Background: an optimization exercise with open tools, aiming at small area and a short achievable clock period. Do not read the settings as production practice. In this exercise RTL edits were held to simulation tests only and were not proved equivalent to the original. Not every run is shown, and edits may drop behaviour that the tests do not exercise. Power is estimated from default activity; no workload was simulated.

## design.v

```verilog
module rf_wsel(input e, input en, input d, input q, output y);
  assign y = (e & d) | (en & q);
endmodule
module rf_aoi222(input a0, input b0, input a1, input b1, input a2, input b2, output y);
  assign y = ~((a0 & b0) | (a1 & b1) | (a2 & b2));
endmodule
module rf_nand2(input a, input b, output y);
  assign y = ~(a & b);
endmodule
module rf_rbit(input [31:1] s, input [31:1] d, output yn, output yn2);
  wire [10:0] t;
  genvar i;
  generate for (i = 0; i < 10; i = i + 1) begin : g
    rf_aoi222 u(s[3*i+1], d[3*i+1], s[3*i+2], d[3*i+2], s[3*i+3], d[3*i+3], t[i]);
  end endgenerate
  rf_nand2 u31(s[31], d[31], t[10]);
  wire [2:0] o;
  c_nand4 n0(t[0], t[1], t[2], t[3], o[0]);
  c_nand4 n1(t[4], t[5], t[6], t[7], o[1]);
  c_nand3 n2(t[8], t[9], t[10], o[2]);
  c_nor3 n3(o[0], o[1], o[2], yn);
  c_nor3 n4(o[0], o[1], o[2], yn2);
endmodule
module c_nand2(input a, input b, output y); assign y = ~(a & b); endmodule
module c_nor2(input a, input b, output y); assign y = ~(a | b); endmodule
module c_xor2(input a, input b, output y); assign y = a ^ b; endmodule
module c_xnor2(input a, input b, output y); assign y = ~(a ^ b); endmodule
module c_inv(input a, output y); assign y = ~a; endmodule
module c_nand3(input a, input b, input c, output y); assign y = ~(a & b & c); endmodule
module c_nand4(input a, input b, input c, input d, output y); assign y = ~(a & b & c & d); endmodule
module c_nor3(input a, input b, input c, output y); assign y = ~(a | b | c); endmodule
module c_aoi21(input a1, input a2, input b1, output y); assign y = ~((a1 & a2) | b1); endmodule
module c_oai21(input a1, input a2, input b1, output y); assign y = ~((a1 | a2) & b1); endmodule
module addr_add32n(input [31:0] an, input [31:0] bn, output [31:0] s);
  wire g0_0;
  wire t0_0;
  wire p_0;
  wire g0_1;
  wire t0_1;
  wire p_1;
  wire g0_2;
  wire t0_2;
  wire p_2;
  wire g0_3;
  wire t0_3;
  wire p_3;
  wire g0_4;
  wire t0_4;
  wire p_4;
  wire g0_5;
  wire t0_5;
  wire p_5;
  wire g0_6;
  wire t0_6;
  wire p_6;
  wire g0_7;
  wire t0_7;
  wire p_7;
  wire g0_8;
  wire t0_8;
  wire p_8;
  wire g0_9;
  wire t0_9;
  wire p_9;
  wire g0_10;
  wire t0_10;
  wire p_10;
  wire g0_11;
  wire t0_11;
  wire p_11;
  wire g0_12;
  wire t0_12;
  wire p_12;
  wire g0_13;
  wire t0_13;
  wire p_13;
  wire g0_14;
  wire t0_14;
  wire p_14;
  wire g0_15;
  wire t0_15;
  wire p_15;
  wire g0_16;
  wire t0_16;
  wire p_16;
  wire g0_17;
  wire t0_17;
  wire p_17;
  wire g0_18;
  wire t0_18;
  wire p_18;
  wire g0_19;
  wire t0_19;
  wire p_19;
  wire g0_20;
  wire t0_20;
  wire p_20;
  wire g0_21;
  wire t0_21;
  wire p_21;
  wire g0_22;
  wire t0_22;
  wire p_22;
  wire g0_23;
  wire t0_23;
  wire p_23;
  wire g0_24;
  wire t0_24;
  wire p_24;
  wire g0_25;
  wire t0_25;
  wire p_25;
  wire g0_26;
  wire t0_26;
  wire p_26;
  wire g0_27;
  wire t0_27;
  wire p_27;
  wire g0_28;
  wire t0_28;
  wire p_28;
  wire g0_29;
  wire t0_29;
  wire p_29;
  wire g0_30;
  wire t0_30;
  wire p_30;
  wire g0_31;
  wire t0_31;
  wire p_31;
  wire g1_1;
  wire g1_2;
  wire t1_2;
  wire g1_3;
  wire t1_3;
  wire g1_4;
  wire t1_4;
  wire g1_5;
  wire t1_5;
  wire g1_6;
  wire t1_6;
  wire g1_7;
  wire t1_7;
  wire g1_8;
  wire t1_8;
  wire g1_9;
  wire t1_9;
  wire g1_10;
  wire t1_10;
  wire g1_11;
  wire t1_11;
  wire g1_12;
  wire t1_12;
  wire g1_13;
  wire t1_13;
  wire g1_14;
  wire t1_14;
  wire g1_15;
  wire t1_15;
  wire g1_16;
  wire t1_16;
  wire g1_17;
  wire t1_17;
  wire g1_18;
  wire t1_18;
  wire g1_19;
  wire t1_19;
  wire g1_20;
  wire t1_20;
  wire g1_21;
  wire t1_21;
  wire g1_22;
  wire t1_22;
  wire g1_23;
  wire t1_23;
  wire g1_24;
  wire t1_24;
  wire g1_25;
  wire t1_25;
  wire g1_26;
  wire t1_26;
  wire g1_27;
  wire t1_27;
  wire g1_28;
  wire t1_28;
  wire g1_29;
  wire t1_29;
  wire g1_30;
  wire t1_30;
  wire g1_31;
  wire t1_31;
  wire gi_0_0;
  wire g2_2;
  wire g2_3;
  wire g2_4;
  wire t2_4;
  wire g2_5;
  wire t2_5;
  wire g2_6;
  wire t2_6;
  wire g2_7;
  wire t2_7;
  wire g2_8;
  wire t2_8;
  wire g2_9;
  wire t2_9;
  wire g2_10;
  wire t2_10;
  wire g2_11;
  wire t2_11;
  wire g2_12;
  wire t2_12;
  wire g2_13;
  wire t2_13;
  wire g2_14;
  wire t2_14;
  wire g2_15;
  wire t2_15;
  wire g2_16;
  wire t2_16;
  wire g2_17;
  wire t2_17;
  wire g2_18;
  wire t2_18;
  wire g2_19;
  wire t2_19;
  wire g2_20;
  wire t2_20;
  wire g2_21;
  wire t2_21;
  wire g2_22;
  wire t2_22;
  wire g2_23;
  wire t2_23;
  wire g2_24;
  wire t2_24;
  wire g2_25;
  wire t2_25;
  wire g2_26;
  wire t2_26;
  wire g2_27;
  wire t2_27;
  wire g2_28;
  wire t2_28;
  wire g2_29;
  wire t2_29;
  wire g2_30;
  wire t2_30;
  wire g2_31;
  wire t2_31;
  wire g3_4;
  wire gi_1_1;
  wire g3_5;
  wire g3_6;
  wire g3_7;
  wire g3_8;
  wire t3_8;
  wire g3_9;
  wire t3_9;
  wire g3_10;
  wire t3_10;
  wire g3_11;
  wire t3_11;
  wire g3_12;
  wire t3_12;
  wire g3_13;
  wire t3_13;
  wire g3_14;
  wire t3_14;
  wire g3_15;
  wire t3_15;
  wire g3_16;
  wire t3_16;
  wire g3_17;
  wire t3_17;
  wire g3_18;
  wire t3_18;
  wire g3_19;
  wire t3_19;
  wire g3_20;
  wire t3_20;
  wire g3_21;
  wire t3_21;
  wire g3_22;
  wire t3_22;
  wire g3_23;
  wire t3_23;
  wire g3_24;
  wire t3_24;
  wire g3_25;
  wire t3_25;
  wire g3_26;
  wire t3_26;
  wire g3_27;
  wire t3_27;
  wire g3_28;
  wire t3_28;
  wire g3_29;
  wire t3_29;
  wire g3_30;
  wire t3_30;
  wire g3_31;
  wire t3_31;
  wire g4_8;
  wire g4_9;
  wire gi_2_0;
  wire g4_10;
  wire gi_3_0;
  wire g4_11;
  wire g4_12;
  wire g4_13;
  wire g4_14;
  wire g4_15;
  wire g4_16;
  wire t4_16;
  wire g4_17;
  wire t4_17;
  wire g4_18;
  wire t4_18;
  wire g4_19;
  wire t4_19;
  wire g4_20;
  wire t4_20;
  wire g4_21;
  wire t4_21;
  wire g4_22;
  wire t4_22;
  wire g4_23;
  wire t4_23;
  wire g4_24;
  wire t4_24;
  wire g4_25;
  wire t4_25;
  wire g4_26;
  wire t4_26;
  wire g4_27;
  wire t4_27;
  wire g4_28;
  wire t4_28;
  wire g4_29;
  wire t4_29;
  wire g4_30;
  wire t4_30;
  wire g4_31;
  wire t4_31;
  wire g5_16;
  wire g5_17;
  wire g5_18;
  wire g5_19;
  wire gi_4_1;
  wire g5_20;
  wire gi_5_1;
  wire g5_21;
  wire gi_6_1;
  wire g5_22;
  wire gi_7_1;
  wire g5_23;
  wire g5_24;
  wire g5_25;
  wire g5_26;
  wire g5_27;
  wire g5_28;
  wire g5_29;
  wire g5_30;
  wire g5_31;
  c_nor2 u1(an[0], bn[0], g0_0);
  c_nand2 u2(an[0], bn[0], t0_0);
  c_xor2 u3(an[0], bn[0], p_0);
  c_nor2 u4(an[1], bn[1], g0_1);
  c_nand2 u5(an[1], bn[1], t0_1);
  c_xor2 u6(an[1], bn[1], p_1);
  c_nor2 u7(an[2], bn[2], g0_2);
  c_nand2 u8(an[2], bn[2], t0_2);
  c_xor2 u9(an[2], bn[2], p_2);
  c_nor2 u10(an[3], bn[3], g0_3);
  c_nand2 u11(an[3], bn[3], t0_3);
  c_xor2 u12(an[3], bn[3], p_3);
  c_nor2 u13(an[4], bn[4], g0_4);
  c_nand2 u14(an[4], bn[4], t0_4);
  c_xor2 u15(an[4], bn[4], p_4);
  c_nor2 u16(an[5], bn[5], g0_5);
  c_nand2 u17(an[5], bn[5], t0_5);
  c_xor2 u18(an[5], bn[5], p_5);
  c_nor2 u19(an[6], bn[6], g0_6);
  c_nand2 u20(an[6], bn[6], t0_6);
  c_xor2 u21(an[6], bn[6], p_6);
  c_nor2 u22(an[7], bn[7], g0_7);
  c_nand2 u23(an[7], bn[7], t0_7);
  c_xor2 u24(an[7], bn[7], p_7);
  c_nor2 u25(an[8], bn[8], g0_8);
  c_nand2 u26(an[8], bn[8], t0_8);
  c_xor2 u27(an[8], bn[8], p_8);
  c_nor2 u28(an[9], bn[9], g0_9);
  c_nand2 u29(an[9], bn[9], t0_9);
  c_xor2 u30(an[9], bn[9], p_9);
  c_nor2 u31(an[10], bn[10], g0_10);
  c_nand2 u32(an[10], bn[10], t0_10);
  c_xor2 u33(an[10], bn[10], p_10);
  c_nor2 u34(an[11], bn[11], g0_11);
  c_nand2 u35(an[11], bn[11], t0_11);
  c_xor2 u36(an[11], bn[11], p_11);
  c_nor2 u37(an[12], bn[12], g0_12);
  c_nand2 u38(an[12], bn[12], t0_12);
  c_xor2 u39(an[12], bn[12], p_12);
  c_nor2 u40(an[13], bn[13], g0_13);
  c_nand2 u41(an[13], bn[13], t0_13);
  c_xor2 u42(an[13], bn[13], p_13);
  c_nor2 u43(an[14], bn[14], g0_14);
  c_nand2 u44(an[14], bn[14], t0_14);
  c_xor2 u45(an[14], bn[14], p_14);
  c_nor2 u46(an[15], bn[15], g0_15);
  c_nand2 u47(an[15], bn[15], t0_15);
  c_xor2 u48(an[15], bn[15], p_15);
  c_nor2 u49(an[16], bn[16], g0_16);
  c_nand2 u50(an[16], bn[16], t0_16);
  c_xor2 u51(an[16], bn[16], p_16);
  c_nor2 u52(an[17], bn[17], g0_17);
  c_nand2 u53(an[17], bn[17], t0_17);
  c_xor2 u54(an[17], bn[17], p_17);
  c_nor2 u55(an[18], bn[18], g0_18);
  c_nand2 u56(an[18], bn[18], t0_18);
  c_xor2 u57(an[18], bn[18], p_18);
  c_nor2 u58(an[19], bn[19], g0_19);
  c_nand2 u59(an[19], bn[19], t0_19);
  c_xor2 u60(an[19], bn[19], p_19);
  c_nor2 u61(an[20], bn[20], g0_20);
  c_nand2 u62(an[20], bn[20], t0_20);
  c_xor2 u63(an[20], bn[20], p_20);
  c_nor2 u64(an[21], bn[21], g0_21);
  c_nand2 u65(an[21], bn[21], t0_21);
  c_xor2 u66(an[21], bn[21], p_21);
  c_nor2 u67(an[22], bn[22], g0_22);
  c_nand2 u68(an[22], bn[22], t0_22);
  c_xor2 u69(an[22], bn[22], p_22);
  c_nor2 u70(an[23], bn[23], g0_23);
  c_nand2 u71(an[23], bn[23], t0_23);
  c_xor2 u72(an[23], bn[23], p_23);
  c_nor2 u73(an[24], bn[24], g0_24);
  c_nand2 u74(an[24], bn[24], t0_24);
  c_xor2 u75(an[24], bn[24], p_24);
  c_nor2 u76(an[25], bn[25], g0_25);
  c_nand2 u77(an[25], bn[25], t0_25);
  c_xor2 u78(an[25], bn[25], p_25);
  c_nor2 u79(an[26], bn[26], g0_26);
  c_nand2 u80(an[26], bn[26], t0_26);
  c_xor2 u81(an[26], bn[26], p_26);
  c_nor2 u82(an[27], bn[27], g0_27);
  c_nand2 u83(an[27], bn[27], t0_27);
  c_xor2 u84(an[27], bn[27], p_27);
  c_nor2 u85(an[28], bn[28], g0_28);
  c_nand2 u86(an[28], bn[28], t0_28);
  c_xor2 u87(an[28], bn[28], p_28);
  c_nor2 u88(an[29], bn[29], g0_29);
  c_nand2 u89(an[29], bn[29], t0_29);
  c_xor2 u90(an[29], bn[29], p_29);
  c_nor2 u91(an[30], bn[30], g0_30);
  c_nand2 u92(an[30], bn[30], t0_30);
  c_xor2 u93(an[30], bn[30], p_30);
  c_nor2 u94(an[31], bn[31], g0_31);
  c_nand2 u95(an[31], bn[31], t0_31);
  c_xor2 u96(an[31], bn[31], p_31);
  c_aoi21 u97(t0_1, g0_0, g0_1, g1_1);
  c_aoi21 u98(t0_2, g0_1, g0_2, g1_2);
  c_nand2 u99(t0_2, t0_1, t1_2);
  c_aoi21 u100(t0_3, g0_2, g0_3, g1_3);
  c_nand2 u101(t0_3, t0_2, t1_3);
  c_aoi21 u102(t0_4, g0_3, g0_4, g1_4);
  c_nand2 u103(t0_4, t0_3, t1_4);
  c_aoi21 u104(t0_5, g0_4, g0_5, g1_5);
  c_nand2 u105(t0_5, t0_4, t1_5);
  c_aoi21 u106(t0_6, g0_5, g0_6, g1_6);
  c_nand2 u107(t0_6, t0_5, t1_6);
  c_aoi21 u108(t0_7, g0_6, g0_7, g1_7);
  c_nand2 u109(t0_7, t0_6, t1_7);
  c_aoi21 u110(t0_8, g0_7, g0_8, g1_8);
  c_nand2 u111(t0_8, t0_7, t1_8);
  c_aoi21 u112(t0_9, g0_8, g0_9, g1_9);
  c_nand2 u113(t0_9, t0_8, t1_9);
  c_aoi21 u114(t0_10, g0_9, g0_10, g1_10);
  c_nand2 u115(t0_10, t0_9, t1_10);
  c_aoi21 u116(t0_11, g0_10, g0_11, g1_11);
  c_nand2 u117(t0_11, t0_10, t1_11);
  c_aoi21 u118(t0_12, g0_11, g0_12, g1_12);
  c_nand2 u119(t0_12, t0_11, t1_12);
  c_aoi21 u120(t0_13, g0_12, g0_13, g1_13);
  c_nand2 u121(t0_13, t0_12, t1_13);
  c_aoi21 u122(t0_14, g0_13, g0_14, g1_14);
  c_nand2 u123(t0_14, t0_13, t1_14);
  c_aoi21 u124(t0_15, g0_14, g0_15, g1_15);
  c_nand2 u125(t0_15, t0_14, t1_15);
  c_aoi21 u126(t0_16, g0_15, g0_16, g1_16);
  c_nand2 u127(t0_16, t0_15, t1_16);
  c_aoi21 u128(t0_17, g0_16, g0_17, g1_17);
  c_nand2 u129(t0_17, t0_16, t1_17);
  c_aoi21 u130(t0_18, g0_17, g0_18, g1_18);
  c_nand2 u131(t0_18, t0_17, t1_18);
  c_aoi21 u132(t0_19, g0_18, g0_19, g1_19);
  c_nand2 u133(t0_19, t0_18, t1_19);
  c_aoi21 u134(t0_20, g0_19, g0_20, g1_20);
  c_nand2 u135(t0_20, t0_19, t1_20);
  c_aoi21 u136(t0_21, g0_20, g0_21, g1_21);
  c_nand2 u137(t0_21, t0_20, t1_21);
  c_aoi21 u138(t0_22, g0_21, g0_22, g1_22);
  c_nand2 u139(t0_22, t0_21, t1_22);
  c_aoi21 u140(t0_23, g0_22, g0_23, g1_23);
  c_nand2 u141(t0_23, t0_22, t1_23);
  c_aoi21 u142(t0_24, g0_23, g0_24, g1_24);
  c_nand2 u143(t0_24, t0_23, t1_24);
  c_aoi21 u144(t0_25, g0_24, g0_25, g1_25);
  c_nand2 u145(t0_25, t0_24, t1_25);
  c_aoi21 u146(t0_26, g0_25, g0_26, g1_26);
  c_nand2 u147(t0_26, t0_25, t1_26);
  c_aoi21 u148(t0_27, g0_26, g0_27, g1_27);
  c_nand2 u149(t0_27, t0_26, t1_27);
  c_aoi21 u150(t0_28, g0_27, g0_28, g1_28);
  c_nand2 u151(t0_28, t0_27, t1_28);
  c_aoi21 u152(t0_29, g0_28, g0_29, g1_29);
  c_nand2 u153(t0_29, t0_28, t1_29);
  c_aoi21 u154(t0_30, g0_29, g0_30, g1_30);
  c_nand2 u155(t0_30, t0_29, t1_30);
  c_aoi21 u156(t0_31, g0_30, g0_31, g1_31);
  c_nand2 u157(t0_31, t0_30, t1_31);
  c_inv u158(g0_0, gi_0_0);
  c_oai21 u159(t1_2, gi_0_0, g1_2, g2_2);
  c_oai21 u160(t1_3, g1_1, g1_3, g2_3);
  c_oai21 u161(t1_4, g1_2, g1_4, g2_4);
  c_nor2 u162(t1_4, t1_2, t2_4);
  c_oai21 u163(t1_5, g1_3, g1_5, g2_5);
  c_nor2 u164(t1_5, t1_3, t2_5);
  c_oai21 u165(t1_6, g1_4, g1_6, g2_6);
  c_nor2 u166(t1_6, t1_4, t2_6);
  c_oai21 u167(t1_7, g1_5, g1_7, g2_7);
  c_nor2 u168(t1_7, t1_5, t2_7);
  c_oai21 u169(t1_8, g1_6, g1_8, g2_8);
  c_nor2 u170(t1_8, t1_6, t2_8);
  c_oai21 u171(t1_9, g1_7, g1_9, g2_9);
  c_nor2 u172(t1_9, t1_7, t2_9);
  c_oai21 u173(t1_10, g1_8, g1_10, g2_10);
  c_nor2 u174(t1_10, t1_8, t2_10);
  c_oai21 u175(t1_11, g1_9, g1_11, g2_11);
  c_nor2 u176(t1_11, t1_9, t2_11);
  c_oai21 u177(t1_12, g1_10, g1_12, g2_12);
  c_nor2 u178(t1_12, t1_10, t2_12);
  c_oai21 u179(t1_13, g1_11, g1_13, g2_13);
  c_nor2 u180(t1_13, t1_11, t2_13);
  c_oai21 u181(t1_14, g1_12, g1_14, g2_14);
  c_nor2 u182(t1_14, t1_12, t2_14);
  c_oai21 u183(t1_15, g1_13, g1_15, g2_15);
  c_nor2 u184(t1_15, t1_13, t2_15);
  c_oai21 u185(t1_16, g1_14, g1_16, g2_16);
  c_nor2 u186(t1_16, t1_14, t2_16);
  c_oai21 u187(t1_17, g1_15, g1_17, g2_17);
  c_nor2 u188(t1_17, t1_15, t2_17);
  c_oai21 u189(t1_18, g1_16, g1_18, g2_18);
  c_nor2 u190(t1_18, t1_16, t2_18);
  c_oai21 u191(t1_19, g1_17, g1_19, g2_19);
  c_nor2 u192(t1_19, t1_17, t2_19);
  c_oai21 u193(t1_20, g1_18, g1_20, g2_20);
  c_nor2 u194(t1_20, t1_18, t2_20);
  c_oai21 u195(t1_21, g1_19, g1_21, g2_21);
  c_nor2 u196(t1_21, t1_19, t2_21);
  c_oai21 u197(t1_22, g1_20, g1_22, g2_22);
  c_nor2 u198(t1_22, t1_20, t2_22);
  c_oai21 u199(t1_23, g1_21, g1_23, g2_23);
  c_nor2 u200(t1_23, t1_21, t2_23);
  c_oai21 u201(t1_24, g1_22, g1_24, g2_24);
  c_nor2 u202(t1_24, t1_22, t2_24);
  c_oai21 u203(t1_25, g1_23, g1_25, g2_25);
  c_nor2 u204(t1_25, t1_23, t2_25);
  c_oai21 u205(t1_26, g1_24, g1_26, g2_26);
  c_nor2 u206(t1_26, t1_24, t2_26);
  c_oai21 u207(t1_27, g1_25, g1_27, g2_27);
  c_nor2 u208(t1_27, t1_25, t2_27);
  c_oai21 u209(t1_28, g1_26, g1_28, g2_28);
  c_nor2 u210(t1_28, t1_26, t2_28);
  c_oai21 u211(t1_29, g1_27, g1_29, g2_29);
  c_nor2 u212(t1_29, t1_27, t2_29);
  c_oai21 u213(t1_30, g1_28, g1_30, g2_30);
  c_nor2 u214(t1_30, t1_28, t2_30);
  c_oai21 u215(t1_31, g1_29, g1_31, g2_31);
  c_nor2 u216(t1_31, t1_29, t2_31);
  c_aoi21 u217(t2_4, g0_0, g2_4, g3_4);
  c_inv u218(g1_1, gi_1_1);
  c_aoi21 u219(t2_5, gi_1_1, g2_5, g3_5);
  c_aoi21 u220(t2_6, g2_2, g2_6, g3_6);
  c_aoi21 u221(t2_7, g2_3, g2_7, g3_7);
  c_aoi21 u222(t2_8, g2_4, g2_8, g3_8);
  c_nand2 u223(t2_8, t2_4, t3_8);
  c_aoi21 u224(t2_9, g2_5, g2_9, g3_9);
  c_nand2 u225(t2_9, t2_5, t3_9);
  c_aoi21 u226(t2_10, g2_6, g2_10, g3_10);
  c_nand2 u227(t2_10, t2_6, t3_10);
  c_aoi21 u228(t2_11, g2_7, g2_11, g3_11);
  c_nand2 u229(t2_11, t2_7, t3_11);
  c_aoi21 u230(t2_12, g2_8, g2_12, g3_12);
  c_nand2 u231(t2_12, t2_8, t3_12);
  c_aoi21 u232(t2_13, g2_9, g2_13, g3_13);
  c_nand2 u233(t2_13, t2_9, t3_13);
  c_aoi21 u234(t2_14, g2_10, g2_14, g3_14);
  c_nand2 u235(t2_14, t2_10, t3_14);
  c_aoi21 u236(t2_15, g2_11, g2_15, g3_15);
  c_nand2 u237(t2_15, t2_11, t3_15);
  c_aoi21 u238(t2_16, g2_12, g2_16, g3_16);
  c_nand2 u239(t2_16, t2_12, t3_16);
  c_aoi21 u240(t2_17, g2_13, g2_17, g3_17);
  c_nand2 u241(t2_17, t2_13, t3_17);
  c_aoi21 u242(t2_18, g2_14, g2_18, g3_18);
  c_nand2 u243(t2_18, t2_14, t3_18);
  c_aoi21 u244(t2_19, g2_15, g2_19, g3_19);
  c_nand2 u245(t2_19, t2_15, t3_19);
  c_aoi21 u246(t2_20, g2_16, g2_20, g3_20);
  c_nand2 u247(t2_20, t2_16, t3_20);
  c_aoi21 u248(t2_21, g2_17, g2_21, g3_21);
  c_nand2 u249(t2_21, t2_17, t3_21);
  c_aoi21 u250(t2_22, g2_18, g2_22, g3_22);
  c_nand2 u251(t2_22, t2_18, t3_22);
  c_aoi21 u252(t2_23, g2_19, g2_23, g3_23);
  c_nand2 u253(t2_23, t2_19, t3_23);
  c_aoi21 u254(t2_24, g2_20, g2_24, g3_24);
  c_nand2 u255(t2_24, t2_20, t3_24);
  c_aoi21 u256(t2_25, g2_21, g2_25, g3_25);
  c_nand2 u257(t2_25, t2_21, t3_25);
  c_aoi21 u258(t2_26, g2_22, g2_26, g3_26);
  c_nand2 u259(t2_26, t2_22, t3_26);
  c_aoi21 u260(t2_27, g2_23, g2_27, g3_27);
  c_nand2 u261(t2_27, t2_23, t3_27);
  c_aoi21 u262(t2_28, g2_24, g2_28, g3_28);
  c_nand2 u263(t2_28, t2_24, t3_28);
  c_aoi21 u264(t2_29, g2_25, g2_29, g3_29);
  c_nand2 u265(t2_29, t2_25, t3_29);
  c_aoi21 u266(t2_30, g2_26, g2_30, g3_30);
  c_nand2 u267(t2_30, t2_26, t3_30);
  c_aoi21 u268(t2_31, g2_27, g2_31, g3_31);
  c_nand2 u269(t2_31, t2_27, t3_31);
  c_oai21 u270(t3_8, gi_0_0, g3_8, g4_8);
  c_oai21 u271(t3_9, g1_1, g3_9, g4_9);
  c_inv u272(g2_2, gi_2_0);
  c_oai21 u273(t3_10, gi_2_0, g3_10, g4_10);
  c_inv u274(g2_3, gi_3_0);
  c_oai21 u275(t3_11, gi_3_0, g3_11, g4_11);
  c_oai21 u276(t3_12, g3_4, g3_12, g4_12);
  c_oai21 u277(t3_13, g3_5, g3_13, g4_13);
  c_oai21 u278(t3_14, g3_6, g3_14, g4_14);
  c_oai21 u279(t3_15, g3_7, g3_15, g4_15);
  c_oai21 u280(t3_16, g3_8, g3_16, g4_16);
  c_nor2 u281(t3_16, t3_8, t4_16);
  c_oai21 u282(t3_17, g3_9, g3_17, g4_17);
  c_nor2 u283(t3_17, t3_9, t4_17);
  c_oai21 u284(t3_18, g3_10, g3_18, g4_18);
  c_nor2 u285(t3_18, t3_10, t4_18);
  c_oai21 u286(t3_19, g3_11, g3_19, g4_19);
  c_nor2 u287(t3_19, t3_11, t4_19);
  c_oai21 u288(t3_20, g3_12, g3_20, g4_20);
  c_nor2 u289(t3_20, t3_12, t4_20);
  c_oai21 u290(t3_21, g3_13, g3_21, g4_21);
  c_nor2 u291(t3_21, t3_13, t4_21);
  c_oai21 u292(t3_22, g3_14, g3_22, g4_22);
  c_nor2 u293(t3_22, t3_14, t4_22);
  c_oai21 u294(t3_23, g3_15, g3_23, g4_23);
  c_nor2 u295(t3_23, t3_15, t4_23);
  c_oai21 u296(t3_24, g3_16, g3_24, g4_24);
  c_nor2 u297(t3_24, t3_16, t4_24);
  c_oai21 u298(t3_25, g3_17, g3_25, g4_25);
  c_nor2 u299(t3_25, t3_17, t4_25);
  c_oai21 u300(t3_26, g3_18, g3_26, g4_26);
  c_nor2 u301(t3_26, t3_18, t4_26);
  c_oai21 u302(t3_27, g3_19, g3_27, g4_27);
  c_nor2 u303(t3_27, t3_19, t4_27);
  c_oai21 u304(t3_28, g3_20, g3_28, g4_28);
  c_nor2 u305(t3_28, t3_20, t4_28);
  c_oai21 u306(t3_29, g3_21, g3_29, g4_29);
  c_nor2 u307(t3_29, t3_21, t4_29);
  c_oai21 u308(t3_30, g3_22, g3_30, g4_30);
  c_nor2 u309(t3_30, t3_22, t4_30);
  c_oai21 u310(t3_31, g3_23, g3_31, g4_31);
  c_nor2 u311(t3_31, t3_23, t4_31);
  c_aoi21 u312(t4_16, g0_0, g4_16, g5_16);
  c_aoi21 u313(t4_17, gi_1_1, g4_17, g5_17);
  c_aoi21 u314(t4_18, g2_2, g4_18, g5_18);
  c_aoi21 u315(t4_19, g2_3, g4_19, g5_19);
  c_inv u316(g3_4, gi_4_1);
  c_aoi21 u317(t4_20, gi_4_1, g4_20, g5_20);
  c_inv u318(g3_5, gi_5_1);
  c_aoi21 u319(t4_21, gi_5_1, g4_21, g5_21);
  c_inv u320(g3_6, gi_6_1);
  c_aoi21 u321(t4_22, gi_6_1, g4_22, g5_22);
  c_inv u322(g3_7, gi_7_1);
  c_aoi21 u323(t4_23, gi_7_1, g4_23, g5_23);
  c_aoi21 u324(t4_24, g4_8, g4_24, g5_24);
  c_aoi21 u325(t4_25, g4_9, g4_25, g5_25);
  c_aoi21 u326(t4_26, g4_10, g4_26, g5_26);
  c_aoi21 u327(t4_27, g4_11, g4_27, g5_27);
  c_aoi21 u328(t4_28, g4_12, g4_28, g5_28);
  c_aoi21 u329(t4_29, g4_13, g4_29, g5_29);
  c_aoi21 u330(t4_30, g4_14, g4_30, g5_30);
  c_aoi21 u331(t4_31, g4_15, g4_31, g5_31);
  assign s[0] = p_0;
  c_xor2 u332(p_1, g0_0, s[1]);
  c_xnor2 u333(p_2, g1_1, s[2]);
  c_xor2 u334(p_3, g2_2, s[3]);
  c_xor2 u335(p_4, g2_3, s[4]);
  c_xnor2 u336(p_5, g3_4, s[5]);
  c_xnor2 u337(p_6, g3_5, s[6]);
  c_xnor2 u338(p_7, g3_6, s[7]);
  c_xnor2 u339(p_8, g3_7, s[8]);
  c_xor2 u340(p_9, g4_8, s[9]);
  c_xor2 u341(p_10, g4_9, s[10]);
  c_xor2 u342(p_11, g4_10, s[11]);
  c_xor2 u343(p_12, g4_11, s[12]);
  c_xor2 u344(p_13, g4_12, s[13]);
  c_xor2 u345(p_14, g4_13, s[14]);
  c_xor2 u346(p_15, g4_14, s[15]);
  c_xor2 u347(p_16, g4_15, s[16]);
  c_xnor2 u348(p_17, g5_16, s[17]);
  c_xnor2 u349(p_18, g5_17, s[18]);
  c_xnor2 u350(p_19, g5_18, s[19]);
  c_xnor2 u351(p_20, g5_19, s[20]);
  c_xnor2 u352(p_21, g5_20, s[21]);
  c_xnor2 u353(p_22, g5_21, s[22]);
  c_xnor2 u354(p_23, g5_22, s[23]);
  c_xnor2 u355(p_24, g5_23, s[24]);
  c_xnor2 u356(p_25, g5_24, s[25]);
  c_xnor2 u357(p_26, g5_25, s[26]);
  c_xnor2 u358(p_27, g5_26, s[27]);
  c_xnor2 u359(p_28, g5_27, s[28]);
  c_xnor2 u360(p_29, g5_28, s[29]);
  c_xnor2 u361(p_30, g5_29, s[30]);
  c_xnor2 u362(p_31, g5_30, s[31]);
endmodule
module mips_core(clk, reset, iaddr, instr, dm_addr, dm_wdata, dm_we, dm_rdata);
  input clk, reset;
  output [29:0] iaddr;
  input [31:0] instr;
  output [31:0] dm_addr;
  output [31:0] dm_wdata;
  output dm_we;
  input [31:0] dm_rdata;
  wire [5:0] op = instr[31:26];
  wire [4:0] rs = instr[25:21];
  wire [4:0] rt = instr[20:16];
  wire [4:0] rd = instr[15:11];
  wire [15:0] imm = instr[15:0];
  wire is_r    = op == 6'b000000;
  wire is_addu = is_r & (instr[5:0] == 6'b100001);
  wire is_ori  = op == 6'b001101;
  wire is_lui  = op == 6'b001111;
  wire is_lw   = op == 6'b100011;
  wire is_sw   = op == 6'b101011;
  wire is_beq  = op == 6'b000100;
  wire is_j    = op == 6'b000010;
  wire regwr = is_r | is_ori | is_lui | is_lw;
  wire [4:0] rw = is_r ? rd : rt;
  reg [1023:32] rf;
  reg [31:1] valid;
  reg [31:1] sa, sb, we;
  wire [1023:32] rf_next;
  wire [31:0] busa_n, busa_n2, busb_n, busb_n2, wd;
  wire [31:0] busa = ~busa_n;
  wire [31:0] busb = ~busb_n;
  integer r;
  always @(*) begin
    for (r = 1; r < 32; r = r + 1) begin
      sa[r] = valid[r] & (rs == r);
      sb[r] = valid[r] & (rt == r);
      we[r] = regwr & (rw == r);
    end
  end
  genvar b, k;
  generate for (b = 0; b < 32; b = b + 1) begin : rb
    wire [31:1] col;
    for (k = 1; k < 32; k = k + 1) begin : c
      assign col[k] = rf[k*32 + b];
      rf_wsel w(we[k], ~we[k], wd[b], rf[k*32 + b], rf_next[k*32 + b]);
    end
    rf_rbit ua(sa, col, busa_n[b], busa_n2[b]);
    rf_rbit ub(sb, col, busb_n[b], busb_n2[b]);
  end endgenerate
  always @(posedge clk) rf <= rf_next;
  always @(posedge clk, posedge reset) begin
    if (reset) valid <= 31'b0;
    else valid <= valid | we;
  end
  wire sub = ~is_addu;
  wire [31:0] alu = busa + (sub ? ~busb : busb) + {31'b0, sub};
  wire eq = busa == busb;
  wire [31:0] sext = {{16{imm[15]}}, imm};
  assign wd = is_lw ? dm_rdata :
              is_lui ? {imm, 16'h0} :
              is_ori ? (busa | {16'h0, imm}) : alu;
  addr_add32n addr_add(busa_n2, ~sext, dm_addr);
  assign dm_wdata = ~busb_n2;
  assign dm_we = is_sw;
  reg [29:0] pc;
  wire [29:0] pc1 = pc + 30'd1;
  wire [29:0] pcb = pc1 + sext[29:0];
  wire [29:0] npc = is_j ? {pc[29:26], instr[25:0]} : (is_beq & eq) ? pcb : pc1;
  always @(posedge clk, posedge reset) begin
    if (reset) pc <= 30'h0000_0c00;
    else pc <= npc;
  end
  assign iaddr = pc;
endmodule
```

## flow/run.sh

```bash
#!/bin/bash
# The standard layout, with the port buffers that buffer_ports inserts made
# plain buf_2 cells (the default pick is a delay cell, clkdlybuf4s50_1,
# that the later timing repair leaves in place on the output paths).
set -euo pipefail
bash standard.sh BUFFER_PORTS_ARGS="-buffer_cell sky130_fd_sc_hd__buf_2" finish > standard.log 2>&1
```

## standard.sh

```bash
#!/bin/bash
# synth_recipe.tcl (not shown) runs the flow's synth.tcl, then flattens the netlist and writes it again
# the make line also repeats each setting of config.mk as NAME=value (left out here)
make -C /OpenROAD-flow-scripts/flow DESIGN_CONFIG=/design/flow/config.mk WORK_HOME=/design/flow/orfs CLKGATE_MAP_FILE= SYNTH_SCRIPT=/design/flow/synth_recipe.tcl "${@:-finish}"
```

## config.mk

```make
export PLATFORM = sky130hd
export DESIGN_NAME = mips_core
export DESIGN_NICKNAME = mips_core
export VERILOG_FILES = /design/flow/design.v
export SDC_FILE = /design/flow/constraint.sdc
export NUM_CORES = 4
export LEC_CHECK = 0
export CAP_MARGIN = 20
export CORE_MARGIN = 2
export CORE_UTILIZATION = 50
export CTS_CLUSTER_DIAMETER = 80
export CTS_CLUSTER_SIZE = 24
export PLACE_DENSITY = 0.64
export SETUP_SLACK_MARGIN = 4.7
export SLEW_MARGIN = 20
export SYNTH_HIERARCHICAL = 1
```

## constraint.sdc

```tcl
create_clock -name core_clock -period 13.0 [get_ports {clk}]
set_input_delay 2.6000 -clock core_clock [delete_from_list [all_inputs] [get_ports {clk}]]
set_output_delay 2.6000 -clock core_clock [all_outputs]
set_load 0.01 [all_outputs]
```

run_1/clock_wires.png
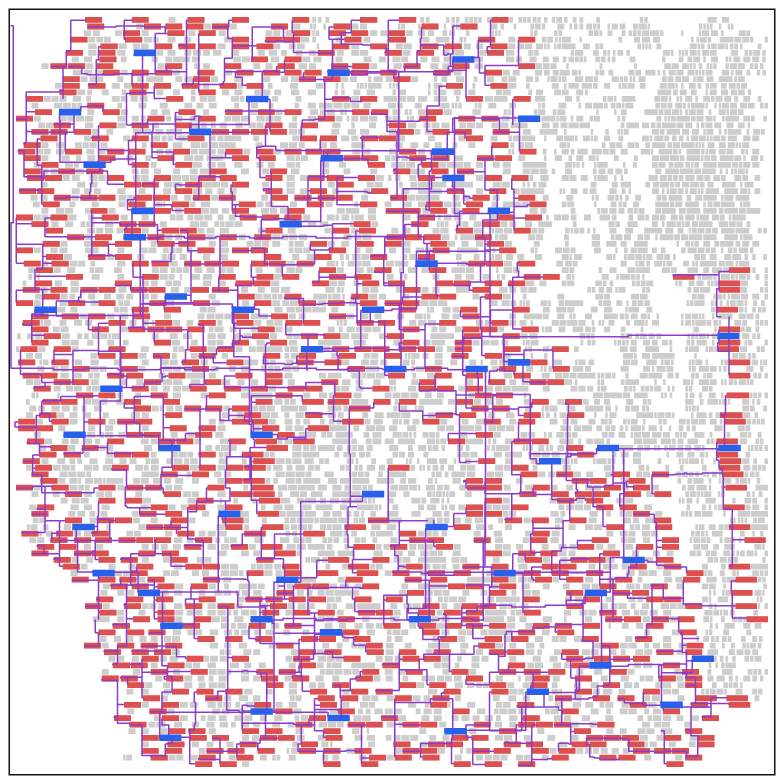
clock wires -> purple  # length 11800 µm
clock-net drivers -> blue  # count 54
flip-flops -> red  # count 1053
flops lie = all over the die
clk_skew: 0.06458 ns
clock latency (worst-skew pair): 0.73 ns
Clock group: 1980 µW
clock share of power: 31.9%

run_1/sizing.png
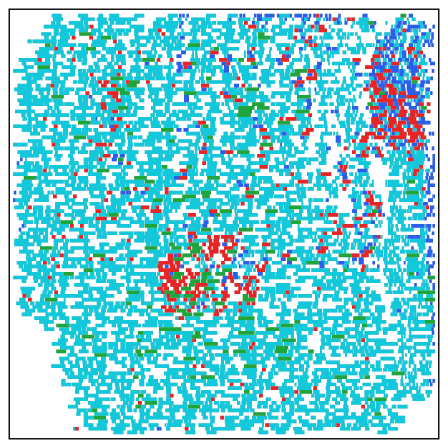
x1 and smaller -> cyan  # cells 4153
x3 and x4 -> red  # cells 462, most used buf_4
x2 -> blue  # cells 442, most used buf_2
x6 and larger -> green  # cells 181, most used clkbuf_16
area delta synth->final: 20.03%
Finished Cell Area: 0.05825 mm²
buffers outside the clock class: 538
final setup margin: 4.495 ns

run_1/layers.png
Scale bar: 100 µm. Only two layers are drawn.
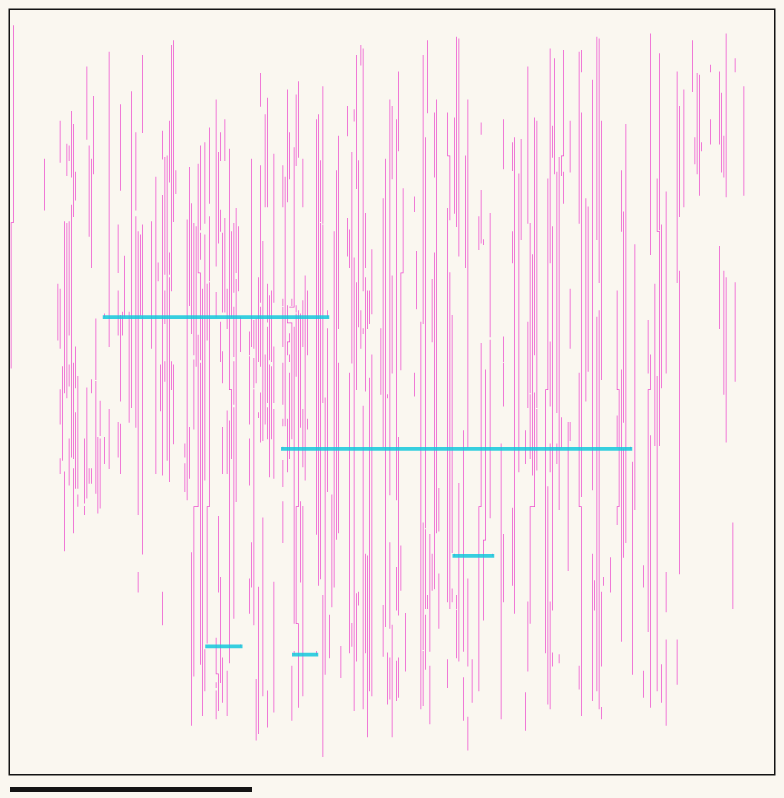
M4 -> magenta  # wire length 21.1 mm
M5 -> cyan  # wire length 274 µm
WL/cell: 37.08 µm
final WL: 241800 µm
GRT Util Overall: 45.31%
DR vias: 51227

run_1/clock_nets.png
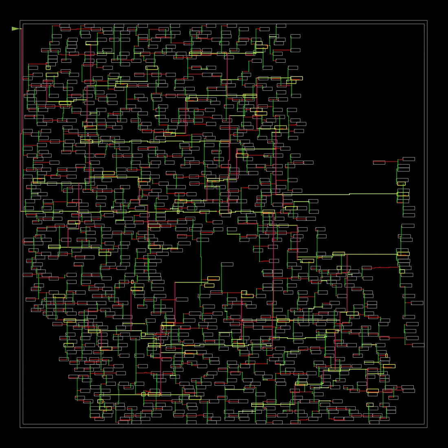
CTS buffer count: 54
clock sink total: 1053
sequential cells: 1053
clock buffer count: 63

==> results.sh, run 1 <==
export IMPL_preCtsSetupSlack_ns=3.391
export IMPL_finalWeightedCongestion=1.021
export IMPL_clk_pin_slew_ns=0.10
export IMPL_cap_violations=0
export IMPL_end_kind="output pin"
export IMPL_taps=1276
export IMPL_portBuffers=160
export IMPL_num_multi_input_gates=3431
export IMPL_die_w_um=315.5
export IMPL_fillers=8206
export IMPL_synth_net_count=4779
export IMPL_critical_path_cell_chain="buf_12 -> nor2b_4 -> and2_4 -> and3_4 -> buf_12 -> buf_12 -> a222oi_1 -> nand3_2 -> nor3_4 -> nand2_2 -> a21oi_4 -> o21ai_4 -> a21oi_2 -> o21ai_2 -> a21oi_2 -> xnor2_1 -> buf_2"
export IMPL_power_group_top="sequential cells"
export IMPL_intPower_uw=4442
export IMPL_cts_setup_buffers=164
export IMPL_via_per_inst=7.858
export IMPL_drt_iter0_drc=13179
export IMPL_ys_top_cells_by_area="dfxtp_1 41%, a22o_1 18%, a222oi_1 13%"
export IMPL_cp_arrival_ns=5.90
export IMPL_multi_input_area_share_pct=48.64
export IMPL_leakage_uw=0.02273
export IMPL_crit_slowest_cell="a222oi_1"
export IMPL_dominant_cells="multi-input combinational cells"
export IMPL_syn_inst=4651
export IMPL_power_density_mw_per_mm2=106.7
export IMPL_cts_root_buf="clkbuf_16"
export IMPL_inv_count=142
export IMPL_multi_input_area_mm2=0.02834
export IMPL_hold_class="flip-flop to flip-flop"
export IMPL_grt_max_degree=62
export IMPL_slew_headroom_pct=18.64
export IMPL_antennaDiodeCount=5
export IMPL_num_nets_final=5348
export IMPL_crit_type="input port to output pin"
export IMPL_finalPower_uw=6215
export IMPL_fmax_ghz=0.1176
export IMPL_htreeDepth=2
export IMPL_grt_pass1_vias=46377
export IMPL_vdd_ir_drop_max_mv=0.1106
export IMPL_route_detailed_drc=0
export IMPL_die_h_um=315.5
export IMPL_final_cell_mix="992 x a22o_1, 992 x dfxtp_1, 640 x a222oi_1"
export IMPL_synth_area_mm2=0.04853
export IMPL_cts_tree="done"
export IMPL_grt_overflow_total=0
export IMPL_core_area_mm2=0.09642
export IMPL_synth_edff_count=0
export IMPL_nonClkBufAreaFrac_pct=8.229
export IMPL_dp_hpwl_um=141800
export IMPL_drive_above_1_share_pct=20.71
export IMPL_path_buf_inv=4
export IMPL_ys_seq_area_share_pct=44.07
export IMPL_comb_power_uw=852
export IMPL_p_sw_uw=1773
export IMPL_setup_tns_ns=0
export IMPL_postCtsHoldBufs=0
export IMPL_fp_dieArea_mm2=0.09957
export IMPL_crit_family="simple AND/OR/NAND/NOR gates"
export IMPL_synth_seq_cells=1053
export IMPL_drv_slew=0
export IMPL_finalHoldWorstSlack_ns=0.5059
export IMPL_synth_warnings=7
export IMPL_power_frac_comb_pct=13.7
export IMPL_clkCellAreaFrac_pct=2.732
export IMPL_cts_resized=242
export IMPL_placedInstanceArea_mm2=0.05224
export IMPL_critPathMaxFanout=7
export IMPL_critPathMaxStageDelay_ns=0.45
export IMPL_dr_pass1_iters=15
export IMPL_final_antenna_net_count=0
export IMPL_start_kind="input port"
export IMPL_hold_viol_final=0
export IMPL_status="timing/DRC/antenna clean"
export IMPL_seq_area_mm2=0.02139
export IMPL_seq_share_pct=36.72
export IMPL_synthTopCellsByCount="992 x a22o_1, 992 x dfxtp_1, 640 x a222oi_1"
export IMPL_ioPinCount=161
export IMPL_swShare_pct=28.52
export IMPL_final_min_clock_period_ns=8.505
export IMPL_setup_viol=0
export IMPL_p_seq_share_pct=54.4
export IMPL_finalNonFillerCells=6519
export IMPL_grt_pass1_wl_um=331000
export IMPL_placed_cells=6172
export IMPL_cp_common_cell="buf_12"
export IMPL_worstPathRequired_ns=10.40
export IMPL_synth_top_area_share_pct=40.92
export IMPL_p_seq_uw=3380
export IMPL_synthFlopType="dfxtp_1"
export IMPL_synthArstFlopShare_pct=5.793
export IMPL_avgSynthCellArea_um2=10.43
export IMPL_rows=114
export IMPL_worst_pin_slew_ns=1.220
export IMPL_synth_distinct_cells=69
export IMPL_yosys_area_top_type="dfxtp_1"
export IMPL_rsz0062_at_grt="true"
export IMPL_post_route_period_util_pct=65.42
export IMPL_clk_path_buf_depth=3
export IMPL_start_util_pct=50.33
export IMPL_fin_util_pct=60.41
export IMPL_antenna_found_initial=5
run 1: routing by layer:
layer | routed length, µm | up-vias | track usage [%]
met5 | 274 | - | 0.8996
met4 | 21110 | 10 | 31.92
met3 | 38590 | 944 | 17.30
met2 | 96420 | 4621 | 63.63
met1 | 85360 | 24643 | 56.87
li1 | - | 21009 | -
run 1: modules after synthesis, one instance, submodules excluded, excerpt:
| module | cells inside | flip-flops and latches | cell area (µm²) | times used |
|---|---|---|---|---|
| c_aoi21 | 1 | 0 | 8.758 | 72 |
| addr_add32n | 1 | 0 | 7.507 | 1 |
| c_nor2 | 1 | 0 | 3.754 | 73 |
| c_xnor2 | 1 | 0 | 8.758 | 20 |
| c_nor3 | 1 | 0 | 10.01 | 128 |
| rf_aoi222 | 1 | 0 | 10.01 | 640 |
| c_nand2 | 1 | 0 | 3.754 | 82 |
| rf_wsel | 1 | 0 | 8.758 | 992 |
| mips_core | 2284 | 1053 | 28730 | 1 |
| c_nand4 | 1 | 0 | 6.256 | 128 |
| rf_nand2 | 1 | 0 | 3.754 | 64 |
| c_oai21 | 1 | 0 | 5.005 | 52 |
| c_xor2 | 1 | 0 | 8.758 | 43 |
| c_inv | 1 | 0 | 3.754 | 8 |
| c_nand3 | 1 | 0 | 5.005 | 64 |
run 1: cells by family (layout without fill, tap and decap cells):
logic type	after synthesis	in the layout	share of synthesized area (%)
AO/OA/AOI/OAI	2075	2076	37.01
AND/OR/NAND/NOR	1070	1093	12.17
flip-flops	1053	1053	44.07
XOR/XNOR	194	194	3.501
buffers and inverters	191	754	1.485
adder cells (fa/ha/maj)	62	62	1.629
multiplexers	6	6	0.1238
other	0	5	0
run 1: registers in the layout, indices dropped and copies added, names as in the netlist:
name / flops
rf: 992
pc: 30
valid: 31
run 1: path summary, 6_finish.rpt:
| kind | from | cells after the start | slack [ns] | to |
|---|---|---|---|---|
| min reg2reg | rf[270]$_DFF_P_ | 1 | 0.51 | rf[270]$_DFF_P_ |
| max in group asynchronous | reset | 3 | 10.21 | valid[8]$_DFF_PP0_ |
| min in group asynchronous | reset | 3 | 2.14 | pc[8]$_DFF_PP0_ |
| max | instr[24] | 17 | 4.50 | dm_addr[31] |
| max reg2reg | valid[24]$_DFF_PP0_ | 18 | 6.63 | rf[222]$_DFF_P_ |
| min | rf[270]$_DFF_P_ | 1 | 0.51 | rf[270]$_DFF_P_ |
==> run 2: changes to the inputs <==
--- a/config.mk
+++ b/config.mk
@@ -8,9 +8,9 @@
 export CAP_MARGIN = 20
 export CORE_MARGIN = 2
-export CORE_UTILIZATION = 50
+export CORE_UTILIZATION = 58
 export CTS_CLUSTER_DIAMETER = 80
 export CTS_CLUSTER_SIZE = 24
-export PLACE_DENSITY = 0.64
-export SETUP_SLACK_MARGIN = 4.7
+export PLACE_DENSITY = 0.72
+export SETUP_SLACK_MARGIN = 4.3
 export SLEW_MARGIN = 20
 export SYNTH_HIERARCHICAL = 1
run_2/layers.png
Scale bar: 100 µm. Only two layers are drawn.
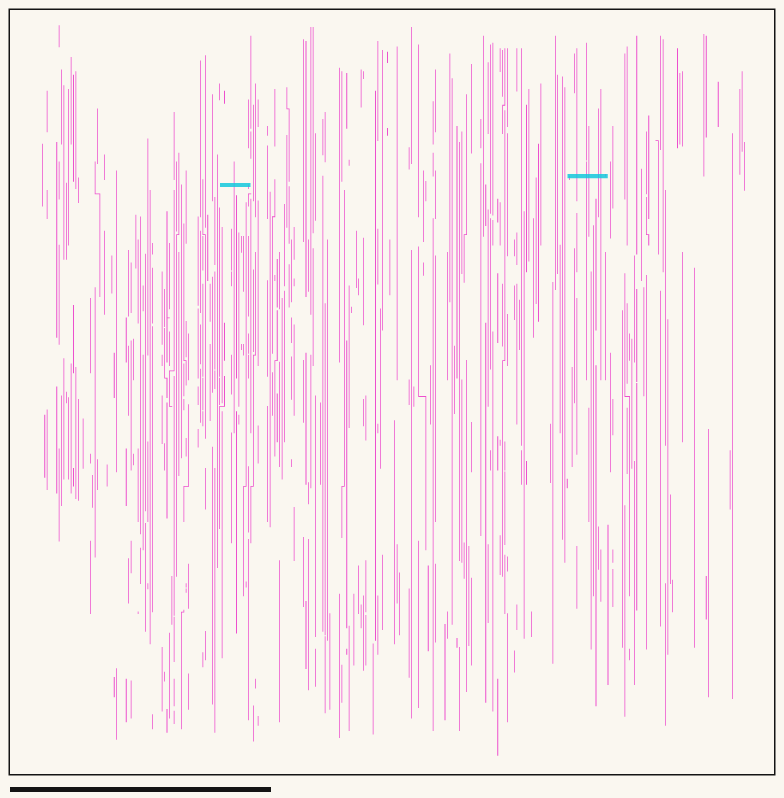
M4 -> magenta  # wire length 19800 µm
M5 -> cyan  # wire length 23.9 µm
DR vias: 50769
GRT Util Overall: 48.60%
WL/cell: 36.40 µm
final WL: 225300 µm

run_2/m1.png
Scale bar: 100 µm. Cells faint in the background.
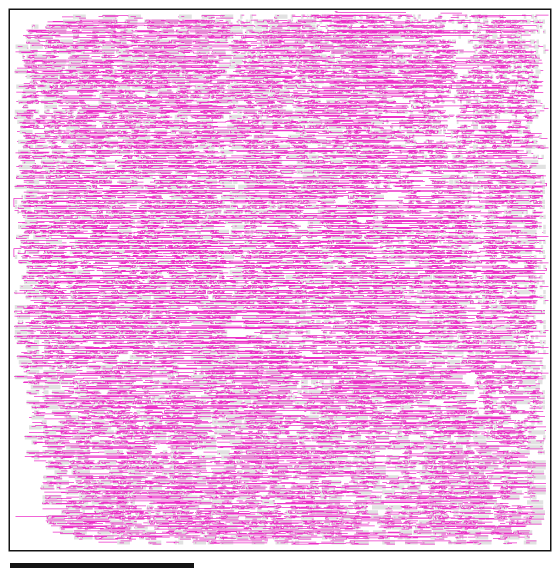
nets with wire on the layer = 4997
wire length on this layer = 78.7 mm
longest straight run = 99.8 µm
share of all routed wire = 35%
grt met1 use: 61.90%

==> results.sh, run 2 <==
export IMPL_cts_root_buf="clkbuf_16"
export IMPL_whs_path_depth=1
export IMPL_worst_pin_slew_ns=1.203
export IMPL_start_kind="input port"
export IMPL_crit_family="compound AO/OA/AOI/OAI gates"
export IMPL_preCtsSetupSlack_ns=3.540
export IMPL_hold_viol_final=0
export IMPL_cp_arrival_ns=6.18
export IMPL_syn_inst=4651
export IMPL_cts_tree="done"
export IMPL_rrSetupSlack_ns=6.46
export IMPL_leakage_uw=0.02168
export IMPL_synthArstFlopShare_pct=5.793
export IMPL_r2r_start="valid[4]$_DFF_PP0_"
export IMPL_r2r_cells=20
export IMPL_clock_skew_ns=0.05672
export IMPL_fillers=6788
export IMPL_path_buf_inv=4
export IMPL_areaGrowthSynthToFinish_pct=13.79
export IMPL_postCtsHoldBufs=0
export IMPL_final_antenna_net_count=0
export IMPL_end_kind="output pin"
export IMPL_num_nets_final=5222
export IMPL_crit_type="input port to output pin"
export IMPL_post_route_period_util_pct=67.55
export IMPL_finalNonFillerCells=6189
export IMPL_finalPower_uw=6061
export IMPL_htreeDepth=2
export IMPL_r2r_end="rf[255]$_DFF_P_"
export IMPL_vdd_ir_drop_max_mv=0.1060
export IMPL_hold_class="flip-flop to flip-flop"
export IMPL_route_detailed_drc=0
export IMPL_ys_seq_area_share_pct=44.07
export IMPL_cap_violations=0
export IMPL_rsz0062_at_grt="true"
export IMPL_critical_path_cell_chain="clkbuf_4 -> nor2b_2 -> and3_1 -> buf_4 -> a222oi_1 -> nand4_1 -> buf_6 -> nor3_4 -> nand2_2 -> a21oi_2 -> o21ai_1 -> a21oi_2 -> o21ai_1 -> a21oi_2 -> xnor2_1 -> buf_2"
export IMPL_synthTopCellsByCount="992 x a22o_1, 992 x dfxtp_1, 640 x a222oi_1"
export IMPL_dr_pass1_iters=17
export IMPL_rows=106
export IMPL_placed_cells=5990
export IMPL_synth_distinct_cells=69
export IMPL_dp_hpwl_um=137900
export IMPL_cp_common_cell="a21oi_2"
export IMPL_crit_end="dm_addr[23]"
export IMPL_core_area_mm2=0.08329
export IMPL_crit_slowest_cell="a222oi_1"
export IMPL_finalHoldWorstSlack_ns=0.4979
export IMPL_antenna_found_initial=3
export IMPL_synth_top_area_share_pct=40.92
export IMPL_synth_area_mm2=0.04853
export IMPL_cp_depth=16
export IMPL_clk_path_buf_depth=3
export IMPL_portBuffers=160
export IMPL_setup_viol=0
export IMPL_synth_edff_count=0
export IMPL_die_h_um=293.3
export IMPL_final_min_clock_period_ns=8.781
export IMPL_grt_overflow_total=0
export IMPL_finalWeightedCongestion=1.005
export IMPL_fin_util_pct=66.30
export IMPL_setup_tns_ns=0
export IMPL_synth_net_count=4779
export IMPL_hold_start="valid[25]$_DFF_PP0_"
export IMPL_grt_pass1_wl_um=312000
export IMPL_drive_above_1_share_pct=16.17
export IMPL_synthFlopType="dfxtp_1"
export IMPL_fin_area_mm2=0.05522
export IMPL_ioPinCount=161
export IMPL_regMostFlops="rf"
export IMPL_worstPathRequired_ns=10.40
export IMPL_synth_seq_cells=1053
export IMPL_fmax_ghz=0.1139
export IMPL_status="timing/DRC/antenna clean"
export IMPL_placedInstanceArea_mm2=0.05206
export IMPL_critPathMaxStageDelay_ns=0.58
export IMPL_via_per_inst=8.203
export IMPL_start_util_pct=58.27
export IMPL_cts_made_buffers=52
export IMPL_critPathMaxFanout=32
export IMPL_grt_pass1_vias=45645
export IMPL_drv_slew=0
export IMPL_grt_max_degree=62
export IMPL_clock_sinks=1053
export IMPL_top_regs="rf (992), valid (31), pc (30)"
export IMPL_avgSynthCellArea_um2=10.43
export IMPL_slew_headroom_pct=19.62
export IMPL_clk_pin_slew_ns=0.09
export IMPL_whs_endpoint="valid[25]$_DFF_PP0_"
export IMPL_fin_ws_ns=4.219
export IMPL_crit_path_start="instr[23]"
export IMPL_fp_dieArea_mm2=0.08600
export IMPL_ys_top_cells_by_area="dfxtp_1 41%, a22o_1 18%, a222oi_1 13%"
export IMPL_power_density_mw_per_mm2=109.8
export IMPL_final_cell_mix="992 x a22o_1, 992 x dfxtp_1, 640 x a222oi_1"
export IMPL_die_w_um=293.3
export IMPL_insertion_delay_ns=0.69
export IMPL_drt_iter0_drc=13446
export IMPL_yosys_area_top_type="dfxtp_1"
export IMPL_synth_warnings=7
export IMPL_largest_reg_flops=992
-- run 2: cell counts after synthesis --
Identical to the previous run, type by type.
-- run 2: repair_timing --
item	in CTS	in global routing
cloned	1	6
buffers inserted	76	42
resized for setup	46	94
setup endpoints to repair	30	121
pin swaps	57	74
-- run 2: modules after synthesis (local to each module, per instance), a selection --
module	times used	cells inside
c_nand4	128	1
c_nand3	64	1
rf_nand2	64	1
c_xnor2	20	1
c_oai21	52	1
mips_core	1	2284
addr_add32n	1	1
rf_aoi222	640	1
-- run 2: cells by family (layout without fill, tap and decap cells) --
logic type / Yosys count / count (layout) / synth area share [%]
AO/OA/AOI/OAI: 2075 / 2075 / 37.01
AND/OR/NAND/NOR: 1070 / 1077 / 12.17
flip-flops: 1053 / 1053 / 44.07
XOR/XNOR: 194 / 194 / 3.501
buffers and inverters: 191 / 641 / 1.485
adder cells (fa/ha/maj): 62 / 62 / 1.629
multiplexers: 6 / 6 / 0.1238
other: 0 / 1 / 0
-- run 2: where the power goes --
group / total, µW / switching [µW] / internal [µW]
Sequential: 3380 / 78.0 / 3300
Clock: 1860 / 1100 / 759
Combinational: 821 / 501 / 320
Total: 6060 / 1680 / 4380
-- run 2: layer usage --
metal | global-route usage (%) | part of all wire [%] | vias to the layer above | wire (µm)
li1 | - | - | 20700 | -
met1 | 61.90 | 35 | 24058 | 78750
met2 | 66.95 | 39 | 4992 | 87590
met3 | 19.52 | 17 | 1015 | 39160
met4 | 33.36 | 8.8 | 4 | 19760
met5 | 0 | 0.010 | - | 23
-- run 2: final cells by class --
type,count,area (µm²),area share (%)
Antenna cell,1,2.502,0.004532
Clock inverter,9,113.9,0.2062
Clock buffer,59,1359,2.461
Multi-Input combinational cell,3414,27290,49.42
Inverter,142,533.0,0.9652
Tap cell,1080,1351,2.447
Timing Repair Buffer,431,3186,5.769
Sequential cell,1053,21390,38.73
-- run 2: worst reg2reg max path, cell delays in order (launching register included) --
cell and delay [ns]:
dfrtp_1 0.42, and3_1 0.44, buf_4 0.38, a222oi_1 0.50, nand4_1 0.52, nor3_4 0.63, xor2_1 0.14, ha_1 0.38
nand2_1 0.14, o21ai_1 0.09, a21o_1 0.19, a21oi_1 0.20, o21ai_1 0.15, a211oi_1 0.62, or4_1 0.22, nand4_1 0.16
a21oi_1 0.30, xnor2_1 0.14, o21ai_2 0.15, buf_4 0.43, a22o_1 0.28
==> run 3: changes to the inputs <==
--- a/design.v
+++ b/design.v
@@ -1,4 +1,6 @@
-module rf_wsel(input e, input en, input d, input q, output y);
-  assign y = (e & d) | (en & q);
+module rf_wsel(input en, input dn, input q, output y);
+  wire x;
+  c_nand2 u0(en, q, x);
+  c_oai21 u1(en, dn, x, y);
 endmodule
 module rf_aoi222(input a0, input b0, input a1, input b1, input a2, input b2, output y);
@@ -771,5 +773,5 @@
     for (k = 1; k < 32; k = k + 1) begin : c
       assign col[k] = rf[k*32 + b];
-      rf_wsel w(we[k], ~we[k], wd[b], rf[k*32 + b], rf_next[k*32 + b]);
+      rf_wsel w(~we[k], ~wd[b], rf[k*32 + b], rf_next[k*32 + b]);
     end
     rf_rbit ua(sa, col, busa_n[b], busa_n2[b]);
--- a/config.mk
+++ b/config.mk
@@ -8,9 +8,9 @@
 export CAP_MARGIN = 20
 export CORE_MARGIN = 2
-export CORE_UTILIZATION = 58
+export CORE_UTILIZATION = 50
 export CTS_CLUSTER_DIAMETER = 80
 export CTS_CLUSTER_SIZE = 24
-export PLACE_DENSITY = 0.72
-export SETUP_SLACK_MARGIN = 4.3
+export PLACE_DENSITY = 0.64
+export SETUP_SLACK_MARGIN = 4.5
 export SLEW_MARGIN = 20
 export SYNTH_HIERARCHICAL = 1
run_3/m1.png
Scale bar: 100 µm. Cells faint in the background.
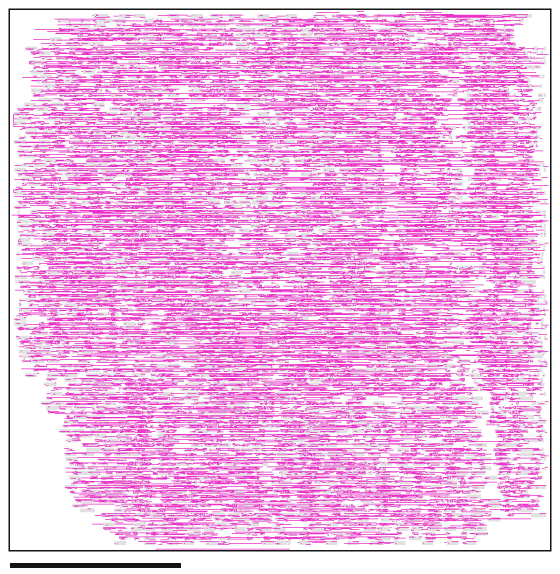
share of all routed wire = 36%
longest straight run = 125 µm
main direction = horizontal
wire length on this layer = 81.9 mm
grt met1 use: 54.42%
DR vias: 51483
final WL: 224400 µm

run_3/clock_nets.png
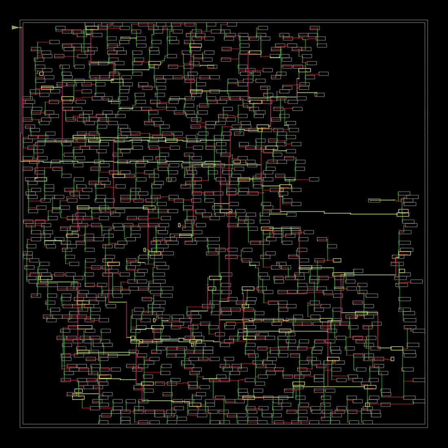
clk_skew: 0.03880 ns
CTS buffer count: 53

==> results.sh, run 3 <==
export IMPL_hold_viol_final=0
export IMPL_synth_edff_count=0
export IMPL_final_min_clock_period_ns=8.568
export IMPL_end_kind="output pin"
export IMPL_core_area_mm2=0.09628
export IMPL_grt_overflow_total=0
export IMPL_fin_util_pct=58.59
export IMPL_grt_usage_pct=42.77
export IMPL_portBuffers=160
export IMPL_clk_path_buf_depth=3
export IMPL_hold_start="rf[541]$_DFF_P_"
export IMPL_synth_warnings=7
export IMPL_dr_pass1_iters=14
export IMPL_wl_per_cell_um=30.44
export IMPL_postCtsHoldBufs=0
export IMPL_drive_above_1_share_pct=15.82
export IMPL_rrSetupSlack_ns=6.62
export IMPL_setup_viol=0
export IMPL_post_route_period_util_pct=65.91
export IMPL_synthTopCellsByCount="1283 x nand2_1, 1047 x o21ai_1, 992 x dfxtp_1"
export IMPL_regMostFlops="rf"
export IMPL_hold_class="flip-flop to flip-flop"
export IMPL_htreeDepth=2
export IMPL_synth_distinct_cells=72
export IMPL_ioPinCount=161
export IMPL_cts_root_buf="clkbuf_16"
export IMPL_critical_path_cell_chain="buf_2 -> inv_1 -> and2_1 -> and3_2 -> buf_4 -> a222oi_1 -> nand4_1 -> nor3_2 -> inv_1 -> buf_2"
export IMPL_crit_slowest_cell="nor3_2"
export IMPL_start_util_pct=50.19
export IMPL_synthFlopType="dfxtp_1"
export IMPL_final_antenna_net_count=0
export IMPL_route_detailed_drc=0
export IMPL_vdd_ir_drop_max_mv=0.1131
export IMPL_start_kind="input port"
export IMPL_finalWeightedCongestion=1.003
export IMPL_synth_area_mm2=0.04832
export IMPL_status="timing/DRC/antenna clean"
export IMPL_ys_seq_area_share_pct=44.26
export IMPL_cap_violations=0
export IMPL_clock_sinks=1053
export IMPL_syn_inst=5564
export IMPL_largest_reg_flops=992
export IMPL_antenna_found_initial=1
export IMPL_die_h_um=314.9
export IMPL_leakage_uw=0.02012
export IMPL_rows=114
export IMPL_areaGrowthSynthToFinish_pct=16.73
export IMPL_cts_tree="done"
export IMPL_insertion_delay_ns=0.71
export IMPL_top_regs="rf (992), valid (31), pc (30)"
export IMPL_fp_dieArea_mm2=0.09915
export IMPL_r2r_start="valid[16]$_DFF_PP0_"
export IMPL_grt_pass1_wl_um=312900
export IMPL_fmax_ghz=0.1167
export IMPL_dp_hpwl_um=134600
export IMPL_cp_arrival_ns=5.97
export IMPL_die_w_um=314.9
export IMPL_critPathMaxStageDelay_ns=0.73
export IMPL_final_common_cell="nand2_1"
export IMPL_crit_family="simple AND/OR/NAND/NOR gates"
export IMPL_worst_pin_slew_ns=1.068
export IMPL_fillers=8864
export IMPL_rsz0062_at_grt="true"
export IMPL_critPathMaxFanout=32
export IMPL_drv_slew=0
export IMPL_synthArstFlopShare_pct=5.793
export IMPL_placed_cells=7079
export IMPL_slew_headroom_pct=28.78
export IMPL_crit_path_start="instr[16]"
export IMPL_finalHoldWorstSlack_ns=0.4670
export IMPL_yosys_area_top_type="dfxtp_1"
export IMPL_num_nets_final=6204
export IMPL_avgSynthCellArea_um2=8.685
export IMPL_path_buf_inv=5
export IMPL_finalNonFillerCells=7371
export IMPL_ys_top_cells_by_area="dfxtp_1 41%, a222oi_1 13%, o21ai_1 11%"
export IMPL_drt_iter0_drc=10874
export IMPL_synth_net_count=5692
export IMPL_preCtsSetupSlack_ns=3.335
export IMPL_clk_pin_slew_ns=0.08
export IMPL_worstPathRequired_ns=10.40
export IMPL_grt_pass1_vias=45649
export IMPL_final_cell_mix="1234 x nand2_1, 1020 x o21ai_1, 992 x dfxtp_1"
export IMPL_grt_max_degree=66
export IMPL_power_density_mw_per_mm2=109.3
export IMPL_synth_top_area_share_pct=41.10
export IMPL_synth_seq_cells=1053
export IMPL_via_per_inst=6.985
export IMPL_fin_ws_ns=4.432
export IMPL_synth_most_common_cell="nand2_1"
export IMPL_setup_tns_ns=0
export IMPL_crit_type="input port to output pin"
-- run 3: cell types whose count changed after synthesis, sizes merged, moves of 21 or more --
| cell | previous run | this run |
|---|---|---|
| nand2 | 273 | 1283 |
| o21ai | 116 | 1110 |
| a22o | 992 | 0 |
| nor2 | 199 | 152 |
| inv | 141 | 105 |
| or2 | 23 | 2 |
-- run 3: timing repair --
item	in CTS	in global routing
pin swaps	121	171
gates resized for setup	146	127
setup endpoints to repair	31	262
buffers inserted	139	48
gates cloned	21	10
-- run 3: layer usage --
metal | part of all wire, % | track usage, % | vias up
met3 | 15 | 14.28 | 753
met5 | 0 | 0 | -
met2 | 40 | 60.96 | 3887
met4 | 8.1 | 29.52 | 0
met1 | 36 | 54.42 | 23909
li1 | - | - | 22934
-- run 3: where the power goes --
| group | leakage (µW) | total, µW | switching (µW) | internal (µW) |
|---|---|---|---|---|
| Combinational | 0.0106 | 859 | 535 | 324 |
| Sequential | 0.00876 | 3390 | 88.2 | 3300 |
| Clock | 0.000744 | 1920 | 1130 | 790 |
-- run 3: cell type report --
| type | instances | area [µm²] | share of cell area [%] |
|---|---|---|---|
| clock buffer | 61 | 1376 | 2.440 |
| tap | 1276 | 1597 | 2.830 |
| inverter | 106 | 397.9 | 0.7054 |
| sequential | 1053 | 21390 | 37.92 |
| multi-input combinational | 4384 | 27630 | 48.99 |
| clock inverter | 12 | 157.7 | 0.2795 |
| antenna | 1 | 2.502 | 0.004436 |
| timing repair buffer | 478 | 3856 | 6.836 |
-- run 3: path summary, 6_finish.rpt --
kind | end | depth (start not counted)
setup / recovery | dm_wdata[4] | 10
hold / removal | rf[541]$_DFF_P_ | 2
setup reg to reg | rf[216]$_DFF_P_ | 18
hold reg to reg | rf[541]$_DFF_P_ | 2
max in group asynchronous | valid[4]$_DFF_PP0_ | 3
min in group asynchronous | pc[16]$_DFF_PP0_ | 3
-- run 3: logic make-up after synthesis --
family,share of synthesized area [%]
AO/OA/AOI/OAI,29.59
XOR/XNOR,3.589
adder cells (fa/ha/maj),1.636
buffers and inverters,1.160
flip-flops,44.26
multiplexers,0.2149
AND/OR/NAND/NOR,19.55
-- run 3: stage by stage --
stage / total power, µW / cell area [µm²]
2_1_floorplan: 3992 / 48320
3_5_place_dp: 4260 / 51750
4_1_cts: 6137 / 55270
3_3_place_gp: 4253 / 51750
5_1_grt: 6370 / 56410
6_report: 6167 / 56410
==> run 4: changes to the inputs <==
--- a/config.mk
+++ b/config.mk
@@ -12,5 +12,5 @@
 export CTS_CLUSTER_SIZE = 24
 export PLACE_DENSITY = 0.64
-export SETUP_SLACK_MARGIN = 4.5
+export SETUP_SLACK_MARGIN = 4.6
 export SLEW_MARGIN = 20
 export SYNTH_HIERARCHICAL = 1
run_4/clock_nets.png
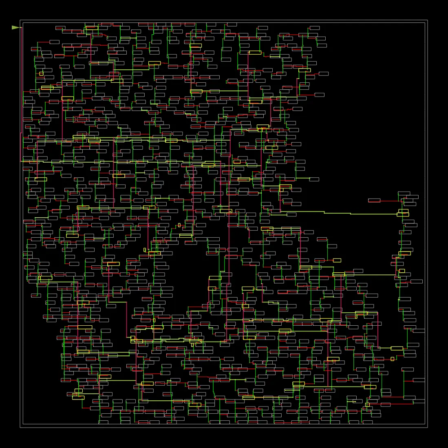
clk_skew: 0.03731 ns
Clock group: 1920 µW
clock buffer count: 61
clock latency (worst-skew pair): 0.71 ns

run_4/clock_wires.png
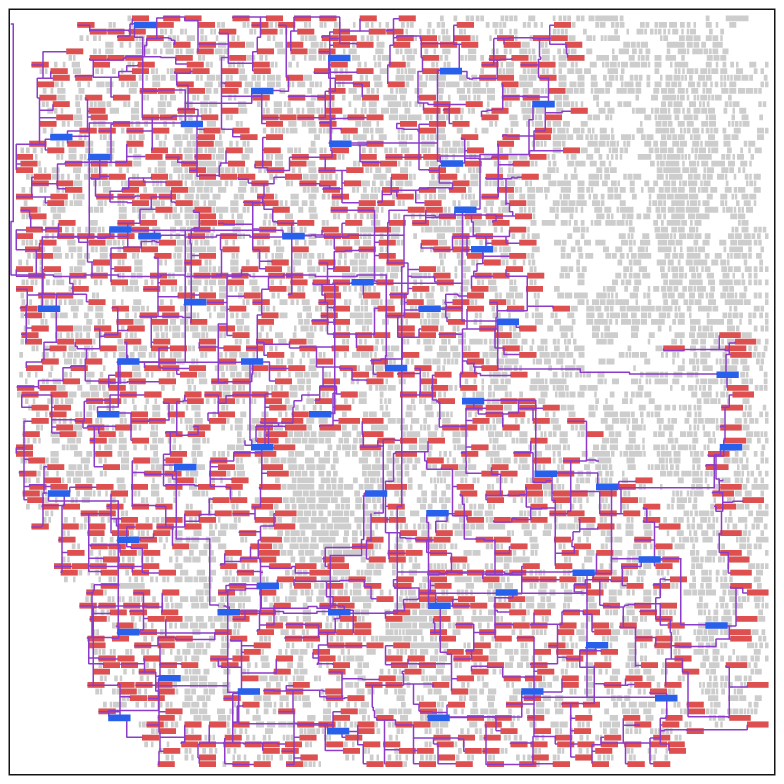
clock wires -> purple  # length 11600 µm
clock-net drivers -> blue  # count 53
flip-flops -> red  # count 1053
routed clock nets = 54
clock share of power: 31.1%

==> results.sh, run 4 <==
export IMPL_core_area_mm2=0.09628
export IMPL_slew_headroom_pct=26.71
export IMPL_setup_tns_ns=0
export IMPL_ys_top_cells_by_area="dfxtp_1 41%, a222oi_1 13%, o21ai_1 11%"
export IMPL_htreeDepth=2
export IMPL_yosys_area_top_type="dfxtp_1"
export IMPL_drv_slew=0
export IMPL_cts_made_buffers=53
export IMPL_critPathMaxStageDelay_ns=0.72
export IMPL_synth_top_area_share_pct=41.10
export IMPL_grt_usage_pct=42.84
export IMPL_r2r_end="rf[670]$_DFF_P_"
export IMPL_final_cell_mix="1215 x nand2_1, 1018 x o21ai_1, 992 x dfxtp_1"
export IMPL_critPathMaxFanout=23
export IMPL_finalWeightedCongestion=1.003
export IMPL_grt_max_degree=66
export IMPL_vias=51606
export IMPL_finalNonFillerCells=7408
export IMPL_ioPinCount=161
export IMPL_fmax_ghz=0.1172
export IMPL_hold_viol_final=0
export IMPL_wl_per_cell_um=30.50
export IMPL_cp_arrival_ns=5.94
export IMPL_grt_overflow_total=0
export IMPL_antenna_found_initial=1
export IMPL_power_density_mw_per_mm2=108.3
export IMPL_largest_reg_flops=992
export IMPL_crit_end="dm_wdata[27]"
export IMPL_portBuffers=160
export IMPL_end_kind="output pin"
export IMPL_regMostFlops="rf"
export IMPL_clk_path_buf_depth=3
export IMPL_synth_area_mm2=0.04832
export IMPL_worstPathRequired_ns=10.40
export IMPL_cap_violations=0
export IMPL_fin_util_pct=59.23
export IMPL_cp_depth=10
export IMPL_final_common_cell="nand2_1"
export IMPL_grt_pass1_vias=45787
export IMPL_synth_seq_cells=1053
export IMPL_path_buf_inv=4
export IMPL_start_kind="input port"
export IMPL_placed_cells=7079
export IMPL_cts_tree="done"
export IMPL_die_h_um=314.9
export IMPL_synth_net_count=5692
export IMPL_wl_um=226000
export IMPL_final_min_clock_period_ns=8.535
export IMPL_dr_pass1_iters=14
export IMPL_areaGrowthSynthToFinish_pct=18.01
export IMPL_finalHoldWorstSlack_ns=0.4684
export IMPL_status="timing/DRC/antenna clean"
export IMPL_start_util_pct=50.19
export IMPL_clk_pin_slew_ns=0.10
export IMPL_whs_path_depth=2
export IMPL_fillers=8780
export IMPL_fp_dieArea_mm2=0.09915
export IMPL_critical_path_cell_chain="buf_2 -> nor2b_1 -> and2_1 -> and3_2 -> buf_4 -> a222oi_1 -> nand4_1 -> nor3_2 -> inv_1 -> buf_2"
export IMPL_whs_endpoint="rf[455]$_DFF_P_"
export IMPL_cts_root_buf="clkbuf_16"
export IMPL_grt_pass1_wl_um=313500
export IMPL_synth_most_common_cell="nand2_1"
export IMPL_r2r_cells=18
export IMPL_crit_type="input port to output pin"
export IMPL_postCtsHoldBufs=0
export IMPL_synth_warnings=7
export IMPL_syn_inst=5564
export IMPL_rsz0062_at_grt="true"
export IMPL_dp_hpwl_um=134600
export IMPL_rows=114
export IMPL_synthArstFlopShare_pct=5.793
export IMPL_synthTopCellsByCount="1283 x nand2_1, 1047 x o21ai_1, 992 x dfxtp_1"
export IMPL_drive_above_1_share_pct=16.98
export IMPL_hold_start="rf[455]$_DFF_P_"
export IMPL_worst_pin_slew_ns=1.099
export IMPL_rrSetupSlack_ns=6.65
export IMPL_clock_sinks=1053
export IMPL_preCtsSetupSlack_ns=3.335
export IMPL_die_w_um=314.9
export IMPL_synth_distinct_cells=72
export IMPL_avgSynthCellArea_um2=8.685
export IMPL_vdd_ir_drop_max_mv=0.1125
export IMPL_drt_iter0_drc=10883
export IMPL_crit_family="simple AND/OR/NAND/NOR gates"
export IMPL_top_regs="rf (992), valid (31), pc (30)"
export IMPL_num_nets_final=6241
export IMPL_final_antenna_net_count=0
export IMPL_setup_viol=0
export IMPL_via_per_inst=6.966
export IMPL_post_route_period_util_pct=65.66
export IMPL_fin_ws_ns=4.465
export IMPL_hold_class="flip-flop to flip-flop"
export IMPL_r2r_start="valid[16]$_DFF_PP0_"
export IMPL_route_detailed_drc=0
export IMPL_ys_seq_area_share_pct=44.26
export IMPL_synth_edff_count=0
==> run 4: layout make-up <==
class | count | area (µm²) | area share (%)
tap | 1276 | 1597 | 2.800
clock inverter | 12 | 157.7 | 0.2765
antenna | 1 | 2.502 | 0.004388
sequential | 1053 | 21390 | 37.51
multi-input combinational | 4387 | 27920 | 48.97
clock buffer | 61 | 1376 | 2.413
inverter | 106 | 397.9 | 0.6977
timing repair buffer | 512 | 4184 | 7.337
==> run 4: per-stage QoR <==
step | cell area, µm² | total power, µW
floorplan | 48320 | 3992
global placement | 51750 | 4253
detailed placement | 51750 | 4260
CTS | 55510 | 6139
global route | 57030 | 6374
finish | 57030 | 6173
==> run 4: cell families after synthesis <==
group	synth area share, %
adder cells (fa/ha/maj)	1.636
buffers and inverters	1.160
multiplexers	0.2149
AND/OR/NAND/NOR	19.55
flip-flops	44.26
AO/OA/AOI/OAI	29.59
XOR/XNOR	3.589
==> run 4: modules after synthesis (local to each module, per instance), excerpt <==
| module | flops+latches | copies in the design | area [µm²] | cells inside |
|---|---|---|---|---|
| c_inv | 0 | 8 | 3.754 | 1 |
| c_xnor2 | 0 | 20 | 8.758 | 1 |
| c_nor3 | 0 | 128 | 10.01 | 1 |
| c_aoi21 | 0 | 72 | 8.758 | 1 |
| c_oai21 | 0 | 1044 | 5.005 | 1 |
| c_nand4 | 0 | 128 | 6.256 | 1 |
| c_xor2 | 0 | 43 | 8.758 | 1 |
| c_nand2 | 0 | 1074 | 3.754 | 1 |
==> run 4: repair_timing <==
action,4_1_cts,5_1_grt
pin swaps,145,199
setup buffers,147,73
cloned,22,13
endpoints found under the hold margin,0,0
resized for setup,178,174
endpoints found under the setup margin,51,330
==> run 4: routing by layer <==
metal / vias to the layer above / routed length [µm] / GRT usage, %
met1: 24055 / 83040 / 54.45
li1: 23006 / - / -
met2: 3777 / 91830 / 61.07
met5: - / 154 / 1.547
met3: 766 / 32520 / 13.87
met4: 2 / 18420 / 30.09
==> run 4: worst register-to-register path: cells and delay by family (launching register included) <==
family	cells	cell delay [ns]
flops	1	0.60
mux	1	0.38
buf+inv	2	0.75
simple gates	5	1.44
xor+xnor	1	0.13
fa+ha+maj	1	0.38
compound gates	8	2.52
==> run 4: report_power, final <==
part | switching [µW] | internal, µW | total [µW]
Combinational | 538 | 326 | 865
Clock | 1130 | 790 | 1920
Sequential | 87.8 | 3300 | 3390
Total | 1760 | 4420 | 6170
==> run 5: changes to the inputs <==
--- a/config.mk
+++ b/config.mk
@@ -8,9 +8,9 @@
 export CAP_MARGIN = 20
 export CORE_MARGIN = 2
-export CORE_UTILIZATION = 50
+export CORE_UTILIZATION = 54
 export CTS_CLUSTER_DIAMETER = 80
 export CTS_CLUSTER_SIZE = 24
-export PLACE_DENSITY = 0.64
-export SETUP_SLACK_MARGIN = 4.6
+export PLACE_DENSITY = 0.68
+export SETUP_SLACK_MARGIN = 4.4
 export SLEW_MARGIN = 20
 export SYNTH_HIERARCHICAL = 1
run_5/placed.png
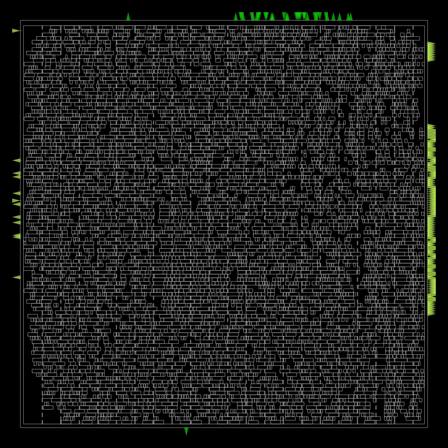
Tapcells: 1165
num rows: 109

run_5/clock_wires.png
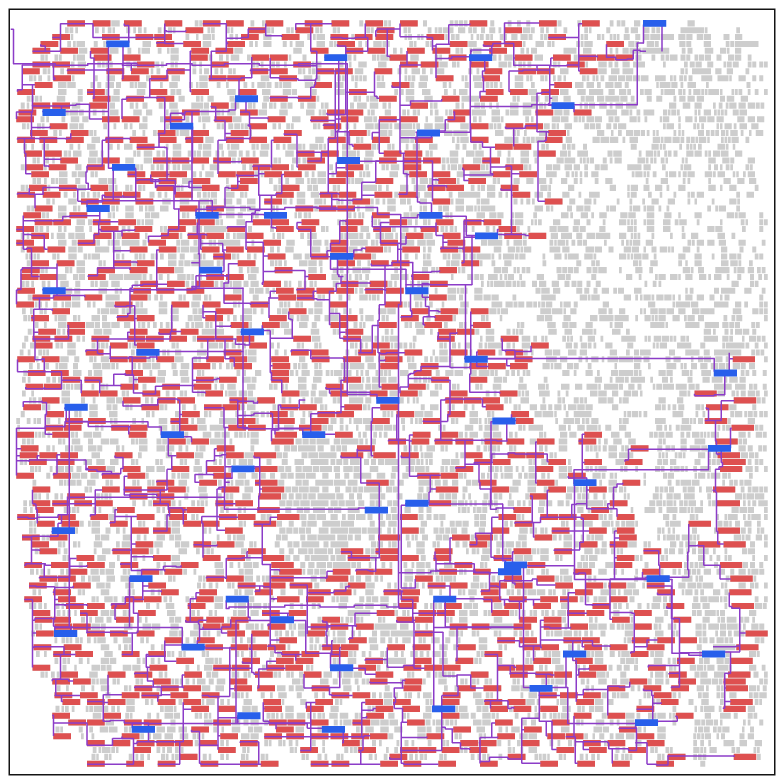
clock-net drivers -> blue  # count 53
flip-flops -> red  # count 1053
clock wires -> purple  # length 11400 µm
flops lie = all over the die
routed clock nets = 54
clk_skew: 0.04268 ns
clock share of power: 31.4%

==> results.sh, run 5 <==
export IMPL_yosys_area_top_type="dfxtp_1"
export IMPL_synth_seq_cells=1053
export IMPL_status="timing/DRC/antenna clean"
export IMPL_synth_net_count=5692
export IMPL_avgSynthCellArea_um2=8.685
export IMPL_postCtsHoldBufs=0
export IMPL_critPathMaxStageDelay_ns=0.87
export IMPL_crit_type="input port to flip-flop"
export IMPL_vias=50871
export IMPL_regMostFlops="rf"
export IMPL_ys_top_cells_by_area="dfxtp_1 41%, a222oi_1 13%, o21ai_1 11%"
export IMPL_clock_sinks=1053
export IMPL_rrSetupSlack_ns=6.54
export IMPL_grt_max_degree=66
export IMPL_cts_tree="done"
export IMPL_finalHoldWorstSlack_ns=0.4657
export IMPL_post_route_period_util_pct=66.21
export IMPL_swShare_pct=28.37
export IMPL_crit_path_start="instr[16]"
export IMPL_synthFlopType="dfxtp_1"
export IMPL_p_seq_share_pct=54.6
export IMPL_hold_class="flip-flop to flip-flop"
export IMPL_crit_slowest_cell="or3_2"
export IMPL_hold_start="rf[262]$_DFF_P_"
export IMPL_die_w_um=303.1
export IMPL_hold_viol_final=0
export IMPL_drt_iter0_drc=11012
export IMPL_intPower_uw=4433
export IMPL_portBuffers=160
export IMPL_r2r_start="valid[21]$_DFF_PP0_"
export IMPL_grt_pass1_wl_um=302200
export IMPL_dp_hpwl_um=131300
export IMPL_power_frac_comb_pct=14.0
export IMPL_synth_top_area_share_pct=41.10
export IMPL_insertion_delay_ns=0.71
export IMPL_final_common_cell="nand2_1"
export IMPL_ys_seq_area_share_pct=44.26
export IMPL_grt_usage_pct=44.62
export IMPL_r2r_end="rf[252]$_DFF_P_"
export IMPL_route_detailed_drc=0
export IMPL_cp_common_cell="o31a_1"
export IMPL_start_kind="input port"
export IMPL_p_sw_uw=1756
export IMPL_dr_pass1_iters=17
export IMPL_syn_inst=5564
export IMPL_num_nets_final=6138
export IMPL_synth_area_mm2=0.04832
export IMPL_cap_violations=0
export IMPL_crit_end="rf[252]$_DFF_P_"
export IMPL_placed_cells=6977
export IMPL_via_per_inst=7.072
export IMPL_whs_endpoint="rf[262]$_DFF_P_"
export IMPL_htreeDepth=2
export IMPL_largest_reg_flops=992
export IMPL_clk_path_buf_depth=3
export IMPL_drv_slew=0
export IMPL_r2r_cells=16
export IMPL_ioPinCount=161
export IMPL_synthTopCellsByCount="1283 x nand2_1, 1047 x o21ai_1, 992 x dfxtp_1"
export IMPL_synth_most_common_cell="nand2_1"
export IMPL_slew_headroom_pct=22.86
export IMPL_rsz0062_at_grt="false"
export IMPL_end_kind="flip-flop"
export IMPL_finalWeightedCongestion=0.9910
export IMPL_fp_dieArea_mm2=0.09189
export IMPL_grt_pass1_vias=45213
export IMPL_setup_tns_ns=0
export IMPL_die_h_um=303.1
export IMPL_grt_overflow_total=0
export IMPL_critPathMaxFanout=32
export IMPL_final_min_clock_period_ns=8.607
export IMPL_synthArstFlopShare_pct=5.793
export IMPL_fin_ws_ns=4.393
export IMPL_areaGrowthSynthToFinish_pct=14.84
export IMPL_drive_above_1_share_pct=14.37
export IMPL_clk_pin_slew_ns=0.09
export IMPL_synth_edff_count=0
export IMPL_top_regs="rf (992), valid (31), pc (30)"
export IMPL_wl_per_cell_um=30.30
export IMPL_power_density_mw_per_mm2=111.5
export IMPL_critical_path_cell_chain="buf_2 -> inv_1 -> and2_1 -> and3_2 -> buf_4 -> a222oi_1 -> nand4_1 -> nor3_2 -> xnor2_1 -> ha_1 -> and2_1 -> o31a_1 -> o31a_1 -> o31a_1 -> a311o_1 -> a31oi_4 -> mux2i_1 -> or3_2 -> o21ai_1"
export IMPL_leakage_uw=0.01972
export IMPL_start_util_pct=54.59
export IMPL_whs_path_depth=2
export IMPL_synth_warnings=7
export IMPL_core_area_mm2=0.08851
export IMPL_worstPathRequired_ns=13.61
export IMPL_cts_made_buffers=53
export IMPL_antenna_found_initial=1
export IMPL_vdd_ir_drop_max_mv=0.1233
export IMPL_final_cell_mix="1247 x nand2_1, 1026 x o21ai_1, 992 x dfxtp_1"
export IMPL_synth_distinct_cells=72
export IMPL_wl_um=218000
export IMPL_fmax_ghz=0.1162
export IMPL_final_antenna_net_count=0
export IMPL_cp_arrival_ns=9.22
export IMPL_finalNonFillerCells=7193
export IMPL_preCtsSetupSlack_ns=3.624
export IMPL_cts_root_buf="clkbuf_16"
export IMPL_worst_pin_slew_ns=1.151
export IMPL_setup_viol=0
-- run 5: cell counts after synthesis --
Identical to the previous run, type by type.
-- run 5: Yosys stat by module (local to each module, per instance), excerpt --
module,area (µm²),flip-flops and latches
rf_nand2,3.754,0
c_xor2,8.758,0
c_xnor2,8.758,0
addr_add32n,7.507,0
c_nand4,6.256,0
c_aoi21,8.758,0
c_nor2,3.754,0
c_inv,3.754,0
c_nand3,5.005,0
mips_core,28520,1053
c_nand2,3.754,0
-- run 5: logic make-up after synthesis --
group / share of synthesized area [%]
XOR/XNOR: 3.589
AND/OR/NAND/NOR: 19.55
adder cells (fa/ha/maj): 1.636
AO/OA/AOI/OAI: 29.59
buffers and inverters: 1.160
multiplexers: 0.2149
flip-flops: 44.26
-- run 5: through the flow --
step / area (µm²) / total power [µW] / utilization, %
after floorplan: 48320 / 3992 / -
after global placement: 51680 / 4253 / 58.39
after detailed placement: 51680 / 4262 / 58.39
after CTS: 54580 / 6147 / 61.66
after global routing: 55490 / 6371 / 62.69
final: 55490 / 6188 / 62.70
-- run 5: cell type report --
cell class / instances / area (µm²)
fill: 7953 / 33020
multi-input combinational: 4374 / 27360
sequential: 1053 / 21390
timing repair buffer: 422 / 3302
tap: 1165 / 1458
clock buffer: 62 / 1424
inverter: 106 / 397.9
clock inverter: 10 / 162.7
antenna: 1 / 2.502
-- run 5: timing repair --
item | CTS | global route
gates resized for setup | 102 | 116
gates cloned | 10 | 10
pin swaps | 91 | 89
setup buffers | 100 | 22
setup endpoints to repair | 30 | 87
-- run 5: power by group through the flow --
stage	clock network (µW)	logic, µW	registers (µW)
floorplan	0	541	3450
global placement	0	812	3440
detailed placement	0	817	3450
CTS	1940	831	3380
global route	2050	932	3390
finish	1940	864	3380
-- run 5: metal layers --
| metal | wire, µm | GRT usage [%] | vias to the layer above |
|---|---|---|---|
| met3 | 34280 | 16.53 | 677 |
| met2 | 88290 | 63.60 | 3820 |
| met5 | 100 | 0.8282 | - |
| li1 | - | - | 22770 |
| met1 | 79120 | 56.05 | 23600 |
| met4 | 16180 | 30.17 | 4 |
-- run 5: worst max-delay path: cells and delay by family --
family / cells / cell delay, ns
muxes: 1 / 0.10
and+or+nand+nor: 6 / 2.62
buffers and inverters: 3 / 0.89
AOI/OAI and AO/OA: 7 / 2.45
xor gates and xnor gates: 1 / 0.14
adders and majority gates: 1 / 0.33

==> gallery <==
Cell sizes after repair.
shot_01.png
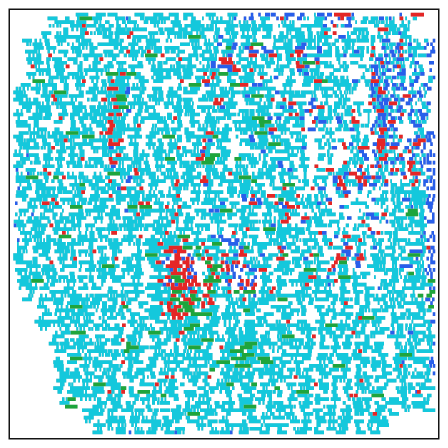
shot_02.png
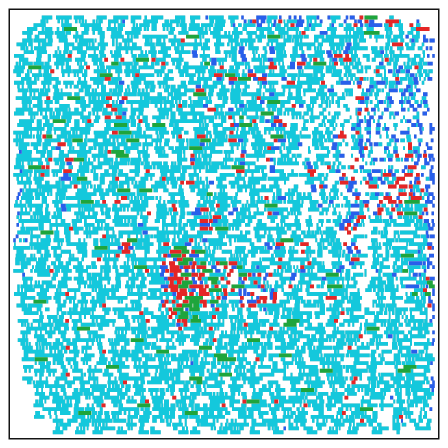
shot_02.png comes from run 5.
shot_01.png comes from run 3.

Key to shot_01.png:
x6 and larger -> green  # cells 134, most used clkbuf_16
x3 and x4 -> red  # cells 370, most used buf_4
x1 and smaller -> cyan  # cells 5130, most used nand2_1
x2 -> blue  # cells 460, most used buf_2

-- re-timing with driven ports --
No port has a modelled driver above. Below, the same layouts with a new extraction and two added sets of constraints.
Step 1: set_driving_cell puts a clkbuf_16 on clk and a buf_2 on each other input, an assumption about the parent block.
Step 2 moves the port delays by t, midway between the first and last clock arrival at a register: inputs arrive t later, outputs are due t later. That takes back most of the time a late clock gives input paths.
Slacks: ideal ports / drivers / drivers and shift; pairs: ideal ports / drivers.
| run | t (ns) | slack for setup (ns) | worst data-port slew with drivers (ns) | cell pins on the clock port's net |
|---|---|---|---|---|
| run 1 | 0.772 | 4.495 / 4.440 / 3.976 | 0.07 | 1 |
| run 2 | 0.736 | 4.219 / 4.195 / 3.634 | 0.07 | 1 |
| run 3 | 0.768 | 4.432 / 4.364 / 3.850 | 0.10 | 1 |
| run 4 | 0.764 | 4.465 / 4.402 / 3.850 | 0.09 | 1 |
| run 5 | 0.760 | 4.393 / 4.389 / 3.683 | 0.10 | 1 |
After both steps every run listed still meets setup and hold. For run 5, which loses most, drivers alone change the setup slack by -0.004 ns; drivers and shift together by -0.710 ns.
